Source: an optimization exercise on an open RTL-to-GDS flow (aim: small area, a short achievable clock period and few clock cycles). Production flows keep margins and buffers that such runs may drop. RTL that was checked went through simulation tests only; none was proved equivalent to the original. The series may have gaps, and a smaller design here may also do less where the tests do not look. The RTL of runs 3 to 9 was laid out without a check of its function.

[flow/run.sh]
#!/bin/bash
# synth_recipe.tcl (not shown) runs the flow's synth.tcl, then flattens the netlist and writes it again
# the make line also repeats each setting of config.mk as NAME=value (left out here)
make -C /OpenROAD-flow-scripts/flow DESIGN_CONFIG=/design/flow/config.mk WORK_HOME=/design/flow/orfs CLKGATE_MAP_FILE= SYNTH_SCRIPT=/design/flow/synth_recipe.tcl finish
[flow/config.mk]
export PLATFORM = sky130hd
export DESIGN_NAME = geofence
export DESIGN_NICKNAME = geofence
export VERILOG_FILES = /design/flow/design.v
export SDC_FILE = /design/flow/constraint.sdc
export NUM_CORES = 4
export LEC_CHECK = 0
export CAP_MARGIN = 20
export CORE_MARGIN = 2
export CORE_UTILIZATION = 40
export SETUP_SLACK_MARGIN = 5
export SLEW_MARGIN = 20
export SYNTH_HIERARCHICAL = 1
export SYNTH_MINIMUM_KEEP_SIZE = 0
[flow/constraint.sdc]
create_clock -name core_clock -period 10.0 [get_ports {clk}]
set_input_delay 2.0000 -clock core_clock [delete_from_list [all_inputs] [get_ports {clk}]]
set_output_delay 2.0000 -clock core_clock [all_outputs]
set_load 0.01 [all_outputs]
[flow/design.v]
module geofence (clk, reset, X, Y, valid, is_inside);
input clk;
input reset;
input [9:0] X;
input [9:0] Y;
output reg valid;
output reg is_inside;
reg [3:0] ph;
reg [9:0] rx, ry;                  
reg vxs, vys;                      
reg [9:0] vxm, vym;                
reg vz;                            
reg axs, ays, bxs, bys;            
reg [9:0] axm, aym, bxm, bym;
reg deg;                           
reg ins;                           
wire [10:0] dx = {1'b0, X} - {1'b0, rx};
wire [10:0] dy = {1'b0, Y} - {1'b0, ry};
wire [9:0] dxm = (dx[9:0] ^ {10{dx[10]}}) + {9'd0, dx[10]};
wire [9:0] dym = (dy[9:0] ^ {10{dy[10]}}) + {9'd0, dy[10]};
wire vxz = ~|vxm;
wire vyz = ~|vym;
wire a1 = axs ^ vys, a2 = ays ^ vxs;
wire b1 = bxs ^ vys, b2 = bys ^ vxs;
wire az = (~|axm | vyz) & (~|aym | vxz);
wire bz = (~|bxm | vyz) & (~|bym | vxz);
wire ta, tb;
geofence_xsign ua (.p(axm), .q(vym), .r(aym), .t(vxm), .c(~a1), .neg(ta));
geofence_xsign ub (.p(bxm), .q(vym), .r(bym), .t(vxm), .c(b1), .neg(tb));
wire a_le = (a1 == a2) ? ta ^ a1 : a1 | az;     
wire b_ge = (b1 == b2) ? ~(tb ^ b1) : ~b1 | bz;  
wire opp = (axs ^ vxs) | (ays ^ vys);
wire hit = vz | (a_le & b_ge & (~deg | opp));
wire new_a = a_le & ~b_ge;
wire new_b = ~a_le & b_ge;
wire first = (ph == 4'd2);
wire ins_nx = first ? vz : (ins | hit);
always @(posedge clk or posedge reset) begin
    if (reset) begin
        ph <= 4'd0;
        valid <= 1'b0;
    end else begin
        valid <= (ph == 4'd7);
        ph <= (ph == 4'd8) ? 4'd0 : ph + 4'd1;
    end
end
always @(posedge clk) begin
    if (ph == 4'd0) begin
        rx <= X;
        ry <= Y;
    end
    vxs <= dx[10];
    vys <= dy[10];
    vxm <= dxm;
    vym <= dym;
    vz <= (X == rx) & (Y == ry);
    if (first | new_a) begin
        axs <= vxs; ays <= vys; axm <= vxm; aym <= vym;
    end
    if (first | new_b) begin
        bxs <= vxs; bys <= vys; bxm <= vxm; bym <= vym;
    end
    deg <= first | (deg & ~new_a & ~new_b);
    ins <= ins_nx;
    if (ph == 4'd7)
        is_inside <= ins_nx;
end
endmodule
module geofence_xsign (p, q, r, t, c, neg);
input [9:0] p, q, r, t;
input c;
output neg;
wire n1 = (p[0] & q[0]);
wire n2 = ~(r[0] & t[0]);
wire n3 = ~c;
wire n4 = (p[0] & q[1]);
wire n5 = ~(r[0] & t[1]);
wire n6 = (p[1] & q[0]);
wire n7 = ~(r[1] & t[0]);
wire n8 = (p[0] & q[2]);
wire n9 = ~(r[0] & t[2]);
wire n10 = (p[1] & q[1]);
wire n11 = ~(r[1] & t[1]);
wire n12 = (p[2] & q[0]);
wire n13 = ~(r[2] & t[0]);
wire n14 = (p[0] & q[3]);
wire n15 = ~(r[0] & t[3]);
wire n16 = (p[1] & q[2]);
wire n17 = ~(r[1] & t[2]);
wire n18 = (p[2] & q[1]);
wire n19 = ~(r[2] & t[1]);
wire n20 = (p[3] & q[0]);
wire n21 = ~(r[3] & t[0]);
wire n22 = (p[0] & q[4]);
wire n23 = ~(r[0] & t[4]);
wire n24 = (p[1] & q[3]);
wire n25 = ~(r[1] & t[3]);
wire n26 = (p[2] & q[2]);
wire n27 = ~(r[2] & t[2]);
wire n28 = (p[3] & q[1]);
wire n29 = ~(r[3] & t[1]);
wire n30 = (p[4] & q[0]);
wire n31 = ~(r[4] & t[0]);
wire n32 = (p[0] & q[5]);
wire n33 = ~(r[0] & t[5]);
wire n34 = (p[1] & q[4]);
wire n35 = ~(r[1] & t[4]);
wire n36 = (p[2] & q[3]);
wire n37 = ~(r[2] & t[3]);
wire n38 = (p[3] & q[2]);
wire n39 = ~(r[3] & t[2]);
wire n40 = (p[4] & q[1]);
wire n41 = ~(r[4] & t[1]);
wire n42 = (p[5] & q[0]);
wire n43 = ~(r[5] & t[0]);
wire n44 = (p[0] & q[6]);
wire n45 = ~(r[0] & t[6]);
wire n46 = (p[1] & q[5]);
wire n47 = ~(r[1] & t[5]);
wire n48 = (p[2] & q[4]);
wire n49 = ~(r[2] & t[4]);
wire n50 = (p[3] & q[3]);
wire n51 = ~(r[3] & t[3]);
wire n52 = (p[4] & q[2]);
wire n53 = ~(r[4] & t[2]);
wire n54 = (p[5] & q[1]);
wire n55 = ~(r[5] & t[1]);
wire n56 = (p[6] & q[0]);
wire n57 = ~(r[6] & t[0]);
wire n58 = (p[0] & q[7]);
wire n59 = ~(r[0] & t[7]);
wire n60 = (p[1] & q[6]);
wire n61 = ~(r[1] & t[6]);
wire n62 = (p[2] & q[5]);
wire n63 = ~(r[2] & t[5]);
wire n64 = (p[3] & q[4]);
wire n65 = ~(r[3] & t[4]);
wire n66 = (p[4] & q[3]);
wire n67 = ~(r[4] & t[3]);
wire n68 = (p[5] & q[2]);
wire n69 = ~(r[5] & t[2]);
wire n70 = (p[6] & q[1]);
wire n71 = ~(r[6] & t[1]);
wire n72 = (p[7] & q[0]);
wire n73 = ~(r[7] & t[0]);
wire n74 = (p[0] & q[8]);
wire n75 = ~(r[0] & t[8]);
wire n76 = (p[1] & q[7]);
wire n77 = ~(r[1] & t[7]);
wire n78 = (p[2] & q[6]);
wire n79 = ~(r[2] & t[6]);
wire n80 = (p[3] & q[5]);
wire n81 = ~(r[3] & t[5]);
wire n82 = (p[4] & q[4]);
wire n83 = ~(r[4] & t[4]);
wire n84 = (p[5] & q[3]);
wire n85 = ~(r[5] & t[3]);
wire n86 = (p[6] & q[2]);
wire n87 = ~(r[6] & t[2]);
wire n88 = (p[7] & q[1]);
wire n89 = ~(r[7] & t[1]);
wire n90 = (p[8] & q[0]);
wire n91 = ~(r[8] & t[0]);
wire n92 = (p[0] & q[9]);
wire n93 = ~(r[0] & t[9]);
wire n94 = (p[1] & q[8]);
wire n95 = ~(r[1] & t[8]);
wire n96 = (p[2] & q[7]);
wire n97 = ~(r[2] & t[7]);
wire n98 = (p[3] & q[6]);
wire n99 = ~(r[3] & t[6]);
wire n100 = (p[4] & q[5]);
wire n101 = ~(r[4] & t[5]);
wire n102 = (p[5] & q[4]);
wire n103 = ~(r[5] & t[4]);
wire n104 = (p[6] & q[3]);
wire n105 = ~(r[6] & t[3]);
wire n106 = (p[7] & q[2]);
wire n107 = ~(r[7] & t[2]);
wire n108 = (p[8] & q[1]);
wire n109 = ~(r[8] & t[1]);
wire n110 = (p[9] & q[0]);
wire n111 = ~(r[9] & t[0]);
wire n112 = (p[1] & q[9]);
wire n113 = ~(r[1] & t[9]);
wire n114 = (p[2] & q[8]);
wire n115 = ~(r[2] & t[8]);
wire n116 = (p[3] & q[7]);
wire n117 = ~(r[3] & t[7]);
wire n118 = (p[4] & q[6]);
wire n119 = ~(r[4] & t[6]);
wire n120 = (p[5] & q[5]);
wire n121 = ~(r[5] & t[5]);
wire n122 = (p[6] & q[4]);
wire n123 = ~(r[6] & t[4]);
wire n124 = (p[7] & q[3]);
wire n125 = ~(r[7] & t[3]);
wire n126 = (p[8] & q[2]);
wire n127 = ~(r[8] & t[2]);
wire n128 = (p[9] & q[1]);
wire n129 = ~(r[9] & t[1]);
wire n130 = (p[2] & q[9]);
wire n131 = ~(r[2] & t[9]);
wire n132 = (p[3] & q[8]);
wire n133 = ~(r[3] & t[8]);
wire n134 = (p[4] & q[7]);
wire n135 = ~(r[4] & t[7]);
wire n136 = (p[5] & q[6]);
wire n137 = ~(r[5] & t[6]);
wire n138 = (p[6] & q[5]);
wire n139 = ~(r[6] & t[5]);
wire n140 = (p[7] & q[4]);
wire n141 = ~(r[7] & t[4]);
wire n142 = (p[8] & q[3]);
wire n143 = ~(r[8] & t[3]);
wire n144 = (p[9] & q[2]);
wire n145 = ~(r[9] & t[2]);
wire n146 = (p[3] & q[9]);
wire n147 = ~(r[3] & t[9]);
wire n148 = (p[4] & q[8]);
wire n149 = ~(r[4] & t[8]);
wire n150 = (p[5] & q[7]);
wire n151 = ~(r[5] & t[7]);
wire n152 = (p[6] & q[6]);
wire n153 = ~(r[6] & t[6]);
wire n154 = (p[7] & q[5]);
wire n155 = ~(r[7] & t[5]);
wire n156 = (p[8] & q[4]);
wire n157 = ~(r[8] & t[4]);
wire n158 = (p[9] & q[3]);
wire n159 = ~(r[9] & t[3]);
wire n160 = (p[4] & q[9]);
wire n161 = ~(r[4] & t[9]);
wire n162 = (p[5] & q[8]);
wire n163 = ~(r[5] & t[8]);
wire n164 = (p[6] & q[7]);
wire n165 = ~(r[6] & t[7]);
wire n166 = (p[7] & q[6]);
wire n167 = ~(r[7] & t[6]);
wire n168 = (p[8] & q[5]);
wire n169 = ~(r[8] & t[5]);
wire n170 = (p[9] & q[4]);
wire n171 = ~(r[9] & t[4]);
wire n172 = (p[5] & q[9]);
wire n173 = ~(r[5] & t[9]);
wire n174 = (p[6] & q[8]);
wire n175 = ~(r[6] & t[8]);
wire n176 = (p[7] & q[7]);
wire n177 = ~(r[7] & t[7]);
wire n178 = (p[8] & q[6]);
wire n179 = ~(r[8] & t[6]);
wire n180 = (p[9] & q[5]);
wire n181 = ~(r[9] & t[5]);
wire n182 = (p[6] & q[9]);
wire n183 = ~(r[6] & t[9]);
wire n184 = (p[7] & q[8]);
wire n185 = ~(r[7] & t[8]);
wire n186 = (p[8] & q[7]);
wire n187 = ~(r[8] & t[7]);
wire n188 = (p[9] & q[6]);
wire n189 = ~(r[9] & t[6]);
wire n190 = (p[7] & q[9]);
wire n191 = ~(r[7] & t[9]);
wire n192 = (p[8] & q[8]);
wire n193 = ~(r[8] & t[8]);
wire n194 = (p[9] & q[7]);
wire n195 = ~(r[9] & t[7]);
wire n196 = (p[8] & q[9]);
wire n197 = ~(r[8] & t[9]);
wire n198 = (p[9] & q[8]);
wire n199 = ~(r[9] & t[8]);
wire n200 = (p[9] & q[9]);
wire n201 = ~(r[9] & t[9]);
wire n202, n203;
geofence_fa fn202 (.a(n92), .b(n93), .c(n94), .s(n202), .co(n203));
wire n204 = n112 ^ n113;
wire n205 = n112 & n113;
wire n206, n207;
geofence_fa fn206 (.a(n44), .b(n45), .c(n46), .s(n206), .co(n207));
wire n208, n209;
geofence_fa fn208 (.a(n58), .b(n59), .c(n60), .s(n208), .co(n209));
wire n210, n211;
geofence_fa fn210 (.a(n61), .b(n62), .c(n63), .s(n210), .co(n211));
wire n212 = n64 ^ n65;
wire n213 = n64 & n65;
wire n214, n215;
geofence_fa fn214 (.a(n74), .b(n75), .c(n76), .s(n214), .co(n215));
wire n216, n217;
geofence_fa fn216 (.a(n77), .b(n78), .c(n79), .s(n216), .co(n217));
wire n218, n219;
geofence_fa fn218 (.a(n80), .b(n81), .c(n82), .s(n218), .co(n219));
wire n220, n221;
geofence_fa fn220 (.a(n83), .b(n84), .c(n85), .s(n220), .co(n221));
wire n222 = n86 ^ n87;
wire n223 = n86 & n87;
wire n224, n225;
geofence_fa fn224 (.a(n95), .b(n96), .c(n97), .s(n224), .co(n225));
wire n226, n227;
geofence_fa fn226 (.a(n98), .b(n99), .c(n100), .s(n226), .co(n227));
wire n228, n229;
geofence_fa fn228 (.a(n101), .b(n102), .c(n103), .s(n228), .co(n229));
wire n230, n231;
geofence_fa fn230 (.a(n104), .b(n105), .c(n106), .s(n230), .co(n231));
wire n232, n233;
geofence_fa fn232 (.a(n107), .b(n108), .c(n109), .s(n232), .co(n233));
wire n234 = n110 ^ n111;
wire n235 = n110 & n111;
wire n236, n237;
geofence_fa fn236 (.a(n114), .b(n115), .c(n116), .s(n236), .co(n237));
wire n238, n239;
geofence_fa fn238 (.a(n117), .b(n118), .c(n119), .s(n238), .co(n239));
wire n240, n241;
geofence_fa fn240 (.a(n120), .b(n121), .c(n122), .s(n240), .co(n241));
wire n242, n243;
geofence_fa fn242 (.a(n123), .b(n124), .c(n125), .s(n242), .co(n243));
wire n244, n245;
geofence_fa fn244 (.a(n126), .b(n127), .c(n128), .s(n244), .co(n245));
wire n246 = ~(n129 ^ n203);
wire n247 = n129 | n203;
wire n248, n249;
geofence_fa fn248 (.a(n130), .b(n131), .c(n132), .s(n248), .co(n249));
wire n250, n251;
geofence_fa fn250 (.a(n133), .b(n134), .c(n135), .s(n250), .co(n251));
wire n252, n253;
geofence_fa fn252 (.a(n136), .b(n137), .c(n138), .s(n252), .co(n253));
wire n254, n255;
geofence_fa fn254 (.a(n139), .b(n140), .c(n141), .s(n254), .co(n255));
wire n256, n257;
geofence_fa fn256 (.a(n142), .b(n143), .c(n144), .s(n256), .co(n257));
wire n258, n259;
geofence_fa fn258 (.a(n146), .b(n147), .c(n148), .s(n258), .co(n259));
wire n260, n261;
geofence_fa fn260 (.a(n149), .b(n150), .c(n151), .s(n260), .co(n261));
wire n262, n263;
geofence_fa fn262 (.a(n152), .b(n153), .c(n154), .s(n262), .co(n263));
wire n264, n265;
geofence_fa fn264 (.a(n160), .b(n161), .c(n162), .s(n264), .co(n265));
wire n266, n267;
geofence_fa fn266 (.a(n22), .b(n23), .c(n24), .s(n266), .co(n267));
wire n268, n269;
geofence_fa fn268 (.a(n32), .b(n33), .c(n34), .s(n268), .co(n269));
wire n270, n271;
geofence_fa fn270 (.a(n35), .b(n36), .c(n37), .s(n270), .co(n271));
wire n272 = n38 ^ n39;
wire n273 = n38 & n39;
wire n274, n275;
geofence_fa fn274 (.a(n47), .b(n48), .c(n49), .s(n274), .co(n275));
wire n276, n277;
geofence_fa fn276 (.a(n50), .b(n51), .c(n52), .s(n276), .co(n277));
wire n278, n279;
geofence_fa fn278 (.a(n53), .b(n54), .c(n55), .s(n278), .co(n279));
wire n280 = n56 ^ n57;
wire n281 = n56 & n57;
wire n282, n283;
geofence_fa fn282 (.a(n66), .b(n67), .c(n68), .s(n282), .co(n283));
wire n284, n285;
geofence_fa fn284 (.a(n69), .b(n70), .c(n71), .s(n284), .co(n285));
wire n286 = ~(n72 ^ n73);
wire n287 = n72 | n73;
wire n288, n289;
geofence_fa fn288 (.a(n207), .b(n208), .c(n210), .s(n288), .co(n289));
wire n290, n291;
geofence_fa fn290 (.a(n88), .b(n89), .c(n90), .s(n290), .co(n291));
wire n292 = ~(n91 ^ n209);
wire n293 = n91 | n209;
wire n294, n295;
geofence_fa fn294 (.a(n211), .b(n213), .c(n214), .s(n294), .co(n295));
wire n296, n297;
geofence_fa fn296 (.a(n216), .b(n218), .c(n220), .s(n296), .co(n297));
wire n298 = ~(n202 ^ n215);
wire n299 = n202 | n215;
wire n300, n301;
geofence_fa fn300 (.a(n217), .b(n219), .c(n221), .s(n300), .co(n301));
wire n302, n303;
geofence_fa fn302 (.a(n223), .b(n224), .c(n226), .s(n302), .co(n303));
wire n304, n305;
geofence_fa fn304 (.a(n228), .b(n230), .c(n232), .s(n304), .co(n305));
wire n306, n307;
geofence_fa fn306 (.a(n204), .b(n225), .c(n227), .s(n306), .co(n307));
wire n308, n309;
geofence_fa fn308 (.a(n229), .b(n231), .c(n233), .s(n308), .co(n309));
wire n310, n311;
geofence_fa fn310 (.a(n235), .b(n236), .c(n238), .s(n310), .co(n311));
wire n312, n313;
geofence_fa fn312 (.a(n240), .b(n242), .c(n244), .s(n312), .co(n313));
wire n314, n315;
geofence_fa fn314 (.a(n145), .b(n205), .c(n237), .s(n314), .co(n315));
wire n316, n317;
geofence_fa fn316 (.a(n239), .b(n241), .c(n243), .s(n316), .co(n317));
wire n318, n319;
geofence_fa fn318 (.a(n245), .b(n247), .c(n248), .s(n318), .co(n319));
wire n320, n321;
geofence_fa fn320 (.a(n250), .b(n252), .c(n254), .s(n320), .co(n321));
wire n322, n323;
geofence_fa fn322 (.a(n155), .b(n156), .c(n157), .s(n322), .co(n323));
wire n324, n325;
geofence_fa fn324 (.a(n158), .b(n159), .c(n249), .s(n324), .co(n325));
wire n326, n327;
geofence_fa fn326 (.a(n251), .b(n253), .c(n255), .s(n326), .co(n327));
wire n328, n329;
geofence_fa fn328 (.a(n257), .b(n258), .c(n260), .s(n328), .co(n329));
wire n330, n331;
geofence_fa fn330 (.a(n163), .b(n164), .c(n165), .s(n330), .co(n331));
wire n332, n333;
geofence_fa fn332 (.a(n166), .b(n167), .c(n168), .s(n332), .co(n333));
wire n334, n335;
geofence_fa fn334 (.a(n169), .b(n170), .c(n171), .s(n334), .co(n335));
wire n336, n337;
geofence_fa fn336 (.a(n259), .b(n261), .c(n263), .s(n336), .co(n337));
wire n338, n339;
geofence_fa fn338 (.a(n172), .b(n173), .c(n174), .s(n338), .co(n339));
wire n340, n341;
geofence_fa fn340 (.a(n175), .b(n176), .c(n177), .s(n340), .co(n341));
wire n342, n343;
geofence_fa fn342 (.a(n178), .b(n179), .c(n180), .s(n342), .co(n343));
wire n344, n345;
geofence_fa fn344 (.a(n182), .b(n183), .c(n184), .s(n344), .co(n345));
wire n346 = n8 ^ n9;
wire n347 = n8 & n9;
wire n348, n349;
geofence_fa fn348 (.a(n14), .b(n15), .c(n16), .s(n348), .co(n349));
wire n350, n351;
geofence_fa fn350 (.a(n17), .b(n18), .c(n19), .s(n350), .co(n351));
wire n352, n353;
geofence_fa fn352 (.a(n25), .b(n26), .c(n27), .s(n352), .co(n353));
wire n354, n355;
geofence_fa fn354 (.a(n28), .b(n29), .c(n30), .s(n354), .co(n355));
wire n356 = ~n31;
wire n357 = n31;
wire n358, n359;
geofence_fa fn358 (.a(n40), .b(n41), .c(n42), .s(n358), .co(n359));
wire n360 = ~(n43 ^ n267);
wire n361 = n43 | n267;
wire n362, n363;
geofence_fa fn362 (.a(n268), .b(n270), .c(n272), .s(n362), .co(n363));
wire n364 = ~(n206 ^ n269);
wire n365 = n206 | n269;
wire n366, n367;
geofence_fa fn366 (.a(n271), .b(n273), .c(n274), .s(n366), .co(n367));
wire n368, n369;
geofence_fa fn368 (.a(n276), .b(n278), .c(n280), .s(n368), .co(n369));
wire n370, n371;
geofence_fa fn370 (.a(n212), .b(n275), .c(n277), .s(n370), .co(n371));
wire n372, n373;
geofence_fa fn372 (.a(n279), .b(n281), .c(n282), .s(n372), .co(n373));
wire n374, n375;
geofence_fa fn374 (.a(n284), .b(n286), .c(n288), .s(n374), .co(n375));
wire n376, n377;
geofence_fa fn376 (.a(n222), .b(n283), .c(n285), .s(n376), .co(n377));
wire n378, n379;
geofence_fa fn378 (.a(n287), .b(n289), .c(n290), .s(n378), .co(n379));
wire n380, n381;
geofence_fa fn380 (.a(n292), .b(n294), .c(n296), .s(n380), .co(n381));
wire n382, n383;
geofence_fa fn382 (.a(n234), .b(n291), .c(n293), .s(n382), .co(n383));
wire n384, n385;
geofence_fa fn384 (.a(n295), .b(n297), .c(n298), .s(n384), .co(n385));
wire n386, n387;
geofence_fa fn386 (.a(n300), .b(n302), .c(n304), .s(n386), .co(n387));
wire n388, n389;
geofence_fa fn388 (.a(n246), .b(n299), .c(n301), .s(n388), .co(n389));
wire n390, n391;
geofence_fa fn390 (.a(n303), .b(n305), .c(n306), .s(n390), .co(n391));
wire n392, n393;
geofence_fa fn392 (.a(n308), .b(n310), .c(n312), .s(n392), .co(n393));
wire n394, n395;
geofence_fa fn394 (.a(n256), .b(n307), .c(n309), .s(n394), .co(n395));
wire n396, n397;
geofence_fa fn396 (.a(n311), .b(n313), .c(n314), .s(n396), .co(n397));
wire n398, n399;
geofence_fa fn398 (.a(n316), .b(n318), .c(n320), .s(n398), .co(n399));
wire n400, n401;
geofence_fa fn400 (.a(n262), .b(n315), .c(n317), .s(n400), .co(n401));
wire n402, n403;
geofence_fa fn402 (.a(n319), .b(n321), .c(n322), .s(n402), .co(n403));
wire n404, n405;
geofence_fa fn404 (.a(n324), .b(n326), .c(n328), .s(n404), .co(n405));
wire n406, n407;
geofence_fa fn406 (.a(n264), .b(n323), .c(n325), .s(n406), .co(n407));
wire n408, n409;
geofence_fa fn408 (.a(n327), .b(n329), .c(n330), .s(n408), .co(n409));
wire n410, n411;
geofence_fa fn410 (.a(n332), .b(n334), .c(n336), .s(n410), .co(n411));
wire n412, n413;
geofence_fa fn412 (.a(n181), .b(n265), .c(n331), .s(n412), .co(n413));
wire n414, n415;
geofence_fa fn414 (.a(n333), .b(n335), .c(n337), .s(n414), .co(n415));
wire n416, n417;
geofence_fa fn416 (.a(n338), .b(n340), .c(n342), .s(n416), .co(n417));
wire n418, n419;
geofence_fa fn418 (.a(n185), .b(n186), .c(n187), .s(n418), .co(n419));
wire n420, n421;
geofence_fa fn420 (.a(n188), .b(n189), .c(n339), .s(n420), .co(n421));
wire n422, n423;
geofence_fa fn422 (.a(n341), .b(n343), .c(n344), .s(n422), .co(n423));
wire n424, n425;
geofence_fa fn424 (.a(n190), .b(n191), .c(n192), .s(n424), .co(n425));
wire n426, n427;
geofence_fa fn426 (.a(n193), .b(n194), .c(n195), .s(n426), .co(n427));
wire n428 = n4 ^ n5;
wire n429 = n4 & n5;
wire n430, n431;
geofence_fa fn430 (.a(n10), .b(n11), .c(n12), .s(n430), .co(n431));
wire n432 = ~n13;
wire n433 = n13;
wire n434 = ~(n20 ^ n21);
wire n435 = n20 | n21;
wire n436, n437;
geofence_fa fn436 (.a(n347), .b(n348), .c(n350), .s(n436), .co(n437));
wire n438, n439;
geofence_fa fn438 (.a(n266), .b(n349), .c(n351), .s(n438), .co(n439));
wire n440, n441;
geofence_fa fn440 (.a(n352), .b(n354), .c(n356), .s(n440), .co(n441));
wire n442, n443;
geofence_fa fn442 (.a(n353), .b(n355), .c(n357), .s(n442), .co(n443));
wire n444, n445;
geofence_fa fn444 (.a(n358), .b(n360), .c(n362), .s(n444), .co(n445));
wire n446, n447;
geofence_fa fn446 (.a(n359), .b(n361), .c(n363), .s(n446), .co(n447));
wire n448, n449;
geofence_fa fn448 (.a(n364), .b(n366), .c(n368), .s(n448), .co(n449));
wire n450, n451;
geofence_fa fn450 (.a(n365), .b(n367), .c(n369), .s(n450), .co(n451));
wire n452, n453;
geofence_fa fn452 (.a(n370), .b(n372), .c(n374), .s(n452), .co(n453));
wire n454, n455;
geofence_fa fn454 (.a(n371), .b(n373), .c(n375), .s(n454), .co(n455));
wire n456, n457;
geofence_fa fn456 (.a(n376), .b(n378), .c(n380), .s(n456), .co(n457));
wire n458, n459;
geofence_fa fn458 (.a(n377), .b(n379), .c(n381), .s(n458), .co(n459));
wire n460, n461;
geofence_fa fn460 (.a(n382), .b(n384), .c(n386), .s(n460), .co(n461));
wire n462, n463;
geofence_fa fn462 (.a(n383), .b(n385), .c(n387), .s(n462), .co(n463));
wire n464, n465;
geofence_fa fn464 (.a(n388), .b(n390), .c(n392), .s(n464), .co(n465));
wire n466, n467;
geofence_fa fn466 (.a(n389), .b(n391), .c(n393), .s(n466), .co(n467));
wire n468, n469;
geofence_fa fn468 (.a(n394), .b(n396), .c(n398), .s(n468), .co(n469));
wire n470, n471;
geofence_fa fn470 (.a(n395), .b(n397), .c(n399), .s(n470), .co(n471));
wire n472, n473;
geofence_fa fn472 (.a(n400), .b(n402), .c(n404), .s(n472), .co(n473));
wire n474, n475;
geofence_fa fn474 (.a(n401), .b(n403), .c(n405), .s(n474), .co(n475));
wire n476, n477;
geofence_fa fn476 (.a(n406), .b(n408), .c(n410), .s(n476), .co(n477));
wire n478, n479;
geofence_fa fn478 (.a(n407), .b(n409), .c(n411), .s(n478), .co(n479));
wire n480, n481;
geofence_fa fn480 (.a(n412), .b(n414), .c(n416), .s(n480), .co(n481));
wire n482, n483;
geofence_fa fn482 (.a(n413), .b(n415), .c(n417), .s(n482), .co(n483));
wire n484, n485;
geofence_fa fn484 (.a(n418), .b(n420), .c(n422), .s(n484), .co(n485));
wire n486, n487;
geofence_fa fn486 (.a(n345), .b(n419), .c(n421), .s(n486), .co(n487));
wire n488, n489;
geofence_fa fn488 (.a(n423), .b(n424), .c(n426), .s(n488), .co(n489));
wire n490, n491;
geofence_fa fn490 (.a(n196), .b(n197), .c(n198), .s(n490), .co(n491));
wire n492, n493;
geofence_fa fn492 (.a(n199), .b(n425), .c(n427), .s(n492), .co(n493));
wire n494 = n6 ^ n7;
wire n495 = n6 & n7;
wire n496, n497;
geofence_fa fn496 (.a(n346), .b(n429), .c(n430), .s(n496), .co(n497));
wire n498, n499;
geofence_fa fn498 (.a(n431), .b(n433), .c(n434), .s(n498), .co(n499));
wire n500, n501;
geofence_fa fn500 (.a(n435), .b(n437), .c(n438), .s(n500), .co(n501));
wire n502, n503;
geofence_fa fn502 (.a(n439), .b(n441), .c(n442), .s(n502), .co(n503));
wire n504, n505;
geofence_fa fn504 (.a(n443), .b(n445), .c(n446), .s(n504), .co(n505));
wire n506, n507;
geofence_fa fn506 (.a(n447), .b(n449), .c(n450), .s(n506), .co(n507));
wire n508, n509;
geofence_fa fn508 (.a(n451), .b(n453), .c(n454), .s(n508), .co(n509));
wire n510, n511;
geofence_fa fn510 (.a(n455), .b(n457), .c(n458), .s(n510), .co(n511));
wire n512, n513;
geofence_fa fn512 (.a(n459), .b(n461), .c(n462), .s(n512), .co(n513));
wire n514, n515;
geofence_fa fn514 (.a(n463), .b(n465), .c(n466), .s(n514), .co(n515));
wire n516, n517;
geofence_fa fn516 (.a(n467), .b(n469), .c(n470), .s(n516), .co(n517));
wire n518, n519;
geofence_fa fn518 (.a(n471), .b(n473), .c(n474), .s(n518), .co(n519));
wire n520, n521;
geofence_fa fn520 (.a(n475), .b(n477), .c(n478), .s(n520), .co(n521));
wire n522, n523;
geofence_fa fn522 (.a(n479), .b(n481), .c(n482), .s(n522), .co(n523));
wire n524, n525;
geofence_fa fn524 (.a(n483), .b(n485), .c(n486), .s(n524), .co(n525));
wire n526, n527;
geofence_fa fn526 (.a(n487), .b(n489), .c(n490), .s(n526), .co(n527));
wire n528, n529;
geofence_fa fn528 (.a(n200), .b(n201), .c(n491), .s(n528), .co(n529));
wire n530 = n1 ^ n2;
wire n531 = n1 & n2;
wire n532 = ~(n428 ^ n494);
wire n533 = n428 | n494;
wire n534, n535;
geofence_fa fn534 (.a(n432), .b(n495), .c(n496), .s(n534), .co(n535));
wire n536, n537;
geofence_fa fn536 (.a(n436), .b(n497), .c(n498), .s(n536), .co(n537));
wire n538, n539;
geofence_fa fn538 (.a(n440), .b(n499), .c(n500), .s(n538), .co(n539));
wire n540, n541;
geofence_fa fn540 (.a(n444), .b(n501), .c(n502), .s(n540), .co(n541));
wire n542, n543;
geofence_fa fn542 (.a(n448), .b(n503), .c(n504), .s(n542), .co(n543));
wire n544, n545;
geofence_fa fn544 (.a(n452), .b(n505), .c(n506), .s(n544), .co(n545));
wire n546, n547;
geofence_fa fn546 (.a(n456), .b(n507), .c(n508), .s(n546), .co(n547));
wire n548, n549;
geofence_fa fn548 (.a(n460), .b(n509), .c(n510), .s(n548), .co(n549));
wire n550, n551;
geofence_fa fn550 (.a(n464), .b(n511), .c(n512), .s(n550), .co(n551));
wire n552, n553;
geofence_fa fn552 (.a(n468), .b(n513), .c(n514), .s(n552), .co(n553));
wire n554, n555;
geofence_fa fn554 (.a(n472), .b(n515), .c(n516), .s(n554), .co(n555));
wire n556, n557;
geofence_fa fn556 (.a(n476), .b(n517), .c(n518), .s(n556), .co(n557));
wire n558, n559;
geofence_fa fn558 (.a(n480), .b(n519), .c(n520), .s(n558), .co(n559));
wire n560, n561;
geofence_fa fn560 (.a(n484), .b(n521), .c(n522), .s(n560), .co(n561));
wire n562, n563;
geofence_fa fn562 (.a(n488), .b(n523), .c(n524), .s(n562), .co(n563));
wire n564, n565;
geofence_fa fn564 (.a(n492), .b(n525), .c(n526), .s(n564), .co(n565));
wire n566, n567;
geofence_fa fn566 (.a(n493), .b(n527), .c(n528), .s(n566), .co(n567));
wire [20:0] ra = {1'b1, n529, n565, n563, n561, n559, n557, n555, n553, n551, n549, n547, n545, n543, n541, n539, n537, n535, n533, n531, n3};
wire [20:0] rb = {1'b0, n567, n566, n564, n562, n560, n558, n556, n554, n552, n550, n548, n546, n544, n542, n540, n538, n536, n534, n532, n530};
wire [20:0] sum = ra + rb;
assign neg = sum[20];
endmodule
module geofence_fa (a, b, c, s, co);
input a, b, c;
output s, co;
assign s = a ^ b ^ c;
assign co = (a & b) | (a & c) | (b & c);
endmodule
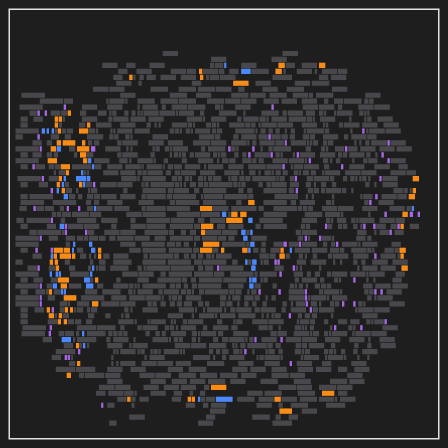
*Gate families picked out, run 1*
blue -> nor cells  # cells 53, most used nor2_1
orange -> aoi and oai cells  # cells 82, most used a21oi_1
purple -> inv cells  # cells 90, most used inv_1

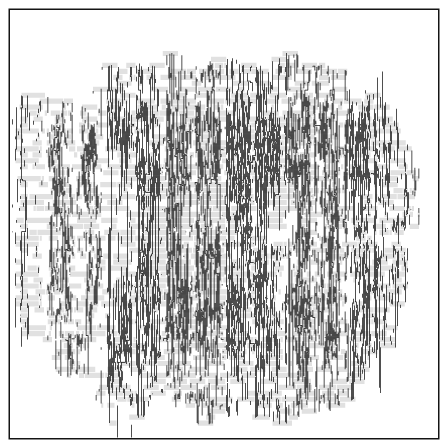
*Met2 routing, run 1*
main direction = vertical
nets with wire on the layer = 1684

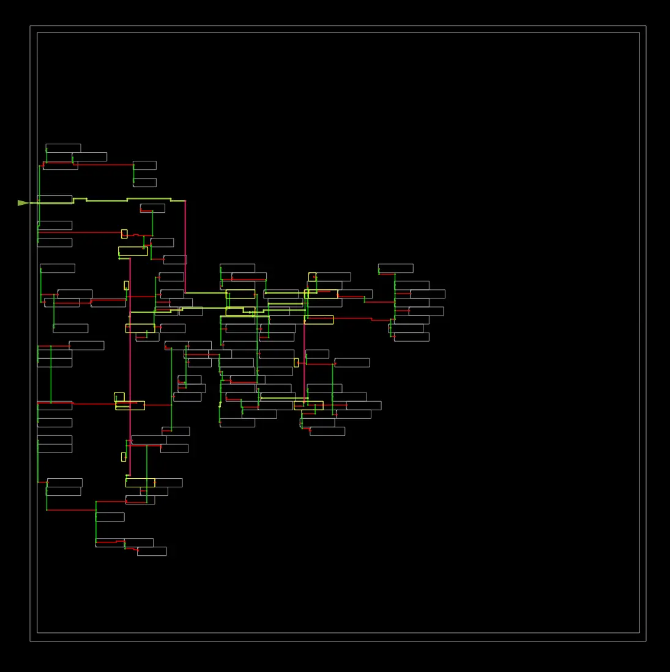
*The clock network, run 1*
CLK BUF: 12
number of buffers created by CTS: 9
Sinks on Clock Net: 95
layout sequential cell count: 95

==> run 1: flip-flops by register name, summed over array words and instances, names as in the netlist, 4 cells and up <==
register  cells
vxm          10
rx           10
bxm          10
ry           10
axm          10
bym          10
aym          10
ph            4
vym          10
==> run 1: worst register-to-register path, cell delays in order, from the launching register on <==
cell and delay [ps]:
sky130_fd_sc_hd__edfxtp_1 510, sky130_fd_sc_hd__and2_4 200, sky130_fd_sc_hd__fa_2 380, sky130_fd_sc_hd__inv_2 80, sky130_fd_sc_hd__ha_4 130, sky130_fd_sc_hd__inv_2 40, sky130_fd_sc_hd__fa_2 550, sky130_fd_sc_hd__fa_2 460
sky130_fd_sc_hd__fa_2 380, sky130_fd_sc_hd__fa_1 510, sky130_fd_sc_hd__fa_1 410, sky130_fd_sc_hd__ha_1 290, sky130_fd_sc_hd__nand4_1 150, sky130_fd_sc_hd__nor2_1 60, sky130_fd_sc_hd__a221o_2 390, sky130_fd_sc_hd__a211oi_4 270
sky130_fd_sc_hd__o21ai_2 110, sky130_fd_sc_hd__a31oi_4 270, sky130_fd_sc_hd__a31oi_1 80, sky130_fd_sc_hd__a21o_1 190, sky130_fd_sc_hd__a21o_1 210
==> run 1: metal layers <==
metal | up-vias | GRT usage
met5 | - | 0
li1 | 4511 | -
met4 | 0 | 0.08538
met1 | 5309 | 0.2831
met2 | 379 | 0.3705
met3 | 105 | 0.02884
==> run 1: final timing paths <==
path / slack (ps) / to / cells after the start
hold reg to reg: 470 / ins / 1
max in group asynchronous: 7950 / ph[2] / 2
setup reg to reg: 4110 / is_inside / 20
hold / removal: 470 / ins / 1
setup / recovery: 4110 / is_inside / 20
min in group asynchronous: 1870 / valid / 2
==> run 1: kinds of logic (layout without fill, tap and decap cells) <==
logic type      count (synthesis)  after routing
xor+xnor                       45             45
flops                          95             95
buf+inv                       133            259
simple gates                  527            530
compound gates                 96             97
mux                             1              1
fa+ha+maj                     427            427
==> run summary, run 1 <==
- The run finished with no timing, DRC or antenna violations.
- The initial antenna violation count is 1.
- The number of buffers and inverters on the critical path is 2.
- The tightest min-delay check is of the flip-flop to flip-flop type.
- The number of placed instances, taps included is 1786.
- The final critical-path setup slack is 4107 ps.
- Fill cells in the final layout number 3228.
- The clock-pin transition on the worst setup and hold timing paths is 70 ps.
- The tool flagged a number of max-cap violations equal to 0.
- The share of the Yosys chip area taken by registers is 0.1761.
- The clock tree synthesis step divided the H-tree into 3 levels.
- For this run, the leading register cell type out of synthesis is sky130_fd_sc_hd__edfxtp_1.
- The sequential portion of the cell area is 0.1504.
- STA puts the critical path data required time at 10080 ps.
- The placer's final routability congestion estimate is 0.8167.
- Non-clock inverters in the final layout number 90.
- The most frequent standard cell in the layout excluding fill and tap cells is sky130_fd_sc_hd__fa_1.
- The signal on the critical path passes through and2_4 -> fa_2 -> inv_2 -> ha_4 -> inv_2 -> fa_2 -> fa_2 -> fa_2 -> fa_1 -> fa_1 -> ha_1 -> nand4_1 -> nor2_1 -> a221o_2 -> a211oi_4 -> o21ai_2 -> a31oi_4 -> a31oi_1 -> a21o_1 -> a21o_1.
- The post-CTS setup repair buffer count is 101.
- The CTS tree is done.
- In the final layout, the multi-input gates occupy 12080 µm².
- On the worst path, the slowest cell contributes a delay of 550 ps.
- At the end of the flow the core is filled with cells to 0.4766.
- The synthesized instance count is 1324.
- The multiplexer area fraction after synthesis is 0.0006839.
- The tap cell count is 468.
- By area the synthesized netlist is led by sky130_fd_sc_hd__fa_1 (45%), sky130_fd_sc_hd__edfxtp_1 (13%), sky130_fd_sc_hd__and2_1 (8.8%).
- The first global-routing pass estimated 63690 µm of wire.
- The count of non-CTS buffers in the layout is 153.
- The launch point of the worst hold path is vz.
- The fraction of final cell area spent on clock buffers and inverters in this run is 0.01502.
- The maximum clock skew at final layout is 6.318 ps.
Testbench counts for the RTL of run 1, summed over its fixed seeds: cycles 21,600.
### Signal wires by layer, run 1

Only two layers are drawn.
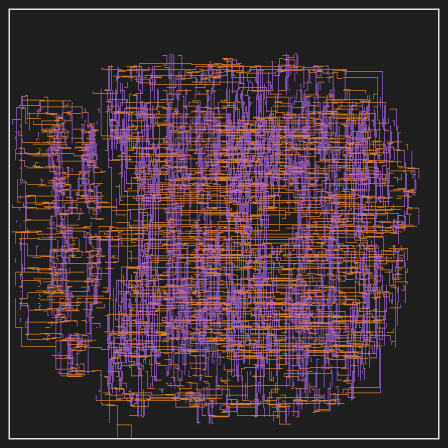

==> run 2, diff against run 1 <==
--- a/flow/config.mk
+++ b/flow/config.mk
@@ -9,5 +9,5 @@
 export CORE_MARGIN = 2
 export CORE_UTILIZATION = 40
-export SETUP_SLACK_MARGIN = 5
+export SETUP_SLACK_MARGIN = 4
 export SLEW_MARGIN = 20
 export SYNTH_HIERARCHICAL = 1
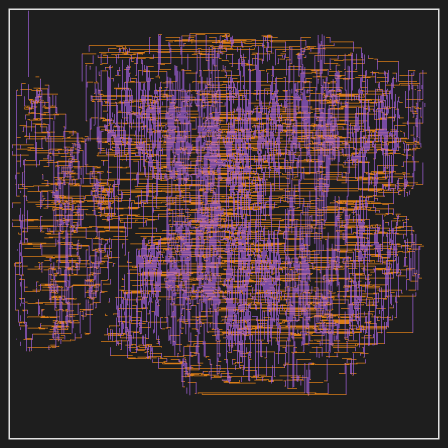
*Signal wires by layer, run 2*
Only two layers are drawn.
purple -> metal 2  # wire length 19100 µm
orange -> metal 1  # wire length 15900 µm

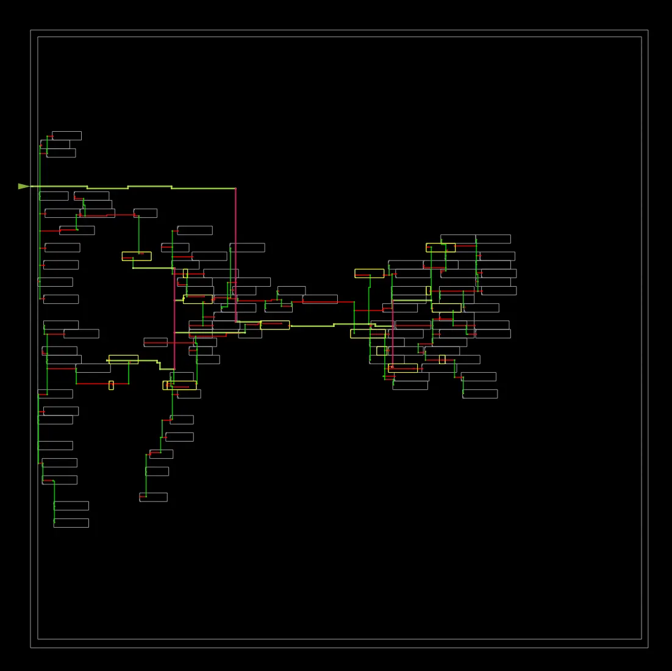
*The clock network, run 2*
later-pin clock latency in the skew report: 350 ps
CLK BUF: 13

==> run summary, run 2 <==
- Outcome: timing/DRC/antenna clean (unchanged).
- The initial antenna violation count is 0 (was 1).
- The global-route wire length before repair is 62840 µm (was 63690 µm).
- The fraction of met2 tracks used by global routing is 0.3614 (was 0.3705).
- The dominant cell by count in the synthesized netlist is sky130_fd_sc_hd__fa_1 (unchanged).
- The via count of the routed design was 10344 (was 10304).
- Worst-path cell chain: and2_1 -> fa_1 -> fa_1 -> fa_1 -> fa_1 -> fa_1 -> fa_1 -> ha_1 -> nand4_1 -> nor2_1 -> a221o_2 -> a211oi_4 -> nand2_1 -> o21ai_2 -> a31oi_4 -> buf_6 -> buf_6 -> o21ai_4 -> clkbuf_16 (was and2_4 -> fa_2 -> inv_2 -> ha_4 -> inv_2 -> fa_2 -> fa_2 -> fa_2 -> fa_1 -> fa_1 -> ha_1 -> nand4_1 -> nor2_1 -> a221o_2 -> a211oi_4 -> o21ai_2 -> a31oi_4 -> a31oi_1 -> a21o_1 -> a21o_1).
- The synthesized instance count is 1324 (unchanged).
- The number of placed instances, taps included is 1792 (was 1786).
- The share of the yosys chip area belonging to registers is 0.1761 (unchanged).
- The total of fill cells in the finished design is 3281 (was 3228).
- The max-capacitance violation count is 0 (unchanged).
- The number of levels in the clock H-tree came to 3 (unchanged).
- The number of global-route vias before repair is 11658 (was 11698).
- The final-stage net count is 1893 (was 1898).
- The critical path data required time is 10060 ps (was 10080 ps).
- The critical path's largest stage delay was 560 ps (was 550 ps).
- The placer's final routability congestion estimate came to 0.8516 (was 0.8167).
- The clock-pin transition on the worst setup and hold timing paths is 60 ps (was 70 ps).
- The die height is 195.3 µm (unchanged).
- The most used flip-flop cell after synthesis is sky130_fd_sc_hd__edfxtp_1 (unchanged).
- The number of sinks on the clock net is 95 (unchanged).
- The count of buffering cells on the critical path with inverters included came to 3 (was 2).
- The maximum clock skew at final layout was 9.091 ps (was 6.318 ps).
- The TritonCTS buffer count is 9 (unchanged).
- The most congested layer reported by global routing is met2 (unchanged).
- The most frequent standard cell in the layout excluding fill and tap cells is sky130_fd_sc_hd__fa_1 (unchanged).
- The type of the most critical hold path is flip-flop to flip-flop (unchanged).
- The critical path startpoint category is a flip-flop (unchanged).
- The CTS tree is done (unchanged).
- The final critical-path setup slack is 4009 ps (was 4107 ps).
- The worst max-slew margin expressed relative to the limit is 0.4732 (was 0.4389).
- The global routing met1 resource utilization is 0.2772 (was 0.2831).
-- run 2: cell counts after synthesis --
Identical to the previous run, type by type.
-- run 2: Yosys stat by module, one instance, submodules excluded --
module / times used / cell area (µm²) / flip-flops and latches
geofence_xsign: 2 / 1820 / 0
geofence: 1 / 4468 / 95
geofence_fa: 326 / 20.02 / 0
-- run 2: area by class of cell --
cell class | count | area (µm²) | share of cell area
Clock buffer | 13 | 240.2 | 0.01397
Inverter | 90 | 340.3 | 0.01979
Sequential cell | 95 | 2608 | 0.1516
Tap cell | 468 | 585.6 | 0.03405
Clock inverter | 3 | 43.79 | 0.002546
Timing Repair Buffer | 150 | 1410 | 0.08199
Multi-Input combinational cell | 1098 | 11970 | 0.6961
-- run 2: kinds of logic after synthesis --
family / synth area share
flip-flops: 0.1761
XOR/XNOR: 0.02847
AO/OA/AOI/OAI: 0.04480
buffers and inverters: 0.03505
AND/OR/NAND/NOR: 0.1816
multiplexers: 0.0006840
adder cells (fa/ha/maj): 0.5333
-- run 2: path summary, 6_finish.rpt --
| kind | from | end | slack (ps) | cells past startpoint |
|---|---|---|---|---|
| worst max-delay path | bxm[6] | bxm[4] | 4010 | 19 |
| worst min-delay path | deg | deg | 500 | 2 |
| worst max register to register | bxm[6] | bxm[4] | 4010 | 19 |
| worst min register to register | deg | deg | 500 | 2 |
| max in group asynchronous | reset | ph[1] | 7980 | 2 |
| min in group asynchronous | reset | ph[0] | 1850 | 2 |
-- run 2: metal layers --
layer	up-vias	part of all wire
met4	0	0.027
met5	-	0
met1	5340	0.41
met2	420	0.49
li1	4493	-
met3	91	0.071
-- run 2: metrics by stage --
stage | utilization | hold slack, ps
3_3_place_gp | 0.4247 | 453.7
2_1_floorplan | - | 397.0
3_5_place_dp | 0.4247 | 479.3
5_1_grt | 0.4732 | 515.7
4_1_cts | 0.4556 | 486.8
6_report | 0.4732 | 495.3
-- run 2: what timing repair did --
| action | CTS | global route |
|---|---|---|
| setup buffers | 84 | 21 |
| gates cloned | 2 | 2 |
| setup endpoints to repair | 47 | 47 |
| gates resized for setup | 46 | 108 |
| pin swaps | 6 | 21 |
### Gate families picked out, run 2

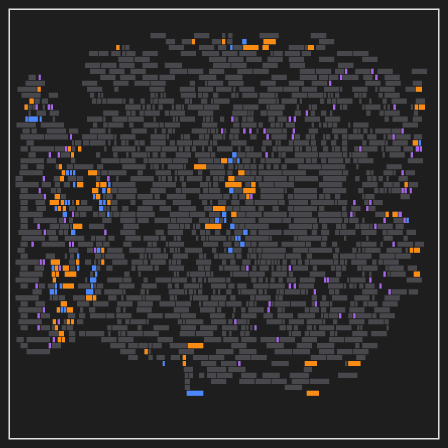

==> run 3, diff against run 2 <==
--- a/flow/design.v
+++ b/flow/design.v
@@ -640,6 +640,83 @@
 wire [20:0] ra = {1'b1, n529, n565, n563, n561, n559, n557, n555, n553, n551, n549, n547, n545, n543, n541, n539, n537, n535, n533, n531, n3};
 wire [20:0] rb = {1'b0, n567, n566, n564, n562, n560, n558, n556, n554, n552, n550, n548, n546, n544, n542, n540, n538, n536, n534, n532, n530};
-wire [20:0] sum = ra + rb;
-assign neg = sum[20];
+wire n568 = ra[0] & rb[0];
+wire n569 = ra[0] | rb[0];
+wire n570 = ra[1] & rb[1];
+wire n571 = ra[1] | rb[1];
+wire n572 = ra[2] & rb[2];
+wire n573 = ra[2] | rb[2];
+wire n574 = ra[3] & rb[3];
+wire n575 = ra[3] | rb[3];
+wire n576 = ra[4] & rb[4];
+wire n577 = ra[4] | rb[4];
+wire n578 = ra[5] & rb[5];
+wire n579 = ra[5] | rb[5];
+wire n580 = ra[6] & rb[6];
+wire n581 = ra[6] | rb[6];
+wire n582 = ra[7] & rb[7];
+wire n583 = ra[7] | rb[7];
+wire n584 = ra[8] & rb[8];
+wire n585 = ra[8] | rb[8];
+wire n586 = ra[9] & rb[9];
+wire n587 = ra[9] | rb[9];
+wire n588 = ra[10] & rb[10];
+wire n589 = ra[10] | rb[10];
+wire n590 = ra[11] & rb[11];
+wire n591 = ra[11] | rb[11];
+wire n592 = ra[12] & rb[12];
+wire n593 = ra[12] | rb[12];
+wire n594 = ra[13] & rb[13];
+wire n595 = ra[13] | rb[13];
+wire n596 = ra[14] & rb[14];
+wire n597 = ra[14] | rb[14];
+wire n598 = ra[15] & rb[15];
+wire n599 = ra[15] | rb[15];
+wire n600 = ra[16] & rb[16];
+wire n601 = ra[16] | rb[16];
+wire n602 = ra[17] & rb[17];
+wire n603 = ra[17] | rb[17];
+wire n604 = ra[18] & rb[18];
+wire n605 = ra[18] | rb[18];
+wire n606 = ra[19] & rb[19];
+wire n607 = ra[19] | rb[19];
+wire n608 = n570 | (n571 & n568);
+wire n609 = n571 & n569;
+wire n610 = n574 | (n575 & n572);
+wire n611 = n575 & n573;
+wire n612 = n578 | (n579 & n576);
+wire n613 = n579 & n577;
+wire n614 = n582 | (n583 & n580);
+wire n615 = n583 & n581;
+wire n616 = n586 | (n587 & n584);
+wire n617 = n587 & n585;
+wire n618 = n590 | (n591 & n588);
+wire n619 = n591 & n589;
+wire n620 = n594 | (n595 & n592);
+wire n621 = n595 & n593;
+wire n622 = n598 | (n599 & n596);
+wire n623 = n599 & n597;
+wire n624 = n602 | (n603 & n600);
+wire n625 = n603 & n601;
+wire n626 = n606 | (n607 & n604);
+wire n627 = n607 & n605;
+wire n628 = n610 | (n611 & n608);
+wire n629 = n611 & n609;
+wire n630 = n614 | (n615 & n612);
+wire n631 = n615 & n613;
+wire n632 = n618 | (n619 & n616);
+wire n633 = n619 & n617;
+wire n634 = n622 | (n623 & n620);
+wire n635 = n623 & n621;
+wire n636 = n626 | (n627 & n624);
+wire n637 = n627 & n625;
+wire n638 = n630 | (n631 & n628);
+wire n639 = n631 & n629;
+wire n640 = n634 | (n635 & n632);
+wire n641 = n635 & n633;
+wire n642 = n640 | (n641 & n638);
+wire n643 = n641 & n639;
+wire n644 = n636 | (n637 & n642);
+wire n645 = n637 & n643;
+assign neg = ra[20] ^ rb[20] ^ n644;
 endmodule
 module geofence_fa (a, b, c, s, co);
--- a/flow/config.mk
+++ b/flow/config.mk
@@ -9,5 +9,5 @@
 export CORE_MARGIN = 2
 export CORE_UTILIZATION = 40
-export SETUP_SLACK_MARGIN = 4
+export SETUP_SLACK_MARGIN = 5
 export SLEW_MARGIN = 20
 export SYNTH_HIERARCHICAL = 1
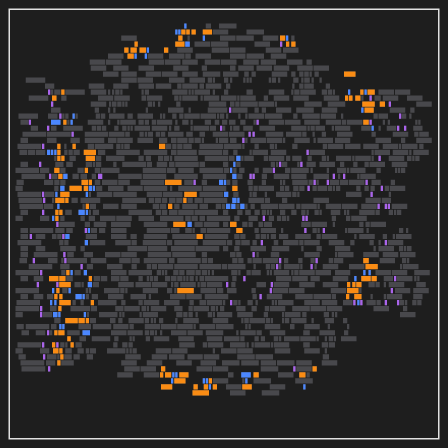
*Gate families picked out, run 3*
orange -> aoi and oai cells  # cells 108, most used a21oi_1, where spread over the die
blue -> nor cells  # cells 73, most used nor2_1, where spread over the die
purple -> inv cells  # cells 88, most used inv_1

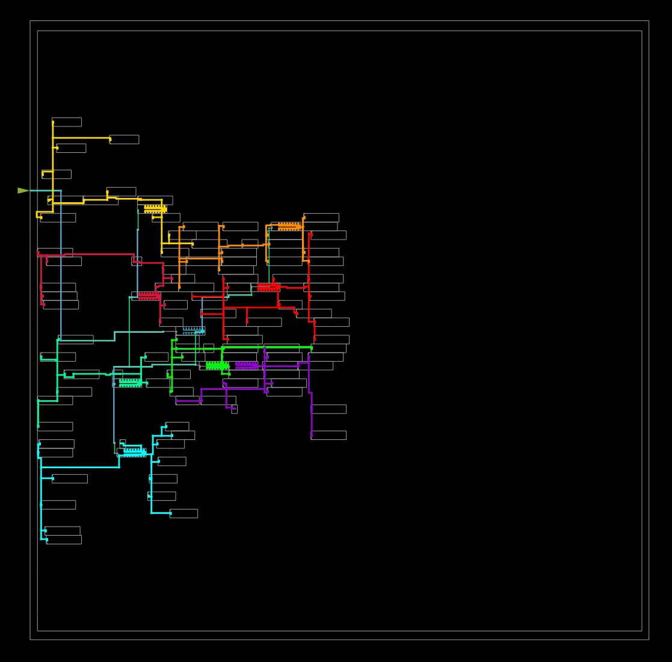
*The clock tree on the layout, run 3*
Clock H-tree levels: 3
cell at the root of the clock tree: sky130_fd_sc_hd__clkbuf_16

==> run summary, run 3 <==
- The register-to-register path setup slack came to 4200 ps (was 4010 ps).
- The slew at the pin with the worst max-slew slack is 850.7 ps (was 788.3 ps).
- The total of fill cells in the finished design was 3189 (was 3281).
- The critical path startpoint category is a flip-flop (unchanged).
- The most frequent standard cell in the layout excluding fill and tap cells is sky130_fd_sc_hd__fa_1 (unchanged).
- The worst hold path stage count is 1 (was 2).
- The number of cells on the worst reg-to-reg path is 20 (was 19).
- The number of global-route vias before repair is 11822 (was 11658).
- The TritonCTS buffer count is 9 (unchanged).
- The met2 layer wire length in the routed design came to 19510 µm (was 19050 µm).
- The placer's final routability congestion estimate is 0.8270 (was 0.8516).
- The detailed route wirelength on metal3 came to 3387 µm (was 2772 µm).
- Setup repair after global routing missed its margin: true (unchanged).
- The fraction of met2 tracks used by global routing is 0.3747 (was 0.3614).
- The CTS tree is done (unchanged).
- The area share of the leading cell type in the synthesized netlist was 0.4569 (was 0.4487).
- The share of the yosys chip area belonging to registers came to 0.1793 (was 0.1761).
- Outcome: timing/DRC/antenna clean (unchanged).
- The total routed wire length on the met1 layer came to 16470 µm (was 15910 µm).
- The number of synthesized register bits came to 95 (unchanged).
- The full die area is 37460 µm² (was 38130 µm²).
- The dominant cell by count in the synthesized netlist is sky130_fd_sc_hd__fa_1 (unchanged).
- The terminating pin of the worst hold path was ins (was deg).
- The detail-routed net length per standard cell came to 21.23 µm (was 20.23 µm).
- The via count of the routed design is 10440 (was 10344).
- The type of the most critical hold path is flip-flop to flip-flop (unchanged).
- The initial antenna violation count came to 2 (was 0).
- The worst max-slew margin expressed relative to the limit is 0.4254 (was 0.4732).
- The time the final worst path needs with I/O delays and setup is 5802 ps (was 5991 ps).
- The max-capacitance violation count is 0 (unchanged).
- Top cells by area, synth: sky130_fd_sc_hd__fa_1 (46%), sky130_fd_sc_hd__edfxtp_1 (14%), sky130_fd_sc_hd__and2_1 (9.0%) (was sky130_fd_sc_hd__fa_1 (45%), sky130_fd_sc_hd__edfxtp_1 (13%), sky130_fd_sc_hd__and2_1 (8.8%)).
- Worst-path cell chain: buf_4 -> buf_4 -> and2_1 -> fa_1 -> fa_1 -> fa_1 -> fa_1 -> fa_1 -> fa_2 -> o21ai_0 -> o31ai_1 -> o2bb2ai_2 -> a31oi_2 -> buf_4 -> nand2b_4 -> a21oi_2 -> a31oi_4 -> buf_12 -> o21ai_4 -> buf_6 (was and2_1 -> fa_1 -> fa_1 -> fa_1 -> fa_1 -> fa_1 -> fa_1 -> ha_1 -> nand4_1 -> nor2_1 -> a221o_2 -> a211oi_4 -> nand2_1 -> o21ai_2 -> a31oi_4 -> buf_6 -> buf_6 -> o21ai_4 -> clkbuf_16).
- The global-route wire length before repair came to 65530 µm (was 62840 µm).
- The number of sinks on the clock net is 95 (unchanged).
- The global routing met1 resource utilization is 0.3080 (was 0.2772).
- The synthesized instance count came to 1316 (was 1324).
- The clock-pin transition on the worst setup and hold timing paths came to 70 ps (was 60 ps).
- The most congested layer reported by global routing is met2 (unchanged).
- The end of the worst register-to-register path is bym[3] (was bxm[4]).
- The startpoint of the lowest-slack register-to-register path is axm[1] (was bxm[6]).
- The critical path data required time was 10060 ps (about the same).
- The top routing layer in use was met5 (was met4).
- The final-stage net count is 1852 (was 1893).
- The global routing met3 resource utilization came to 0.03121 (was 0.04041).
- The critical path's largest stage delay is 600 ps (was 560 ps).
- The maximum clock skew at final layout was 8.852 ps (was 9.091 ps).
- The most used flip-flop cell after synthesis is sky130_fd_sc_hd__edfxtp_1 (unchanged).
- The insertion delay of the later-clocked pin in the worst-skew pair was 340 ps (was 350 ps).
- The number of design rule violations left after detail routing is 0 (unchanged).
-- run 3: area by class of cell --
class,instances,area [µm²],area share
multi-input cells,1093,11670,0.6908
well taps,461,576.8,0.03414
repair buffers,154,1403,0.08301
clock buffers,10,239.0,0.01414
clock inverters,6,66.31,0.003925
inverters,88,332.8,0.01970
flip-flops and latches,95,2608,0.1543
-- run 3: logic make-up (layout without fill, tap and decap cells) --
kind of cell | count (synthesis) | count (layout) | share of synthesized area
adder cells (fa/ha/maj) | 391 | 391 | 0.5115
XOR/XNOR | 45 | 45 | 0.02899
AND/OR/NAND/NOR | 533 | 535 | 0.1846
buffers and inverters | 131 | 258 | 0.03500
multiplexers | 1 | 1 | 0.0006965
flip-flops | 95 | 95 | 0.1793
AO/OA/AOI/OAI | 120 | 121 | 0.05989
-- run 3: worst max-delay path by stage --
stage,slack (ps),from,depth (start not counted),to
after floorplan,4740,axm[1],20,axm[0]
after global placement,3550,vxm[9],17,bxm[8]
after detailed placement,3490,vxm[9],17,bym[8]
after CTS,4230,axm[1],21,aym[3]
after global routing,4020,axm[1],20,bym[3]
final,4200,axm[1],20,bym[3]
-- run 3: per-module statistics from Yosys, one instance, submodules excluded --
module / cell area, µm² / copies in the design
geofence: 4468 / 1
geofence_xsign: 1689 / 2
geofence_fa: 20.02 / 326
-- run 3: repair_timing --
item	CTS	global route
cloned	4	0
endpoints found under the setup margin	48	51
setup buffers	100	16
pin swaps	37	30
hold buffers	0	0
resized for setup	73	32
-- run 3: stage by stage --
step           setup WS, ps  instance area [µm²]  instances  hold slack [ps]
3_5_place_dp           3495                15250       1771            455.7
3_3_place_gp           3555                15250       1771            455.2
2_1_floorplan          4735                14560       1316            397.0
5_1_grt                4023                16900       1907            502.1
6_report               4198                16900       1907            466.7
4_1_cts                4231                16660       1891            474.3
-- run 3: critical path: cells and delay by family (launching register included) --
family / cells / cell delay, ps
fa+ha+maj: 6 / 2850
compound gates: 7 / 1130
buf+inv: 5 / 780
flops: 1 / 440
simple gates: 2 / 290
### Signal wires by layer, run 3

Only two layers are drawn.
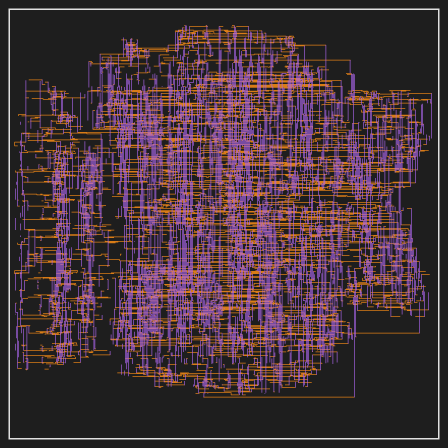

## Run 4: files that changed since run 3, shown whole
==> flow/design.v <==
module geofence ( clk,reset,X,Y,valid,is_inside);
input clk;
input reset;
input [9:0] X;
input [9:0] Y;
output reg valid;
output reg is_inside;
reg [2:0] cnt, base, now;
reg [9:0] x [5:0];
reg [9:0] y [5:0];
reg [9:0] xx,yy;
reg [3:0] state;
reg signed [20:0] cross_p;
reg signed [10:0] mul1, mul2, sub1, sub2;
wire signed [20:0] multiply; 
assign multiply = mul1 * mul2;
wire signed [10:0] substract; 
assign substract = sub1 - sub2;
always @(posedge clk or posedge reset) begin
    if(reset) begin
        valid <= 0;
        is_inside <= 0;
        cnt <= 0;
        state <= 0;
		mul1 <= 0;
		mul2 <= 0;
    end
    else begin
        case(state)
            4'd0: begin
				cnt <= 0;
                valid <= 0;
                xx <= X;
                yy <= Y;
                state <= 1;
            end
            4'd1: begin                
                x[cnt] <= X;
                y[cnt] <= Y;                
                if(cnt == 3'd5) begin
                    state <= 2;
                    base <= 5;
                    now <= 0;
                    cnt <= 0;
                end
                else begin
                    cnt <= cnt + 1;
                end
            end
            4'd2: begin
                sub1 <= x[now];
                sub2 <= x[0];
                state <= 3;
            end
            4'd3: begin
                sub1 <= y[now+1];
                sub2 <= y[0];
                mul1 <= substract;
                state <= 4;
            end
            4'd4: begin
                sub1 <= x[now+1];
                sub2 <= x[0];
                mul2 <= substract;
                state <= 5;
            end
            4'd5: begin
                cross_p <= multiply;
                sub1 <= y[now];
                sub2 <= y[0];
                mul1 <= substract;
                state <= 6;
            end
            4'd6: begin
                mul2 <= substract;
                state <= 7;
            end
            4'd7: begin
                if(cross_p > multiply) begin  
                    x[now+1] <= x[now];
                    y[now+1] <= y[now];
                    x[now] <= x[now+1];                             
                    y[now] <= y[now+1];                    
                end                  
                if(now + 1 == base) begin                                                
                    if(base == 1) begin
                        state <= 8;
                        is_inside <= 1;
                    end
                    else begin
                        base <= base - 1;
                        now <= 0;
                        state <= 4'd2;
                    end
                end
                else begin
                    now <= now + 1;
                    state <= 4'd2;
                end
            end
            4'd8: begin
                sub1 <= x[cnt];
                sub2 <= xx;
                state <= 9;
            end
            4'd9: begin
                if(cnt == 5)
                    sub1 <= y[0];
                else
                    sub1 <= y[cnt+1];
                sub2 <= y[cnt];
                mul1 <= substract;
                state <= 10;
            end
            4'd10: begin
                if(cnt == 5)
                    sub1 <= x[0];
                else
                    sub1 <= x[cnt+1];
                sub2 <= x[cnt];
                mul2 <= substract;
                state <= 11;
            end
            4'd11: begin
                cross_p <= multiply;
                sub1 <= y[cnt];
                sub2 <= yy;
                mul1 <= substract;
                state <= 12;
            end
            4'd12: begin
                mul2 <= substract;
                state <= 13;
            end
            4'd13: begin
                if(cross_p > multiply) begin
                    is_inside <= 0;
                    state <= 14;
                end
                else begin
                    if(cnt == 5) begin
                        state <= 14;
                    end
                    else begin
                        state <= 4'd8;
                        cnt <= cnt + 1;
                    end
                end                
            end
            4'd14: begin
                valid <= 1;
                state <= 15;
            end
			4'd15: begin
				valid <= 0;
				state <= 4'd0;
			end
        endcase
    end
end
endmodule
==> flow/config.mk <==
export PLATFORM = sky130hd
export DESIGN_NAME = geofence
export DESIGN_NICKNAME = geofence
export VERILOG_FILES = /design/flow/design.v
export SDC_FILE = /design/flow/constraint.sdc
export NUM_CORES = 4
export LEC_CHECK = 0
export CAP_MARGIN = 20
export CORE_MARGIN = 2
export CORE_UTILIZATION = 40
export SLEW_MARGIN = 20
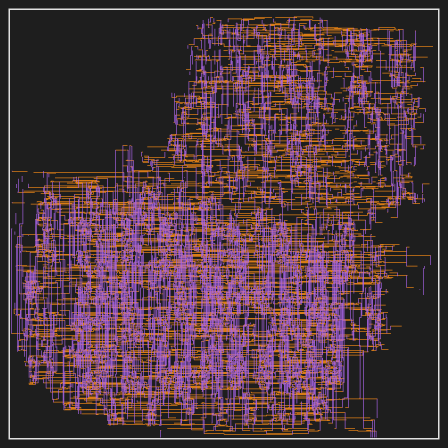
*Signal wires by layer, run 4*
Only two layers are drawn.
orange -> metal 1  # wire length 25.9 mm
purple -> metal 2  # wire length 27.1 mm

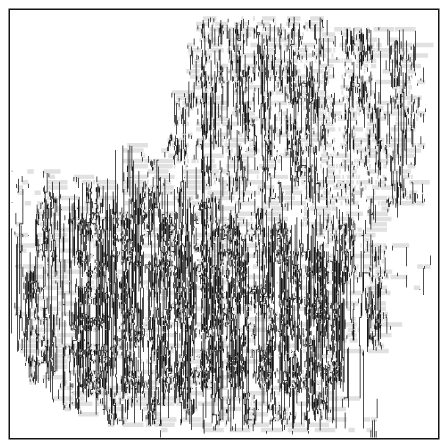
*Met2 routing, run 4*
longest straight run = 65.3 µm
main direction = vertical
share of all routed wire = 43%
nets with wire on the layer = 1789

==> run summary, run 4 <==
- The type of the most critical hold path is flip-flop to flip-flop (unchanged).
- The post-CTS setup repair buffer count is 0 (was 100).
- The slew at the pin with the worst max-slew slack came to 1203 ps (was 850.7 ps).
- The number of design rule violations left after detail routing is 0 (unchanged).
- The critical path data required time came to 10240 ps (was 10060 ps).
- The time the final worst path needs with I/O delays and setup was 7840 ps (was 5802 ps).
- Setup repair after global routing missed its margin: false (was true).
- The initial antenna violation count came to 0 (was 2).
- The placer's final routability congestion estimate is 0.9490 (was 0.8270).
- The critical path startpoint category is a flip-flop (unchanged).
- The count of buffering cells on the critical path with inverters included came to 4 (was 5).
- The kind of cell adding the most delay to the critical path was adder cells (unchanged).
- The most frequent standard cell in the layout excluding fill and tap cells was sky130_fd_sc_hd__nand2_1 (was sky130_fd_sc_hd__fa_1).
- The dominant cell by count in the synthesized netlist was sky130_fd_sc_hd__nand2_1 (was sky130_fd_sc_hd__fa_1).
- The CTS root buffer is sky130_fd_sc_hd__clkbuf_16 (unchanged).
- The number of global-route vias before repair is 16369 (was 11822).
- The worst max-slew margin expressed relative to the limit is 0.1980 (was 0.4254).
- The via count of the routed design is 16659 (was 10440).
- The number of synthesized flops with an enable pin is 187 (was 65).
- The area share of the leading cell type in the synthesized netlist was 0.2990 (was 0.4569).
- The critical path's largest stage delay is 740 ps (was 600 ps).
- The synthesized instance count is 2038 (was 1316).
- The TritonCTS buffer count is 28 (was 9).
- The insertion delay of the later-clocked pin in the worst-skew pair is 610 ps (was 340 ps).
- The share of the yosys chip area belonging to registers was 0.3403 (was 0.1793).
- The clock-pin transition on the worst setup and hold timing paths is 60 ps (was 70 ps).
- Outcome: timing/DRC/antenna clean (unchanged).
- The number of levels in the clock H-tree is 1 (was 3).
- The full die area is 48700 µm² (was 37460 µm²).
- The number of buffers inserted for hold repair after clock tree synthesis is 0 (unchanged).
- The number of hold violations in the final report was 0 (unchanged).
- The filler-free cell count of the finished design is 2611 (was 1907).
- In the final layout, the registers with the most flip-flops are x: 60 flops, y: 60 flops, cross_p: 21 flops.
- The maximum clock skew at final layout is 63.48 ps (was 8.852 ps).
- The detail-routed net length per standard cell was 24.17 µm (was 21.23 µm).
- The final-stage net count was 2207 (was 1852).
- The final critical-path setup slack is 2160 ps (was 4198 ps).
- The most used flip-flop cell after synthesis was sky130_fd_sc_hd__edfxtp_1 (unchanged).
- The die height was 220.7 µm (was 193.6 µm).
- The number of sinks on the clock net is 218 (was 95).
- The total routing usage reported by global routing is 0.2587 (was 0.2247).
- The number of gates resized after CTS is 0 (was 73).
- The global-route wire length before repair was 96920 µm (was 65530 µm).
- The pre-CTS setup slack came to 2162 ps (was 3495 ps).
- The number of placed instances, taps included is 2558 (was 1771).
- Top cells by area, synth: sky130_fd_sc_hd__edfxtp_1 (30%), sky130_fd_sc_hd__fa_1 (12%), sky130_fd_sc_hd__ha_1 (6.0%) (was sky130_fd_sc_hd__fa_1 (46%), sky130_fd_sc_hd__edfxtp_1 (14%), sky130_fd_sc_hd__and2_1 (9.0%)).
- The number of synthesized register bits is 218 (was 95).
- The worst hold slack is 493.6 ps (was 466.7 ps).
## run 4: final timing paths
check	depth (start not counted)	slack, ps	endpoint	start
worst max register to register	25	2160	x[2][4]	mul2[3]
min in group asynchronous	2	2100	is_inside	reset
worst max-delay path	25	2160	x[2][4]	mul2[3]
worst min register to register	1	490	is_inside	is_inside
worst min-delay path	1	490	is_inside	is_inside
max in group asynchronous	3	7200	mul1[8]	reset
## run 4: per-layer routing
metal / part of all wire / track usage / vias up
met5: 0 / 0 / -
met2: 0.43 / 0.3884 / 1167
met4: 0.036 / 0.09978 / 0
met3: 0.12 / 0.06378 / 181
li1: - / - / 7338
met1: 0.41 / 0.3595 / 7973
## run 4: through the flow
step / cell area, µm² / util
after floorplan: 18780 / -
after global placement: 19550 / 0.4209
after detailed placement: 19560 / 0.4210
after CTS: 20570 / 0.4429
after global routing: 20570 / 0.4429
final: 20580 / 0.4429
## run 4: logic make-up after synthesis
family / synth area share
adder cells (fa/ha/maj): 0.1815
AO/OA/AOI/OAI: 0.2463
AND/OR/NAND/NOR: 0.1217
buffers and inverters: 0.06949
XOR/XNOR: 0.01632
flip-flops: 0.3403
multiplexers: 0.02432
## run 4: final cells by class
class,count,area [µm²]
Antenna cell,1,2.502
Clock buffer,36,750.7
Clock inverter,16,267.8
Fill cell,4418,25880
Inverter,182,683.2
Multi-Input combinational cell,1482,11150
Sequential cell,218,6391
Tap cell,607,759.5
Timing Repair Buffer,69,575.6
### Gate families picked out, run 4

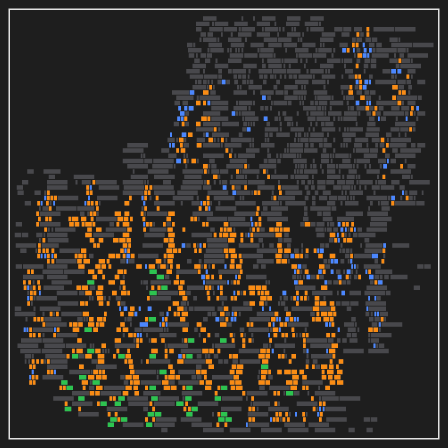

==> run 5, diff against run 4 <==
==> flow/design.v (replaced) <==
module geofence (clk, reset, X, Y, valid, is_inside);
input clk;
input reset;
input [9:0] X;
input [9:0] Y;
output reg valid;
output reg is_inside;
reg [3:0] ph;
reg [9:0] rx, ry;                  
reg signed [10:0] vx, vy;          
reg vz;                            
reg signed [10:0] ax, ay, bx, by;  
reg ins;                           
wire signed [21:0] pa1 = ax * vy;
wire signed [21:0] pa2 = ay * vx;
wire signed [21:0] pb1 = bx * vy;
wire signed [21:0] pb2 = by * vx;
wire a_neg  = pa1 < pa2;
wire a_zero = pa1 == pa2;
wire b_pos  = pb1 > pb2;
wire b_zero = pb1 == pb2;
wire opp_a = (ax[10] ^ vx[10]) | (ay[10] ^ vy[10]);
wire opp_b = (bx[10] ^ vx[10]) | (by[10] ^ vy[10]);
wire hit = vz | (a_zero & opp_a) | (b_zero & opp_b) | (a_neg & b_pos);
wire new_a = a_neg & ~b_pos;
wire new_b = ~a_neg & b_pos;
wire first = (ph == 4'd2);
wire ins_nx = first ? vz : (ins | hit);
always @(posedge clk or posedge reset) begin
    if (reset) begin
        ph <= 4'd0;
        valid <= 1'b0;
    end else begin
        valid <= (ph == 4'd7);
        ph <= (ph == 4'd8) ? 4'd0 : ph + 4'd1;
    end
end
always @(posedge clk) begin
    if (ph == 4'd0) begin
        rx <= X;
        ry <= Y;
    end
    vx <= $signed({1'b0, X}) - $signed({1'b0, rx});
    vy <= $signed({1'b0, Y}) - $signed({1'b0, ry});
    vz <= (X == rx) & (Y == ry);
    if (first | new_a) begin
        ax <= vx;
        ay <= vy;
    end
    if (first | new_b) begin
        bx <= vx;
        by <= vy;
    end
    ins <= ins_nx;
    if (ph == 4'd7)
        is_inside <= ins_nx;
end
endmodule
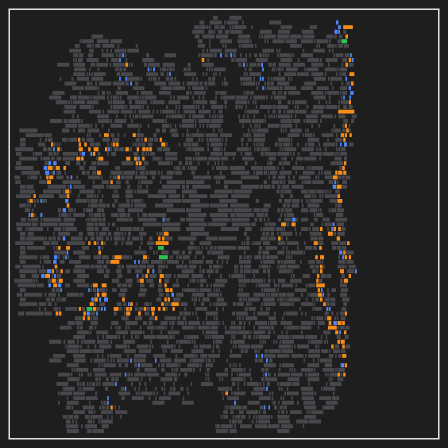
*Gate families picked out, run 5*
green -> mux cells  # cells 4, most used mux2i_1
orange -> aoi and oai cells  # cells 175, most used a21oi_1
blue -> nor cells  # cells 105, most used nor2_1, where spread over the die

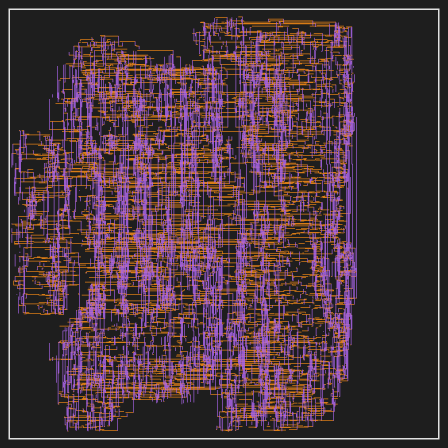
*Signal wires by layer, run 5*
Only two layers are drawn.
orange -> metal 1  # wire length 24.0 mm
purple -> metal 2  # wire length 26.6 mm

==> run summary, run 5 <==
- Outcome: timing/DRC/antenna clean (unchanged).
- The largest family of logic cells by synthesized area is adder cells (was compound AO/OA/AOI/OAI gates).
- The placer's final routability congestion estimate was 0.8758 (was 0.9490).
- The area share of the leading cell type in the synthesized netlist is 0.3954 (was 0.2990).
- The global-route wire length before repair came to 90330 µm (was 96920 µm).
- The worst hold slack came to 494.7 ps (was 493.6 ps).
- The initial antenna violation count is 0 (unchanged).
- The number of levels in the clock H-tree is 3 (was 1).
- The parity-gate share of the synthesized area counting xor and xnor cells is 0.03901 (was 0.01632).
- The full die area was 61460 µm² (was 48700 µm²).
- The global routing met1 resource utilization is 0.2429 (was 0.3595).
- The filler-free cell count of the finished design is 3315 (was 2611).
- The maximum clock skew at final layout is 11.40 ps (was 63.48 ps).
- The number of synthesized register bits is 94 (was 218).
- The critical path data required time is 9960 ps (was 10240 ps).
- The pre-CTS setup slack is 902.7 ps (was 2162 ps).
- The post-CTS setup repair buffer count came to 0 (unchanged).
- The fraction of met2 tracks used by global routing came to 0.3348 (was 0.3884).
- The final-stage net count was 3284 (was 2207).
- The post-synthesis adder-cell area fraction is 0.5294 (was 0.1815).
- The CTS root buffer is sky130_fd_sc_hd__clkbuf_16 (unchanged).
- The number of placed instances, taps included is 3299 (was 2558).
- The top routing layer in use was met4 (unchanged).
- The synthesized instance count came to 2576 (was 2038).
- The number of sinks on the clock net is 94 (was 218).
- The final standard cell utilization of the core is 0.4268 (was 0.4429).
- The slew at the pin with the worst max-slew slack is 1128 ps (was 1203 ps).
- The number of global-route vias before repair was 17764 (was 16369).
- The total routing usage reported by global routing came to 0.1851 (was 0.2587).
- The post-route cell area is 25140 µm² (was 20580 µm²).
- The max-capacitance violation count came to 0 (unchanged).
- The most used flip-flop cell after synthesis is sky130_fd_sc_hd__edfxtp_1 (unchanged).
- Top cells by area, synth: sky130_fd_sc_hd__fa_1 (40%), sky130_fd_sc_hd__ha_1 (13%), sky130_fd_sc_hd__inv_1 (10%) (was sky130_fd_sc_hd__edfxtp_1 (30%), sky130_fd_sc_hd__fa_1 (12%), sky130_fd_sc_hd__ha_1 (6.0%)).
- The post-placement cell area is 24800 µm² (was 19560 µm²).
- The clock-pin transition on the worst setup and hold timing paths came to 70 ps (was 60 ps).
- The final critical-path setup slack is 931.6 ps (was 2160 ps).
- The global routing met3 resource utilization is 0.01081 (was 0.06378).
- The number of buffers inserted for hold repair after clock tree synthesis is 0 (unchanged).
- The type of the most critical hold path is flip-flop to flip-flop (unchanged).
- The time the final worst path needs with I/O delays and setup came to 9068 ps (was 7840 ps).
- The met2 layer wire length in the routed design came to 26620 µm (was 27120 µm).
- The die height is 247.9 µm (was 220.7 µm).
- The insertion delay of the later-clocked pin in the worst-skew pair is 350 ps (was 610 ps).
- The post-synthesis compound-gate area fraction came to 0.06656 (was 0.2463).
- The worst max-slew margin expressed relative to the limit is 0.2473 (was 0.1980).
- The number of antenna cells inserted is 0 (was 1).
- The number of synthesized flops with an enable pin is 65 (was 187).
-- run 5: changes by cell type after synthesis, sizes merged, moves of 47 or more --
cell / previous run / this run
fa: 114 / 470
ha: 90 / 255
nand2: 216 / 272
inv: 182 / 657
and2: 63 / 214
edfxtp: 187 / 65
xnor2: 25 / 72
o21ai: 224 / 49
a222oi: 84 / 0
a22oi: 51 / 1
a21oi: 150 / 66
-- run 5: logic make-up (layout without fill, tap and decap cells) --
logic type               count (synthesis)  after routing
flip-flops                              94             94
AND/OR/NAND/NOR                        663            663
buffers and inverters                  751            717
adder cells (fa/ha/maj)                725            725
multiplexers                             4              4
XOR/XNOR                               106            106
AO/OA/AOI/OAI                          233            233
-- run 5: final timing paths --
kind	start	to	slack (ps)	cells past startpoint
max	vx[10]	ax[5]	930	23
min in group asynchronous	reset	ph[1]	1840	2
max in group asynchronous	reset	ph[2]	7980	2
min reg2reg	ph[0]	ph[0]	490	1
max reg2reg	vx[10]	ax[5]	930	23
min	ph[0]	ph[0]	490	1
-- run 5: area by class of cell --
class | count | area (µm²)
fill | 5701 | 33760
multi-input combinational | 1731 | 18430
sequential | 94 | 2557
inverter | 659 | 2474
tap | 773 | 967.2
timing repair buffer | 42 | 372.9
clock buffer | 9 | 225.2
clock inverter | 7 | 120.1
-- run 5: worst max-delay path, cell delays in order (launching register included) --
cell and delay (ps):
sky130_fd_sc_hd__dfxtp_1 860, sky130_fd_sc_hd__clkinv_1 740, sky130_fd_sc_hd__nor2_1 310, sky130_fd_sc_hd__fa_1 460, sky130_fd_sc_hd__fa_1 520, sky130_fd_sc_hd__fa_1 430, sky130_fd_sc_hd__fa_1 500, sky130_fd_sc_hd__inv_1 50
sky130_fd_sc_hd__fa_1 470, sky130_fd_sc_hd__inv_1 40, sky130_fd_sc_hd__ha_1 340, sky130_fd_sc_hd__a21o_1 210, sky130_fd_sc_hd__a21oi_1 220, sky130_fd_sc_hd__nor2b_1 210, sky130_fd_sc_hd__a31oi_1 140, sky130_fd_sc_hd__a311o_1 400
sky130_fd_sc_hd__a21oi_1 190, sky130_fd_sc_hd__xnor2_1 140, sky130_fd_sc_hd__ha_1 370, sky130_fd_sc_hd__nand4_1 150, sky130_fd_sc_hd__nor4_1 510, sky130_fd_sc_hd__a31oi_1 180, sky130_fd_sc_hd__o21a_1 330, sky130_fd_sc_hd__o21ai_2 870
### Met2 routing, run 5

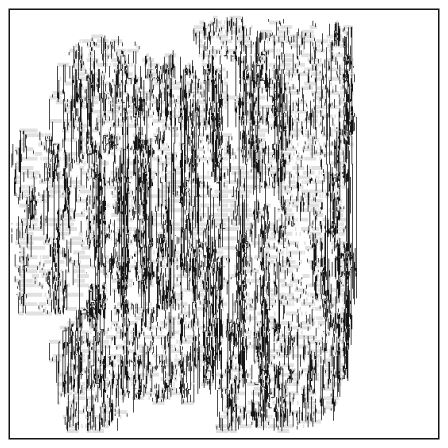

==> run 6: too many edits to list; what changed since run 5 <==
flow/design.v: 58 -> 645 lines; modules unchanged: 0
  geofence: edited, 58 -> 69 lines
  geofence_xsign: new, 576 lines
==> module geofence as of run 6 <==
module geofence (clk, reset, X, Y, valid, is_inside);
input clk;
input reset;
input [9:0] X;
input [9:0] Y;
output reg valid;
output reg is_inside;
reg [3:0] ph;
reg [9:0] rx, ry;                  
reg vxs, vys;                      
reg [9:0] vxm, vym;                
reg vz;                            
reg axs, ays, bxs, bys;            
reg [9:0] axm, aym, bxm, bym;
reg ins;                           
wire [10:0] dx = {1'b0, X} - {1'b0, rx};
wire [10:0] dy = {1'b0, Y} - {1'b0, ry};
wire [9:0] dxm = dx[10] ? rx - X : dx[9:0];
wire [9:0] dym = dy[10] ? ry - Y : dy[9:0];
wire da_neg, da_zero, db_neg, db_zero;
geofence_xsign ua (.p(axm), .q(vym), .r(aym), .t(vxm), .neg(da_neg), .zero(da_zero));
geofence_xsign ub (.p(bxm), .q(vym), .r(bym), .t(vxm), .neg(db_neg), .zero(db_zero));
wire vxz = ~|vxm;
wire vyz = ~|vym;
wire a1 = axs ^ vys, a2 = ays ^ vxs;
wire b1 = bxs ^ vys, b2 = bys ^ vxs;
wire az = (~|axm | vyz) & (~|aym | vxz);
wire bz = (~|bxm | vyz) & (~|bym | vxz);
wire a_zero = (a1 == a2) ? da_zero : az;
wire b_zero = (b1 == b2) ? db_zero : bz;
wire a_neg = (a1 == a2) ? ~da_zero & (da_neg ^ a1) : ~az & a1;
wire b_pos = (b1 == b2) ? ~db_zero & ~(db_neg ^ b1) : ~bz & ~b1;
wire opp_a = (axs ^ vxs) | (ays ^ vys);
wire opp_b = (bxs ^ vxs) | (bys ^ vys);
wire hit = vz | (a_zero & opp_a) | (b_zero & opp_b) | (a_neg & b_pos);
wire new_a = a_neg & ~b_pos;
wire new_b = ~a_neg & b_pos;
wire first = (ph == 4'd2);
wire ins_nx = first ? vz : (ins | hit);
always @(posedge clk or posedge reset) begin
    if (reset) begin
        ph <= 4'd0;
        valid <= 1'b0;
    end else begin
        valid <= (ph == 4'd7);
        ph <= (ph == 4'd8) ? 4'd0 : ph + 4'd1;
    end
end
always @(posedge clk) begin
    if (ph == 4'd0) begin
        rx <= X;
        ry <= Y;
    end
    vxs <= dx[10];
    vys <= dy[10];
    vxm <= dxm;
    vym <= dym;
    vz <= (X == rx) & (Y == ry);
    if (first | new_a) begin
        axs <= vxs; ays <= vys; axm <= vxm; aym <= vym;
    end
    if (first | new_b) begin
        bxs <= vxs; bys <= vys; bxm <= vxm; bym <= vym;
    end
    ins <= ins_nx;
    if (ph == 4'd7)
        is_inside <= ins_nx;
end
endmodule
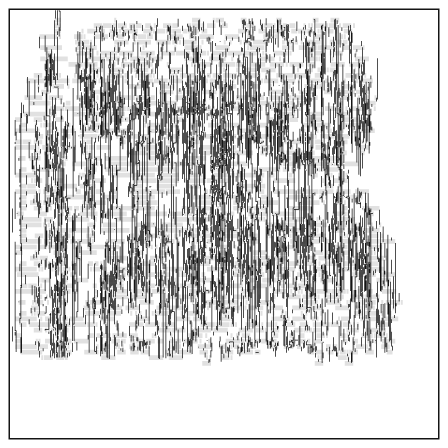
*Met2 routing, run 6*
wire length on this layer = 20.8 mm
nets with wire on the layer = 1901

==> run summary, run 6 <==
- The most used flip-flop cell after synthesis is sky130_fd_sc_hd__edfxtp_1 (unchanged).
- The detail-routed net length per standard cell came to 18.13 µm (was 16.08 µm).
- The area share of the leading cell type in the synthesized netlist was 0.3881 (was 0.3954).
- The final-stage net count was 2263 (was 3284).
- The number of synthesized register bits is 94 (unchanged).
- The max-capacitance violation count is 0 (unchanged).
- The die height is 210.3 µm (was 247.9 µm).
- The maximum clock skew at final layout is 11.15 ps (was 11.40 ps).
- The slew at the pin with the worst max-slew slack is 1074 ps (was 1128 ps).
- The detailed route wirelength on metal3 is 2872 µm (was 1458 µm).
- The largest family of logic cells by synthesized area is adder cells (unchanged).
- The area share of and/or/nand/nor cells after synthesis is 0.1574 (was 0.1372).
- The critical path startpoint category is a flip-flop (unchanged).
- The final standard cell utilization of the core is 0.4293 (was 0.4268).
- The number of cells on the worst reg-to-reg path is 16 (was 23).
- Top cells by area, synth: sky130_fd_sc_hd__fa_1 (39%), sky130_fd_sc_hd__edfxtp_1 (11%), sky130_fd_sc_hd__ha_1 (11%) (was sky130_fd_sc_hd__fa_1 (40%), sky130_fd_sc_hd__ha_1 (13%), sky130_fd_sc_hd__inv_1 (10%)).
- The post-synthesis compound-gate area fraction is 0.03815 (was 0.06656).
- The synthesized instance count is 1796 (was 2576).
- The number of antenna cells inserted came to 0 (unchanged).
- The TritonCTS buffer count came to 9 (unchanged).
- The post-synthesis adder-cell area fraction is 0.5006 (was 0.5294).
- The number of levels in the clock H-tree came to 3 (unchanged).
- The type of the most critical hold path is flip-flop to flip-flop (unchanged).
- The post-CTS setup repair buffer count came to 0 (unchanged).
- The CTS tree is done (unchanged).
- Outcome: timing/DRC/antenna clean (unchanged).
- The register-to-register path setup slack was 2920 ps (was 930 ps).
- The share of the yosys chip area belonging to registers was 0.1502 (was 0.1075).
- The number of global-route vias before repair is 13222 (was 17764).
- The full die area is 44220 µm² (was 61460 µm²).
- The dominant cell by count in the synthesized netlist is sky130_fd_sc_hd__inv_1 (unchanged).
- The worst max-slew margin expressed relative to the limit is 0.2829 (was 0.2473).
- The worst hold path stage count came to 1 (unchanged).
- The number of buffers inserted for hold repair after clock tree synthesis was 0 (unchanged).
- The met2 layer wire length in the routed design is 20820 µm (was 26620 µm).
- The via count of the routed design is 11768 (was 16097).
- The number of design rule violations left after detail routing came to 0 (unchanged).
- The total routed wire length on the met1 layer is 17100 µm (was 23970 µm).
- The parity-gate share of the synthesized area counting xor and xnor cells is 0.03293 (was 0.03901).
- The CTS root buffer is sky130_fd_sc_hd__clkbuf_16 (unchanged).
- The insertion delay of the later-clocked pin in the worst-skew pair is 350 ps (about the same).
- The most frequent standard cell in the layout excluding fill and tap cells was sky130_fd_sc_hd__inv_1 (unchanged).
- Setup repair after global routing missed its margin: false (unchanged).
- The critical path data required time is 9960 ps (about the same).
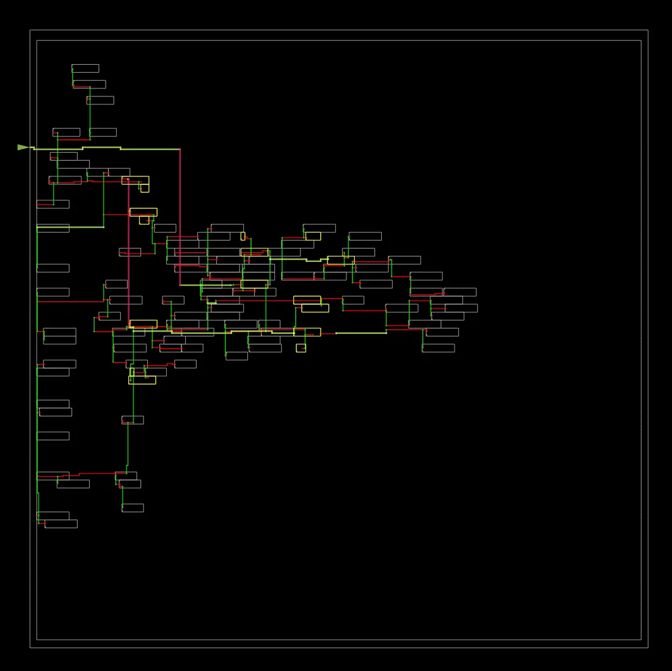
*The clock network, run 6*
layout sequential cell count: 94
Sinks on Clock Net: 94

==> run 6: final cells by class <==
type                            instances  area [µm²]
Sequential cell                        94        2557
Clock buffer                           13       271.5
Tap cell                              539       674.4
Inverter                              412        1546
Multi-Input combinational cell       1204       12600
Clock inverter                          3       25.02
Timing Repair Buffer                   37       335.3
Fill cell                            4028       23940
==> run 6: path summary, 6_finish.rpt <==
path                            startpoint      to
worst max register to register      vym[4]  bym[7]
worst max-delay path                vym[4]  bym[7]
worst min register to register       ph[0]   ph[0]
min in group asynchronous            reset   valid
worst min-delay path                 ph[0]   ph[0]
max in group asynchronous            reset   ph[1]
==> run 6: worst max-delay path: stages (launching register included) <==
cell	delay [ps]
sky130_fd_sc_hd__dfxtp_1	1020
sky130_fd_sc_hd__nand2_1	190
sky130_fd_sc_hd__fa_1	610
sky130_fd_sc_hd__fa_1	450
sky130_fd_sc_hd__fa_1	480
sky130_fd_sc_hd__fa_1	520
sky130_fd_sc_hd__fa_1	540
sky130_fd_sc_hd__inv_1	50
sky130_fd_sc_hd__fa_1	490
sky130_fd_sc_hd__ha_1	330
sky130_fd_sc_hd__xor2_1	190
sky130_fd_sc_hd__nand2_1	70
sky130_fd_sc_hd__nor4_1	330
sky130_fd_sc_hd__nand2_1	190
sky130_fd_sc_hd__nand4b_1	140
sky130_fd_sc_hd__o311a_1	270
sky130_fd_sc_hd__a22o_1	790
==> run 6: per-layer routing <==
layer | vias up | global-route usage
li1 | 5267 | -
met1 | 6050 | 0.2592
met2 | 387 | 0.3473
met3 | 64 | 0.03814
met4 | 0 | 0.05698
met5 | - | 0
==> run 6: cell families (layout without fill, tap and decap cells) <==
logic type	Yosys count	after routing
multiplexers	17	17
XOR/XNOR	64	64
flip-flops	94	94
buffers and inverters	498	465
AO/OA/AOI/OAI	100	100
adder cells (fa/ha/maj)	483	483
AND/OR/NAND/NOR	540	540
==> run 6: metrics by stage <==
stage / instance area (µm²) / cells / worst slack, ps
after floorplan: 17020 / 1796 / 3599
after global placement: 17700 / 2286 / 3080
after detailed placement: 17700 / 2286 / 2926
after CTS: 18000 / 2302 / 2946
after global routing: 18010 / 2302 / 2532
final: 18010 / 2302 / 2921
### Gate families picked out, run 6

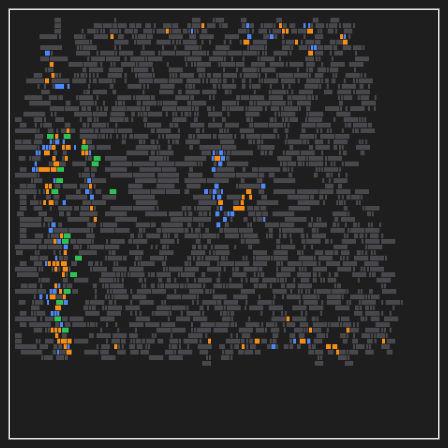

==> run 7, diff against run 6 <==
--- a/flow/config.mk
+++ b/flow/config.mk
@@ -9,3 +9,4 @@
 export CORE_MARGIN = 2
 export CORE_UTILIZATION = 40
+export SETUP_SLACK_MARGIN = 4
 export SLEW_MARGIN = 20
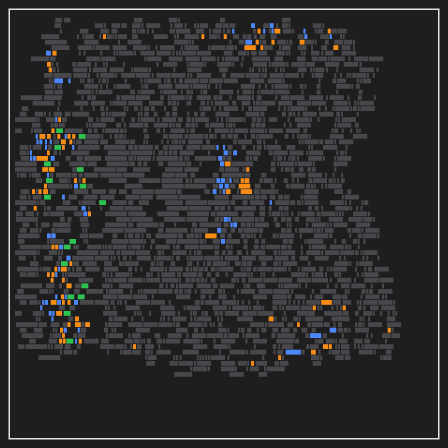
*Gate families picked out, run 7*
blue -> nor cells  # cells 72, most used nor2_1
green -> mux cells  # cells 17, most used mux2i_1
orange -> aoi and oai cells  # cells 81, most used a21oi_1, where spread over the die

==> run summary, run 7 <==
- Setup repair after global routing missed its margin: true (was false).
- The global routing met1 resource utilization is 0.2707 (was 0.2592).
- The share of the yosys chip area belonging to registers was 0.1502 (unchanged).
- The fraction of met2 tracks used by global routing is 0.3481 (was 0.3473).
- The placer's final routability congestion estimate is 0.8566 (was 0.8499).
- The number of sinks on the clock net was 94 (unchanged).
- The number of synthesized register bits came to 94 (unchanged).
- The number of design rule violations left after detail routing was 0 (unchanged).
- The global-route wire length before repair is 71150 µm (was 69100 µm).
- The number of levels in the clock H-tree is 3 (unchanged).
- The cell at the slowest stage of the critical path is sky130_fd_sc_hd__fa_1 (was sky130_fd_sc_hd__dfxtp_1).
- The maximum clock skew at final layout came to 9.749 ps (was 11.15 ps).
- The detailed route wirelength on metal3 is 3400 µm (was 2872 µm).
- The synthesized instance count is 1796 (unchanged).
- Top cells by area, synth: sky130_fd_sc_hd__fa_1 (39%), sky130_fd_sc_hd__edfxtp_1 (11%), sky130_fd_sc_hd__ha_1 (11%) (unchanged).
- The number of hold violations in the final report is 0 (unchanged).
- The number of global-route vias before repair was 13509 (was 13222).
- The final-stage net count came to 2385 (was 2263).
- The total routed wire length on the met1 layer is 18240 µm (was 17100 µm).
- The clock-pin transition on the worst setup and hold timing paths was 60 ps (was 70 ps).
- Outcome: timing/DRC/antenna clean (unchanged).
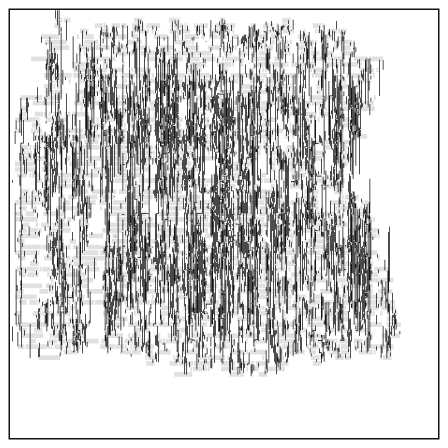
*Met2 routing, run 7*
longest straight run = 76.5 µm
share of all routed wire = 49%
nets with wire on the layer = 1995
wire length on this layer = 21.8 mm
main direction = vertical

-- run 7: cell types whose count changed in the layout (fill, tap and decap cells not counted), moves of 6 or more --
| cell | before | now |
|---|---|---|
| sky130_fd_sc_hd__buf_6 | 0 | 9 |
| sky130_fd_sc_hd__fa_1 | 330 | 314 |
| sky130_fd_sc_hd__fa_2 | 0 | 16 |
| sky130_fd_sc_hd__buf_4 | 14 | 108 |
| sky130_fd_sc_hd__ha_4 | 0 | 9 |
| sky130_fd_sc_hd__dfxtp_4 | 0 | 6 |
| sky130_fd_sc_hd__dfxtp_1 | 24 | 17 |
| sky130_fd_sc_hd__buf_12 | 0 | 8 |
| sky130_fd_sc_hd__ha_1 | 153 | 142 |
-- run 7: through the flow --
stage / utilization / std cells / instance area, µm² / hold slack, ps / setup slack (ps)
6_report: 0.4644 / 2424 / 19480 / 489.3 / 4146
4_1_cts: 0.4467 / 2373 / 18740 / 489.4 / 4001
2_1_floorplan: - / 1796 / 17030 / 423.9 / 4010
5_1_grt: 0.4644 / 2424 / 19480 / 519.1 / 3938
3_3_place_gp: 0.4224 / 2288 / 17720 / 465.5 / 2894
3_5_place_dp: 0.4224 / 2288 / 17720 / 479.2 / 2849
-- run 7: worst paths after layout --
path / startpoint / cells past startpoint / slack, ps / to
max in group asynchronous: reset / 2 / 7980 / ph[1]
max reg2reg: vym[2] / 20 / 4150 / bxm[9]
min: ph[0] / 1 / 490 / ph[0]
min reg2reg: ph[0] / 1 / 490 / ph[0]
max: vym[2] / 20 / 4150 / bxm[9]
min in group asynchronous: reset / 2 / 1850 / valid
-- run 7: critical path: cells and delay by family (launching register included) --
kind	cells	cell delay [ps]
buffers and inverters	5	600
DFF	1	320
AOI/OAI and AO/OA	4	820
adders and majority gates	7	3190
and+or+nand+nor	4	600
-- run 7: area by class of cell --
| cell class | count | area, µm² |
|---|---|---|
| inverter | 412 | 1546 |
| clock buffer | 9 | 225.2 |
| fill | 3877 | 22470 |
| tap | 539 | 674.4 |
| multi-input combinational | 1208 | 12950 |
| clock inverter | 7 | 75.07 |
| timing repair buffer | 155 | 1425 |
| sequential | 94 | 2581 |
-- run 7: repair_timing --
item                       4_1_cts  5_1_grt
gates resized for setup         38       69
pin swaps                        9       40
buffers inserted                65       49
setup endpoints to repair       46       46
gates cloned                     4        2
### The clock tree on the layout, run 7

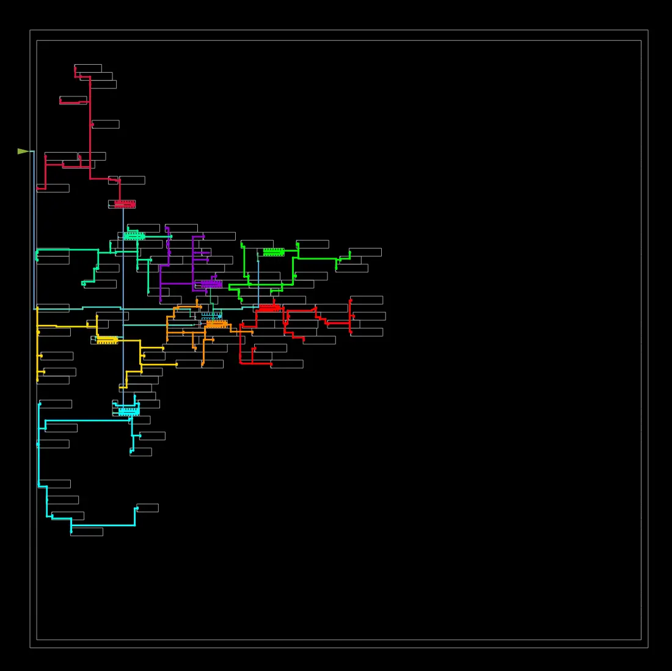

==> run 8: too many edits to list; what changed since run 7 <==
flow/design.v: 645 -> 651 lines; modules unchanged: 1
  geofence_xsign: edited, 576 -> 576 lines
  geofence_fa: new, 6 lines
==> module geofence_fa as of run 8 <==
module geofence_fa (a, b, c, s, co);
input a, b, c;
output s, co;
assign s = a ^ b ^ c;
assign co = (a & b) | (a & c) | (b & c);
endmodule
--- a/flow/config.mk
+++ b/flow/config.mk
@@ -11,2 +11,4 @@
 export SETUP_SLACK_MARGIN = 4
 export SLEW_MARGIN = 20
+export SYNTH_HIERARCHICAL = 1
+export SYNTH_MINIMUM_KEEP_SIZE = 0
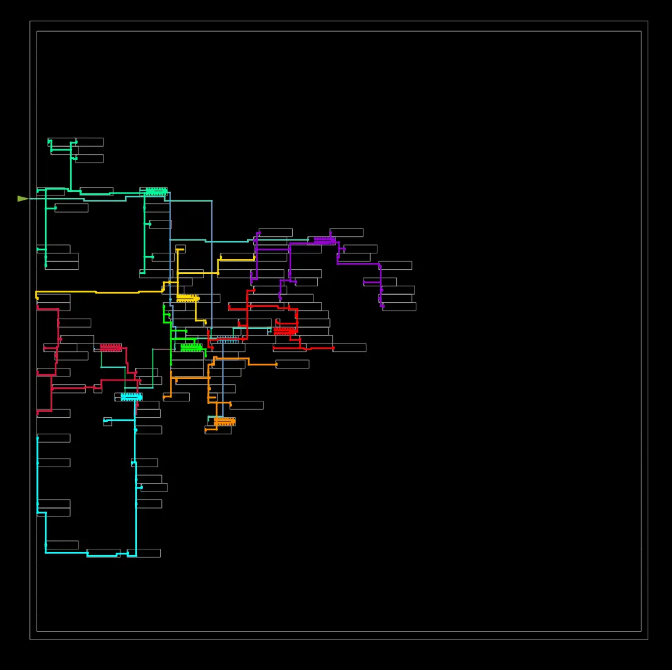
*The clock tree on the layout, run 8*

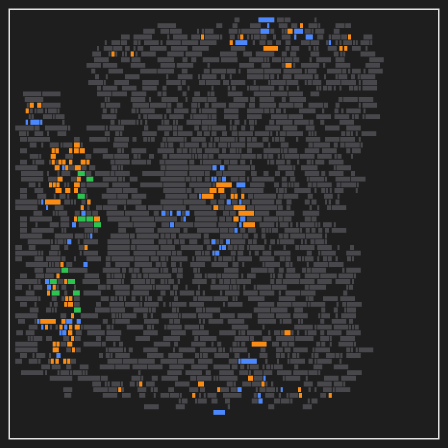
*Gate families picked out, run 8*
green -> mux cells  # cells 12, most used mux2i_1, where west
blue -> nor cells  # cells 61, most used nor2_1
orange -> aoi and oai cells  # cells 97, most used a21oi_1

==> run summary, run 8 <==
- The TritonCTS buffer count is 9 (unchanged).
- The final-stage net count is 2167 (was 2385).
- The register-to-register path setup slack is 3870 ps (was 4150 ps).
- The number of cells on the worst reg-to-reg path is 19 (was 20).
- The placer's final routability congestion estimate is 0.8525 (was 0.8566).
- The number of placed instances, taps included came to 2036 (was 2288).
- The number of hold violations in the final report was 0 (unchanged).
- Outcome: timing/DRC/antenna clean (unchanged).
- The via count of the routed design is 11656 (was 12354).
- The critical path data required time came to 10070 ps (was 10050 ps).
- The startpoint of the lowest-slack register-to-register path is bym[4] (was vym[2]).
- The global-route wire length before repair came to 71770 µm (was 71150 µm).
- The worst hold path stage count is 1 (unchanged).
- The total routed wire length on the met1 layer is 18310 µm (was 18240 µm).
- The clock-pin transition on the worst setup and hold timing paths is 70 ps (was 60 ps).
- The initial antenna violation count is 0 (unchanged).
- The cell at the slowest stage of the critical path is sky130_fd_sc_hd__fa_2 (was sky130_fd_sc_hd__fa_1).
- The number of buffers inserted for hold repair after clock tree synthesis is 0 (unchanged).
- The number of design rule violations left after detail routing is 0 (unchanged).
- Top cells by area, synth: sky130_fd_sc_hd__fa_1 (41%), sky130_fd_sc_hd__edfxtp_1 (12%), sky130_fd_sc_hd__ha_1 (12%) (was sky130_fd_sc_hd__fa_1 (39%), sky130_fd_sc_hd__edfxtp_1 (11%), sky130_fd_sc_hd__ha_1 (11%)).
- The CTS tree is done (unchanged).
- The insertion delay of the later-clocked pin in the worst-skew pair is 350 ps (was 340 ps).
- The area share of the leading cell type in the synthesized netlist is 0.4102 (was 0.3881).
- The multiplexer area fraction after synthesis came to 0.007613 (was 0.009997).
- The post-synthesis compound-gate area fraction came to 0.04949 (was 0.03815).
- The endpoint of the most critical setup path is bxs (was bxm[9]).
- The die height is 204.7 µm (was 210.3 µm).
- The fraction of met2 tracks used by global routing is 0.3908 (was 0.3481).
- The full die area is 41880 µm² (was 44220 µm²).
- The total of fill cells in the finished design came to 3586 (was 3877).
- The synthesized instance count was 1528 (was 1796).
## run 8: changes by cell type after synthesis, moves of 9 or more
cell and change:
sky130_fd_sc_hd__inv_1 -231, sky130_fd_sc_hd__clkbuf_1 -41, sky130_fd_sc_hd__xor2_1 -28, sky130_fd_sc_hd__xnor2_1 +27, sky130_fd_sc_hd__and2_1 +18, sky130_fd_sc_hd__a21oi_1 +11
sky130_fd_sc_hd__nor2_1 -10, sky130_fd_sc_hd__nand2_1 -9
## run 8: area by class of cell
class	count	area, µm²	share of cell area
repair buffers	172	1604	0.08363
clock buffers	9	225.2	0.01174
multi-input cells	1205	13330	0.6952
inverters	180	675.6	0.03523
flip-flops and latches	94	2604	0.1358
well taps	525	656.9	0.03425
diodes	1	2.502	0.0001305
clock inverters	7	77.57	0.004045
## run 8: worst reg2reg max path: stages (launching register included)
cell                       delay (ps)
sky130_fd_sc_hd__edfxtp_1         570
sky130_fd_sc_hd__buf_4            180
sky130_fd_sc_hd__nand2_1           70
sky130_fd_sc_hd__fa_2             590
sky130_fd_sc_hd__fa_2             440
sky130_fd_sc_hd__fa_2             350
sky130_fd_sc_hd__fa_1             520
sky130_fd_sc_hd__fa_2             450
sky130_fd_sc_hd__fa_1             520
sky130_fd_sc_hd__inv_1             80
sky130_fd_sc_hd__ha_4             230
sky130_fd_sc_hd__nand3_1           60
sky130_fd_sc_hd__nand2_1           60
sky130_fd_sc_hd__a221o_1          390
sky130_fd_sc_hd__a211oi_4         310
sky130_fd_sc_hd__nor3b_2          220
sky130_fd_sc_hd__a21oi_1           60
sky130_fd_sc_hd__or2_4            270
sky130_fd_sc_hd__o31ai_4          280
sky130_fd_sc_hd__buf_12           170
## run 8: per-stage QoR
stage / hold WS (ps) / setup slack [ps] / cell area, µm²
floorplan: 420.2 / 4001 / 16320
global placement: 470.8 / 3119 / 16990
detailed placement: 485.8 / 3042 / 16990
CTS: 495.8 / 3926 / 18930
global route: 522.3 / 3721 / 19180
finish: 495.0 / 3873 / 19180
## run 8: modules after synthesis (local to each module, per instance)
module / flip-flops and latches / area [µm²] / times used / cells
geofence_fa: 0 / 20.02 / 326 / 1
geofence_xsign: 0 / 2385 / 2 / 393
geofence: 94 / 4810 / 1 / 416
### The clock network, run 8

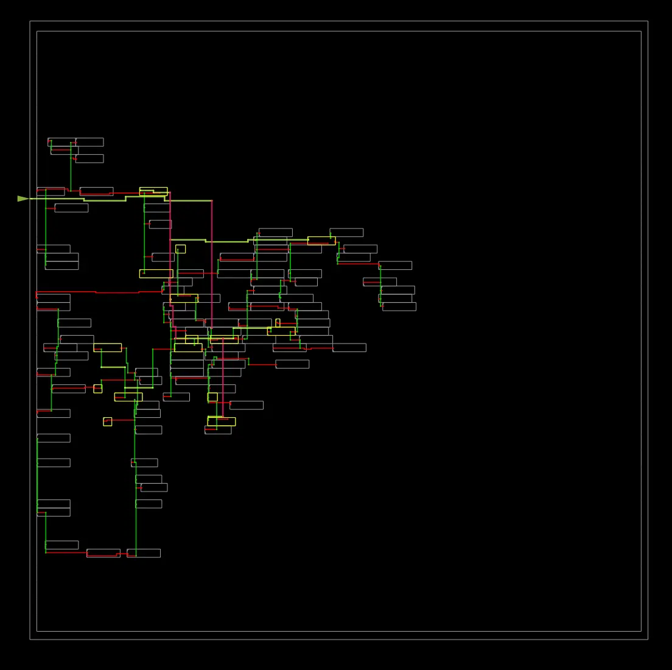

## Run 9: large edit since run 8, in outline
flow/design.v: 651 -> 616 lines; modules unchanged: 1
  geofence: edited, 69 -> 73 lines
  geofence_xsign: edited, 576 -> 524 lines
  geofence_booth: new, 13 lines
==> module geofence_booth as of run 9 <==
module geofence_booth (x, one, two, neg);
input [9:0] x;
output [4:0] one, two, neg;
wire [10:0] xx = {x, 1'b0};
genvar k;
generate
    for (k = 0; k < 5; k = k + 1) begin : dig
        assign one[k] = xx[2*k+1] ^ xx[2*k];
        assign two[k] = (xx[2*k+2] & ~xx[2*k+1] & ~xx[2*k]) | (~xx[2*k+2] & xx[2*k+1] & xx[2*k]);
        assign neg[k] = xx[2*k+2];
    end
endgenerate
endmodule
==> module geofence as of run 9 <==
module geofence (clk, reset, X, Y, valid, is_inside);
input clk;
input reset;
input [9:0] X;
input [9:0] Y;
output reg valid;
output reg is_inside;
reg [3:0] ph;
reg [9:0] rx, ry;                  
reg vxs, vys;                      
reg [9:0] vxm, vym;                
reg vz;                            
reg axs, ays, bxs, bys;            
reg [9:0] axm, aym, bxm, bym;
reg deg;                           
reg ins;                           
wire [10:0] dx = {1'b0, X} - {1'b0, rx};
wire [10:0] dy = {1'b0, Y} - {1'b0, ry};
wire [9:0] dxm = (dx[9:0] ^ {10{dx[10]}}) + {9'd0, dx[10]};
wire [9:0] dym = (dy[9:0] ^ {10{dy[10]}}) + {9'd0, dy[10]};
wire vxz = ~|vxm;
wire vyz = ~|vym;
wire a1 = axs ^ vys, a2 = ays ^ vxs;
wire b1 = bxs ^ vys, b2 = bys ^ vxs;
wire az = (~|axm | vyz) & (~|aym | vxz);
wire bz = (~|bxm | vyz) & (~|bym | vxz);
wire ta, tb;
wire [4:0] xone, xtwo, xneg, yone, ytwo, yneg;
geofence_booth ex (.x(vxm), .one(xone), .two(xtwo), .neg(xneg));
geofence_booth ey (.x(vym), .one(yone), .two(ytwo), .neg(yneg));
geofence_xsign ua (.p(axm), .r(aym), .qone(yone), .qtwo(ytwo), .qneg(yneg), .q9(vym[9]),
    .tone(xone), .ttwo(xtwo), .tneg(xneg), .t9(vxm[9]), .c(~a1), .neg(ta));
geofence_xsign ub (.p(bxm), .r(bym), .qone(yone), .qtwo(ytwo), .qneg(yneg), .q9(vym[9]),
    .tone(xone), .ttwo(xtwo), .tneg(xneg), .t9(vxm[9]), .c(b1), .neg(tb));
wire a_le = (a1 == a2) ? ta ^ a1 : a1 | az;     
wire b_ge = (b1 == b2) ? ~(tb ^ b1) : ~b1 | bz;  
wire opp = (axs ^ vxs) | (ays ^ vys);
wire hit = vz | (a_le & b_ge & (~deg | opp));
wire new_a = a_le & ~b_ge;
wire new_b = ~a_le & b_ge;
wire first = (ph == 4'd2);
wire ins_nx = first ? vz : (ins | hit);
always @(posedge clk or posedge reset) begin
    if (reset) begin
        ph <= 4'd0;
        valid <= 1'b0;
    end else begin
        valid <= (ph == 4'd7);
        ph <= (ph == 4'd8) ? 4'd0 : ph + 4'd1;
    end
end
always @(posedge clk) begin
    if (ph == 4'd0) begin
        rx <= X;
        ry <= Y;
    end
    vxs <= dx[10];
    vys <= dy[10];
    vxm <= dxm;
    vym <= dym;
    vz <= (X == rx) & (Y == ry);
    if (first | new_a) begin
        axs <= vxs; ays <= vys; axm <= vxm; aym <= vym;
    end
    if (first | new_b) begin
        bxs <= vxs; bys <= vys; bxm <= vxm; bym <= vym;
    end
    deg <= first | (deg & ~new_a & ~new_b);
    ins <= ins_nx;
    if (ph == 4'd7)
        is_inside <= ins_nx;
end
endmodule
--- a/flow/config.mk
+++ b/flow/config.mk
@@ -9,5 +9,5 @@
 export CORE_MARGIN = 2
 export CORE_UTILIZATION = 40
-export SETUP_SLACK_MARGIN = 4
+export SETUP_SLACK_MARGIN = 5
 export SLEW_MARGIN = 20
 export SYNTH_HIERARCHICAL = 1
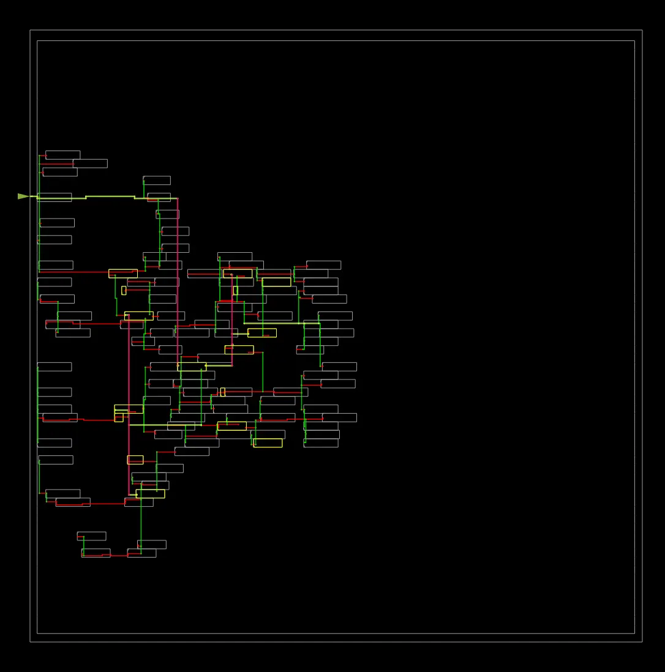
*The clock network, run 9*
Sinks on Clock Net: 95
CLK BUF: 15
layout sequential cell count: 95

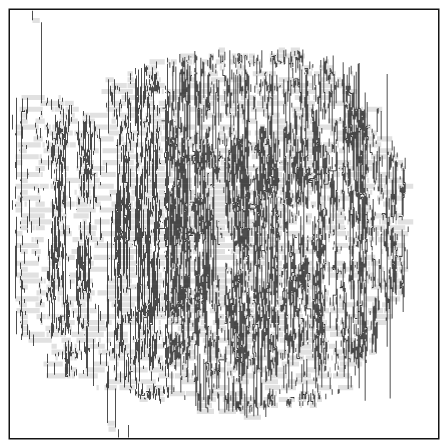
*Met2 routing, run 9*
main direction = vertical
wire length on this layer = 20.3 mm
nets with wire on the layer = 1552
longest straight run = 125 µm

==> run summary, run 9 <==
- The number of synthesized flops with an enable pin is 65 (unchanged).
- The type of the most critical hold path was flip-flop to flip-flop (unchanged).
- The number of antenna cells inserted is 0 (was 1).
- The full die area was 38640 µm² (was 41880 µm²).
- The die height is 196.6 µm (was 204.7 µm).
- The number of synthesized register bits is 95 (was 94).
- The slew at the pin with the worst max-slew slack is 772.1 ps (was 1089 ps).
- Worst-path cell chain: nand3b_1 -> buf_6 -> o21ai_4 -> a22oi_2 -> xnor2_2 -> fa_2 -> fa_2 -> fa_2 -> fa_1 -> fa_1 -> nor2_1 -> nor3_2 -> o211ai_1 -> o211ai_2 -> o211ai_2 -> nand2b_4 -> a21oi_4 -> a31oi_4 -> buf_12 -> a21o_1 -> a21o_1 (was buf_4 -> nand2_1 -> fa_2 -> fa_2 -> fa_2 -> fa_1 -> fa_2 -> fa_1 -> inv_1 -> ha_4 -> nand3_1 -> nand2_1 -> a221o_1 -> a211oi_4 -> nor3b_2 -> a21oi_1 -> or2_4 -> o31ai_4 -> buf_12).
- The number of levels in the clock H-tree is 3 (unchanged).
- The most used flip-flop cell after synthesis is sky130_fd_sc_hd__edfxtp_1 (unchanged).
- The post-route cell area is 17440 µm² (was 19180 µm²).
- The insertion delay of the later-clocked pin in the worst-skew pair was 340 ps (was 350 ps).
- The share of the yosys chip area belonging to registers is 0.1738 (was 0.1588).
- The global-route wire length before repair is 67210 µm (was 71770 µm).
- Top library cells by usage in the layout, fill and taps aside: sky130_fd_sc_hd__xnor2_1 (199), sky130_fd_sc_hd__fa_1 (190), sky130_fd_sc_hd__a22oi_1 (167) (was sky130_fd_sc_hd__fa_1 (255), sky130_fd_sc_hd__nand2_1 (223), sky130_fd_sc_hd__and2_1 (174)).
- The placer's final routability congestion estimate was 0.8425 (was 0.8525).
- The via count of the routed design is 11394 (was 11656).
- The post-placement cell area is 15510 µm² (was 16990 µm²).
- The number of design rule violations left after detail routing was 0 (unchanged).
- The time the final worst path needs with I/O delays and setup came to 5835 ps (was 6127 ps).
- The count of unique library cells instantiated by Yosys came to 62 (was 54).
- The critical path's largest stage delay is 570 ps (was 590 ps).
- The max-capacitance violation count came to 0 (unchanged).
- The cell at the slowest stage of the critical path is sky130_fd_sc_hd__fa_2 (unchanged).
- The number of iterations in the first detailed-routing pass was 7 (was 5).
- The worst max-slew margin expressed relative to the limit was 0.4785 (was 0.2725).
- The number of buffers inserted for hold repair after clock tree synthesis is 0 (unchanged).
- The critical path startpoint category is a flip-flop (unchanged).
- The area share of the leading cell type in the synthesized netlist came to 0.3050 (was 0.4102).
- The dominant cell by count in the synthesized netlist is sky130_fd_sc_hd__fa_1 (unchanged).
- The number of hold violations in the final report was 0 (unchanged).
- Setup repair after global routing missed its margin: true (unchanged).
- The synthesized instance count is 1450 (was 1528).
- The endpoint kind of the worst setup timing path is a flip-flop (unchanged).
- The detailed placement HPWL came to 27710 µm (was 30120 µm).
- The total routing usage reported by global routing was 0.2262 (was 0.2258).
- The detail-routed net length per standard cell is 21.97 µm (was 20.91 µm).
- The TritonCTS buffer count came to 9 (unchanged).
- The total of fill cells in the finished design is 3253 (was 3586).
- The final-stage net count is 1803 (was 2167).
- The most repeated library cell on the critical path is sky130_fd_sc_hd__fa_2 (unchanged).
- The count of buffering cells on the critical path with inverters included is 2 (was 3).
- The register-to-register path setup slack is 4170 ps (was 3870 ps).
- Outcome: timing/DRC/antenna clean (unchanged).
- The worst hold slack was 490.3 ps (was 495.0 ps).
- The most frequent standard cell in the layout excluding fill and tap cells is sky130_fd_sc_hd__xnor2_1 (was sky130_fd_sc_hd__fa_1).
- The kind of cell adding the most delay to the critical path is adder cells (unchanged).
- The number of global-route vias before repair is 11843 (was 13066).
- Top cells by area, synth: sky130_fd_sc_hd__fa_1 (31%), sky130_fd_sc_hd__edfxtp_1 (13%), sky130_fd_sc_hd__xnor2_1 (12%) (was sky130_fd_sc_hd__fa_1 (41%), sky130_fd_sc_hd__edfxtp_1 (12%), sky130_fd_sc_hd__ha_1 (12%)).
- The critical path data required time is 10080 ps (was 10070 ps).
- The maximum clock skew at final layout was 6.938 ps (was 12.60 ps).
## run 9: final cells by class
cell class	instances	area [µm²]	area share
Clock buffer	15	300.3	0.01722
Clock inverter	1	7.507	0.0004304
Tap cell	468	585.6	0.03357
Multi-Input combinational cell	1121	12000	0.6881
Inverter	120	454.2	0.02604
Timing Repair Buffer	139	1460	0.08371
Sequential cell	95	2633	0.1509
## run 9: cells by family after synthesis
family | Yosys count | share of synthesized area
AO/OA/AOI/OAI | 314 | 0.1542
AND/OR/NAND/NOR | 231 | 0.07626
adder cells (fa/ha/maj) | 295 | 0.3632
XOR/XNOR | 275 | 0.1649
flip-flops | 95 | 0.1738
buffers and inverters | 237 | 0.06546
multiplexers | 3 | 0.002193
## run 9: final timing paths
path                             start         to  cells past startpoint
max in group asynchronous        reset      ph[2]                      2
worst max-delay path            vym[5]  is_inside                     21
min in group asynchronous        reset      ph[3]                      2
worst max register to register  vym[5]  is_inside                     21
worst min-delay path                vz        ins                      1
worst min register to register      vz        ins                      1
## run 9: per-module statistics from Yosys (local to each module, per instance)
module | cells | area [µm²] | copies in the design
geofence | 370 | 4468 | 1
geofence_xsign | 405 | 2781 | 2
geofence_booth | 23 | 158.9 | 2
geofence_fa | 1 | 20.02 | 224
## run 9: through the flow
step	std cells	utilization	worst slack, ps
2_1_floorplan	1450	-	4723
3_3_place_gp	1846	0.4243	3058
3_5_place_dp	1847	0.4247	2929
4_1_cts	1956	0.4738	4366
5_1_grt	1959	0.4776	4064
6_report	1959	0.4776	4165
## run 9: timing repair
| item | CTS | global route |
|---|---|---|
| pin swaps | 68 | 12 |
| resized for setup | 130 | 21 |
| buffers inserted | 82 | 3 |
| gates cloned | 11 | 0 |
| endpoints found under the setup margin | 48 | 52 |
## run 9: routing by layer
metal,vias to the layer above,track usage,part of all wire
li1,5011,-,-
met5,-,0,0.00026
met1,5764,0.3062,0.42
met4,2,0.08883,0.038
met3,109,0.03268,0.073
met2,508,0.3679,0.47

afterwards: timing with drivers on the ports:
Ports are ideal in the flow. The routed layouts listed here were re-timed in OpenROAD. Step 1 assumes that a clkbuf_16 drives the clock port and a buf_2 every other input. Step 2 adds t to the input delays and takes it off the output delays; t is the mean of the earliest and latest rising clock arrival at the registers after step 1. Input paths then give back, and output paths get back, about the clock's delay inside the block. Slacks: ideal / step 1 / step 2; pairs: ideal / step 1.
run	t, ns	setup WS [ns]	latest minus earliest clock arrival (ns)	worst slew at a driven data input, ns
run 1	0.376	4.107 / 4.107 / 4.107	0.007 / 0.006	0.03
run 2	0.384	4.009 / 4.009 / 4.009	0.009 / 0.009	0.04
run 3	0.369	4.198 / 4.198 / 4.198	0.009 / 0.009	0.03
run 4	0.631	2.160 / 2.160 / 2.160	0.063 / 0.064	0.06
run 5	0.387	0.932 / 0.932 / 0.932	0.012 / 0.012	0.04
run 6	0.384	2.921 / 2.921 / 2.921	0.012 / 0.011	0.03
run 7	0.376	4.146 / 4.146 / 4.146	0.010 / 0.009	0.03
run 8	0.387	3.873 / 3.873 / 3.873	0.015 / 0.014	0.04
run 9	0.376	4.165 / 4.165 / 4.165	0.007 / 0.007	0.03
After both steps setup and hold are still met in every run listed.
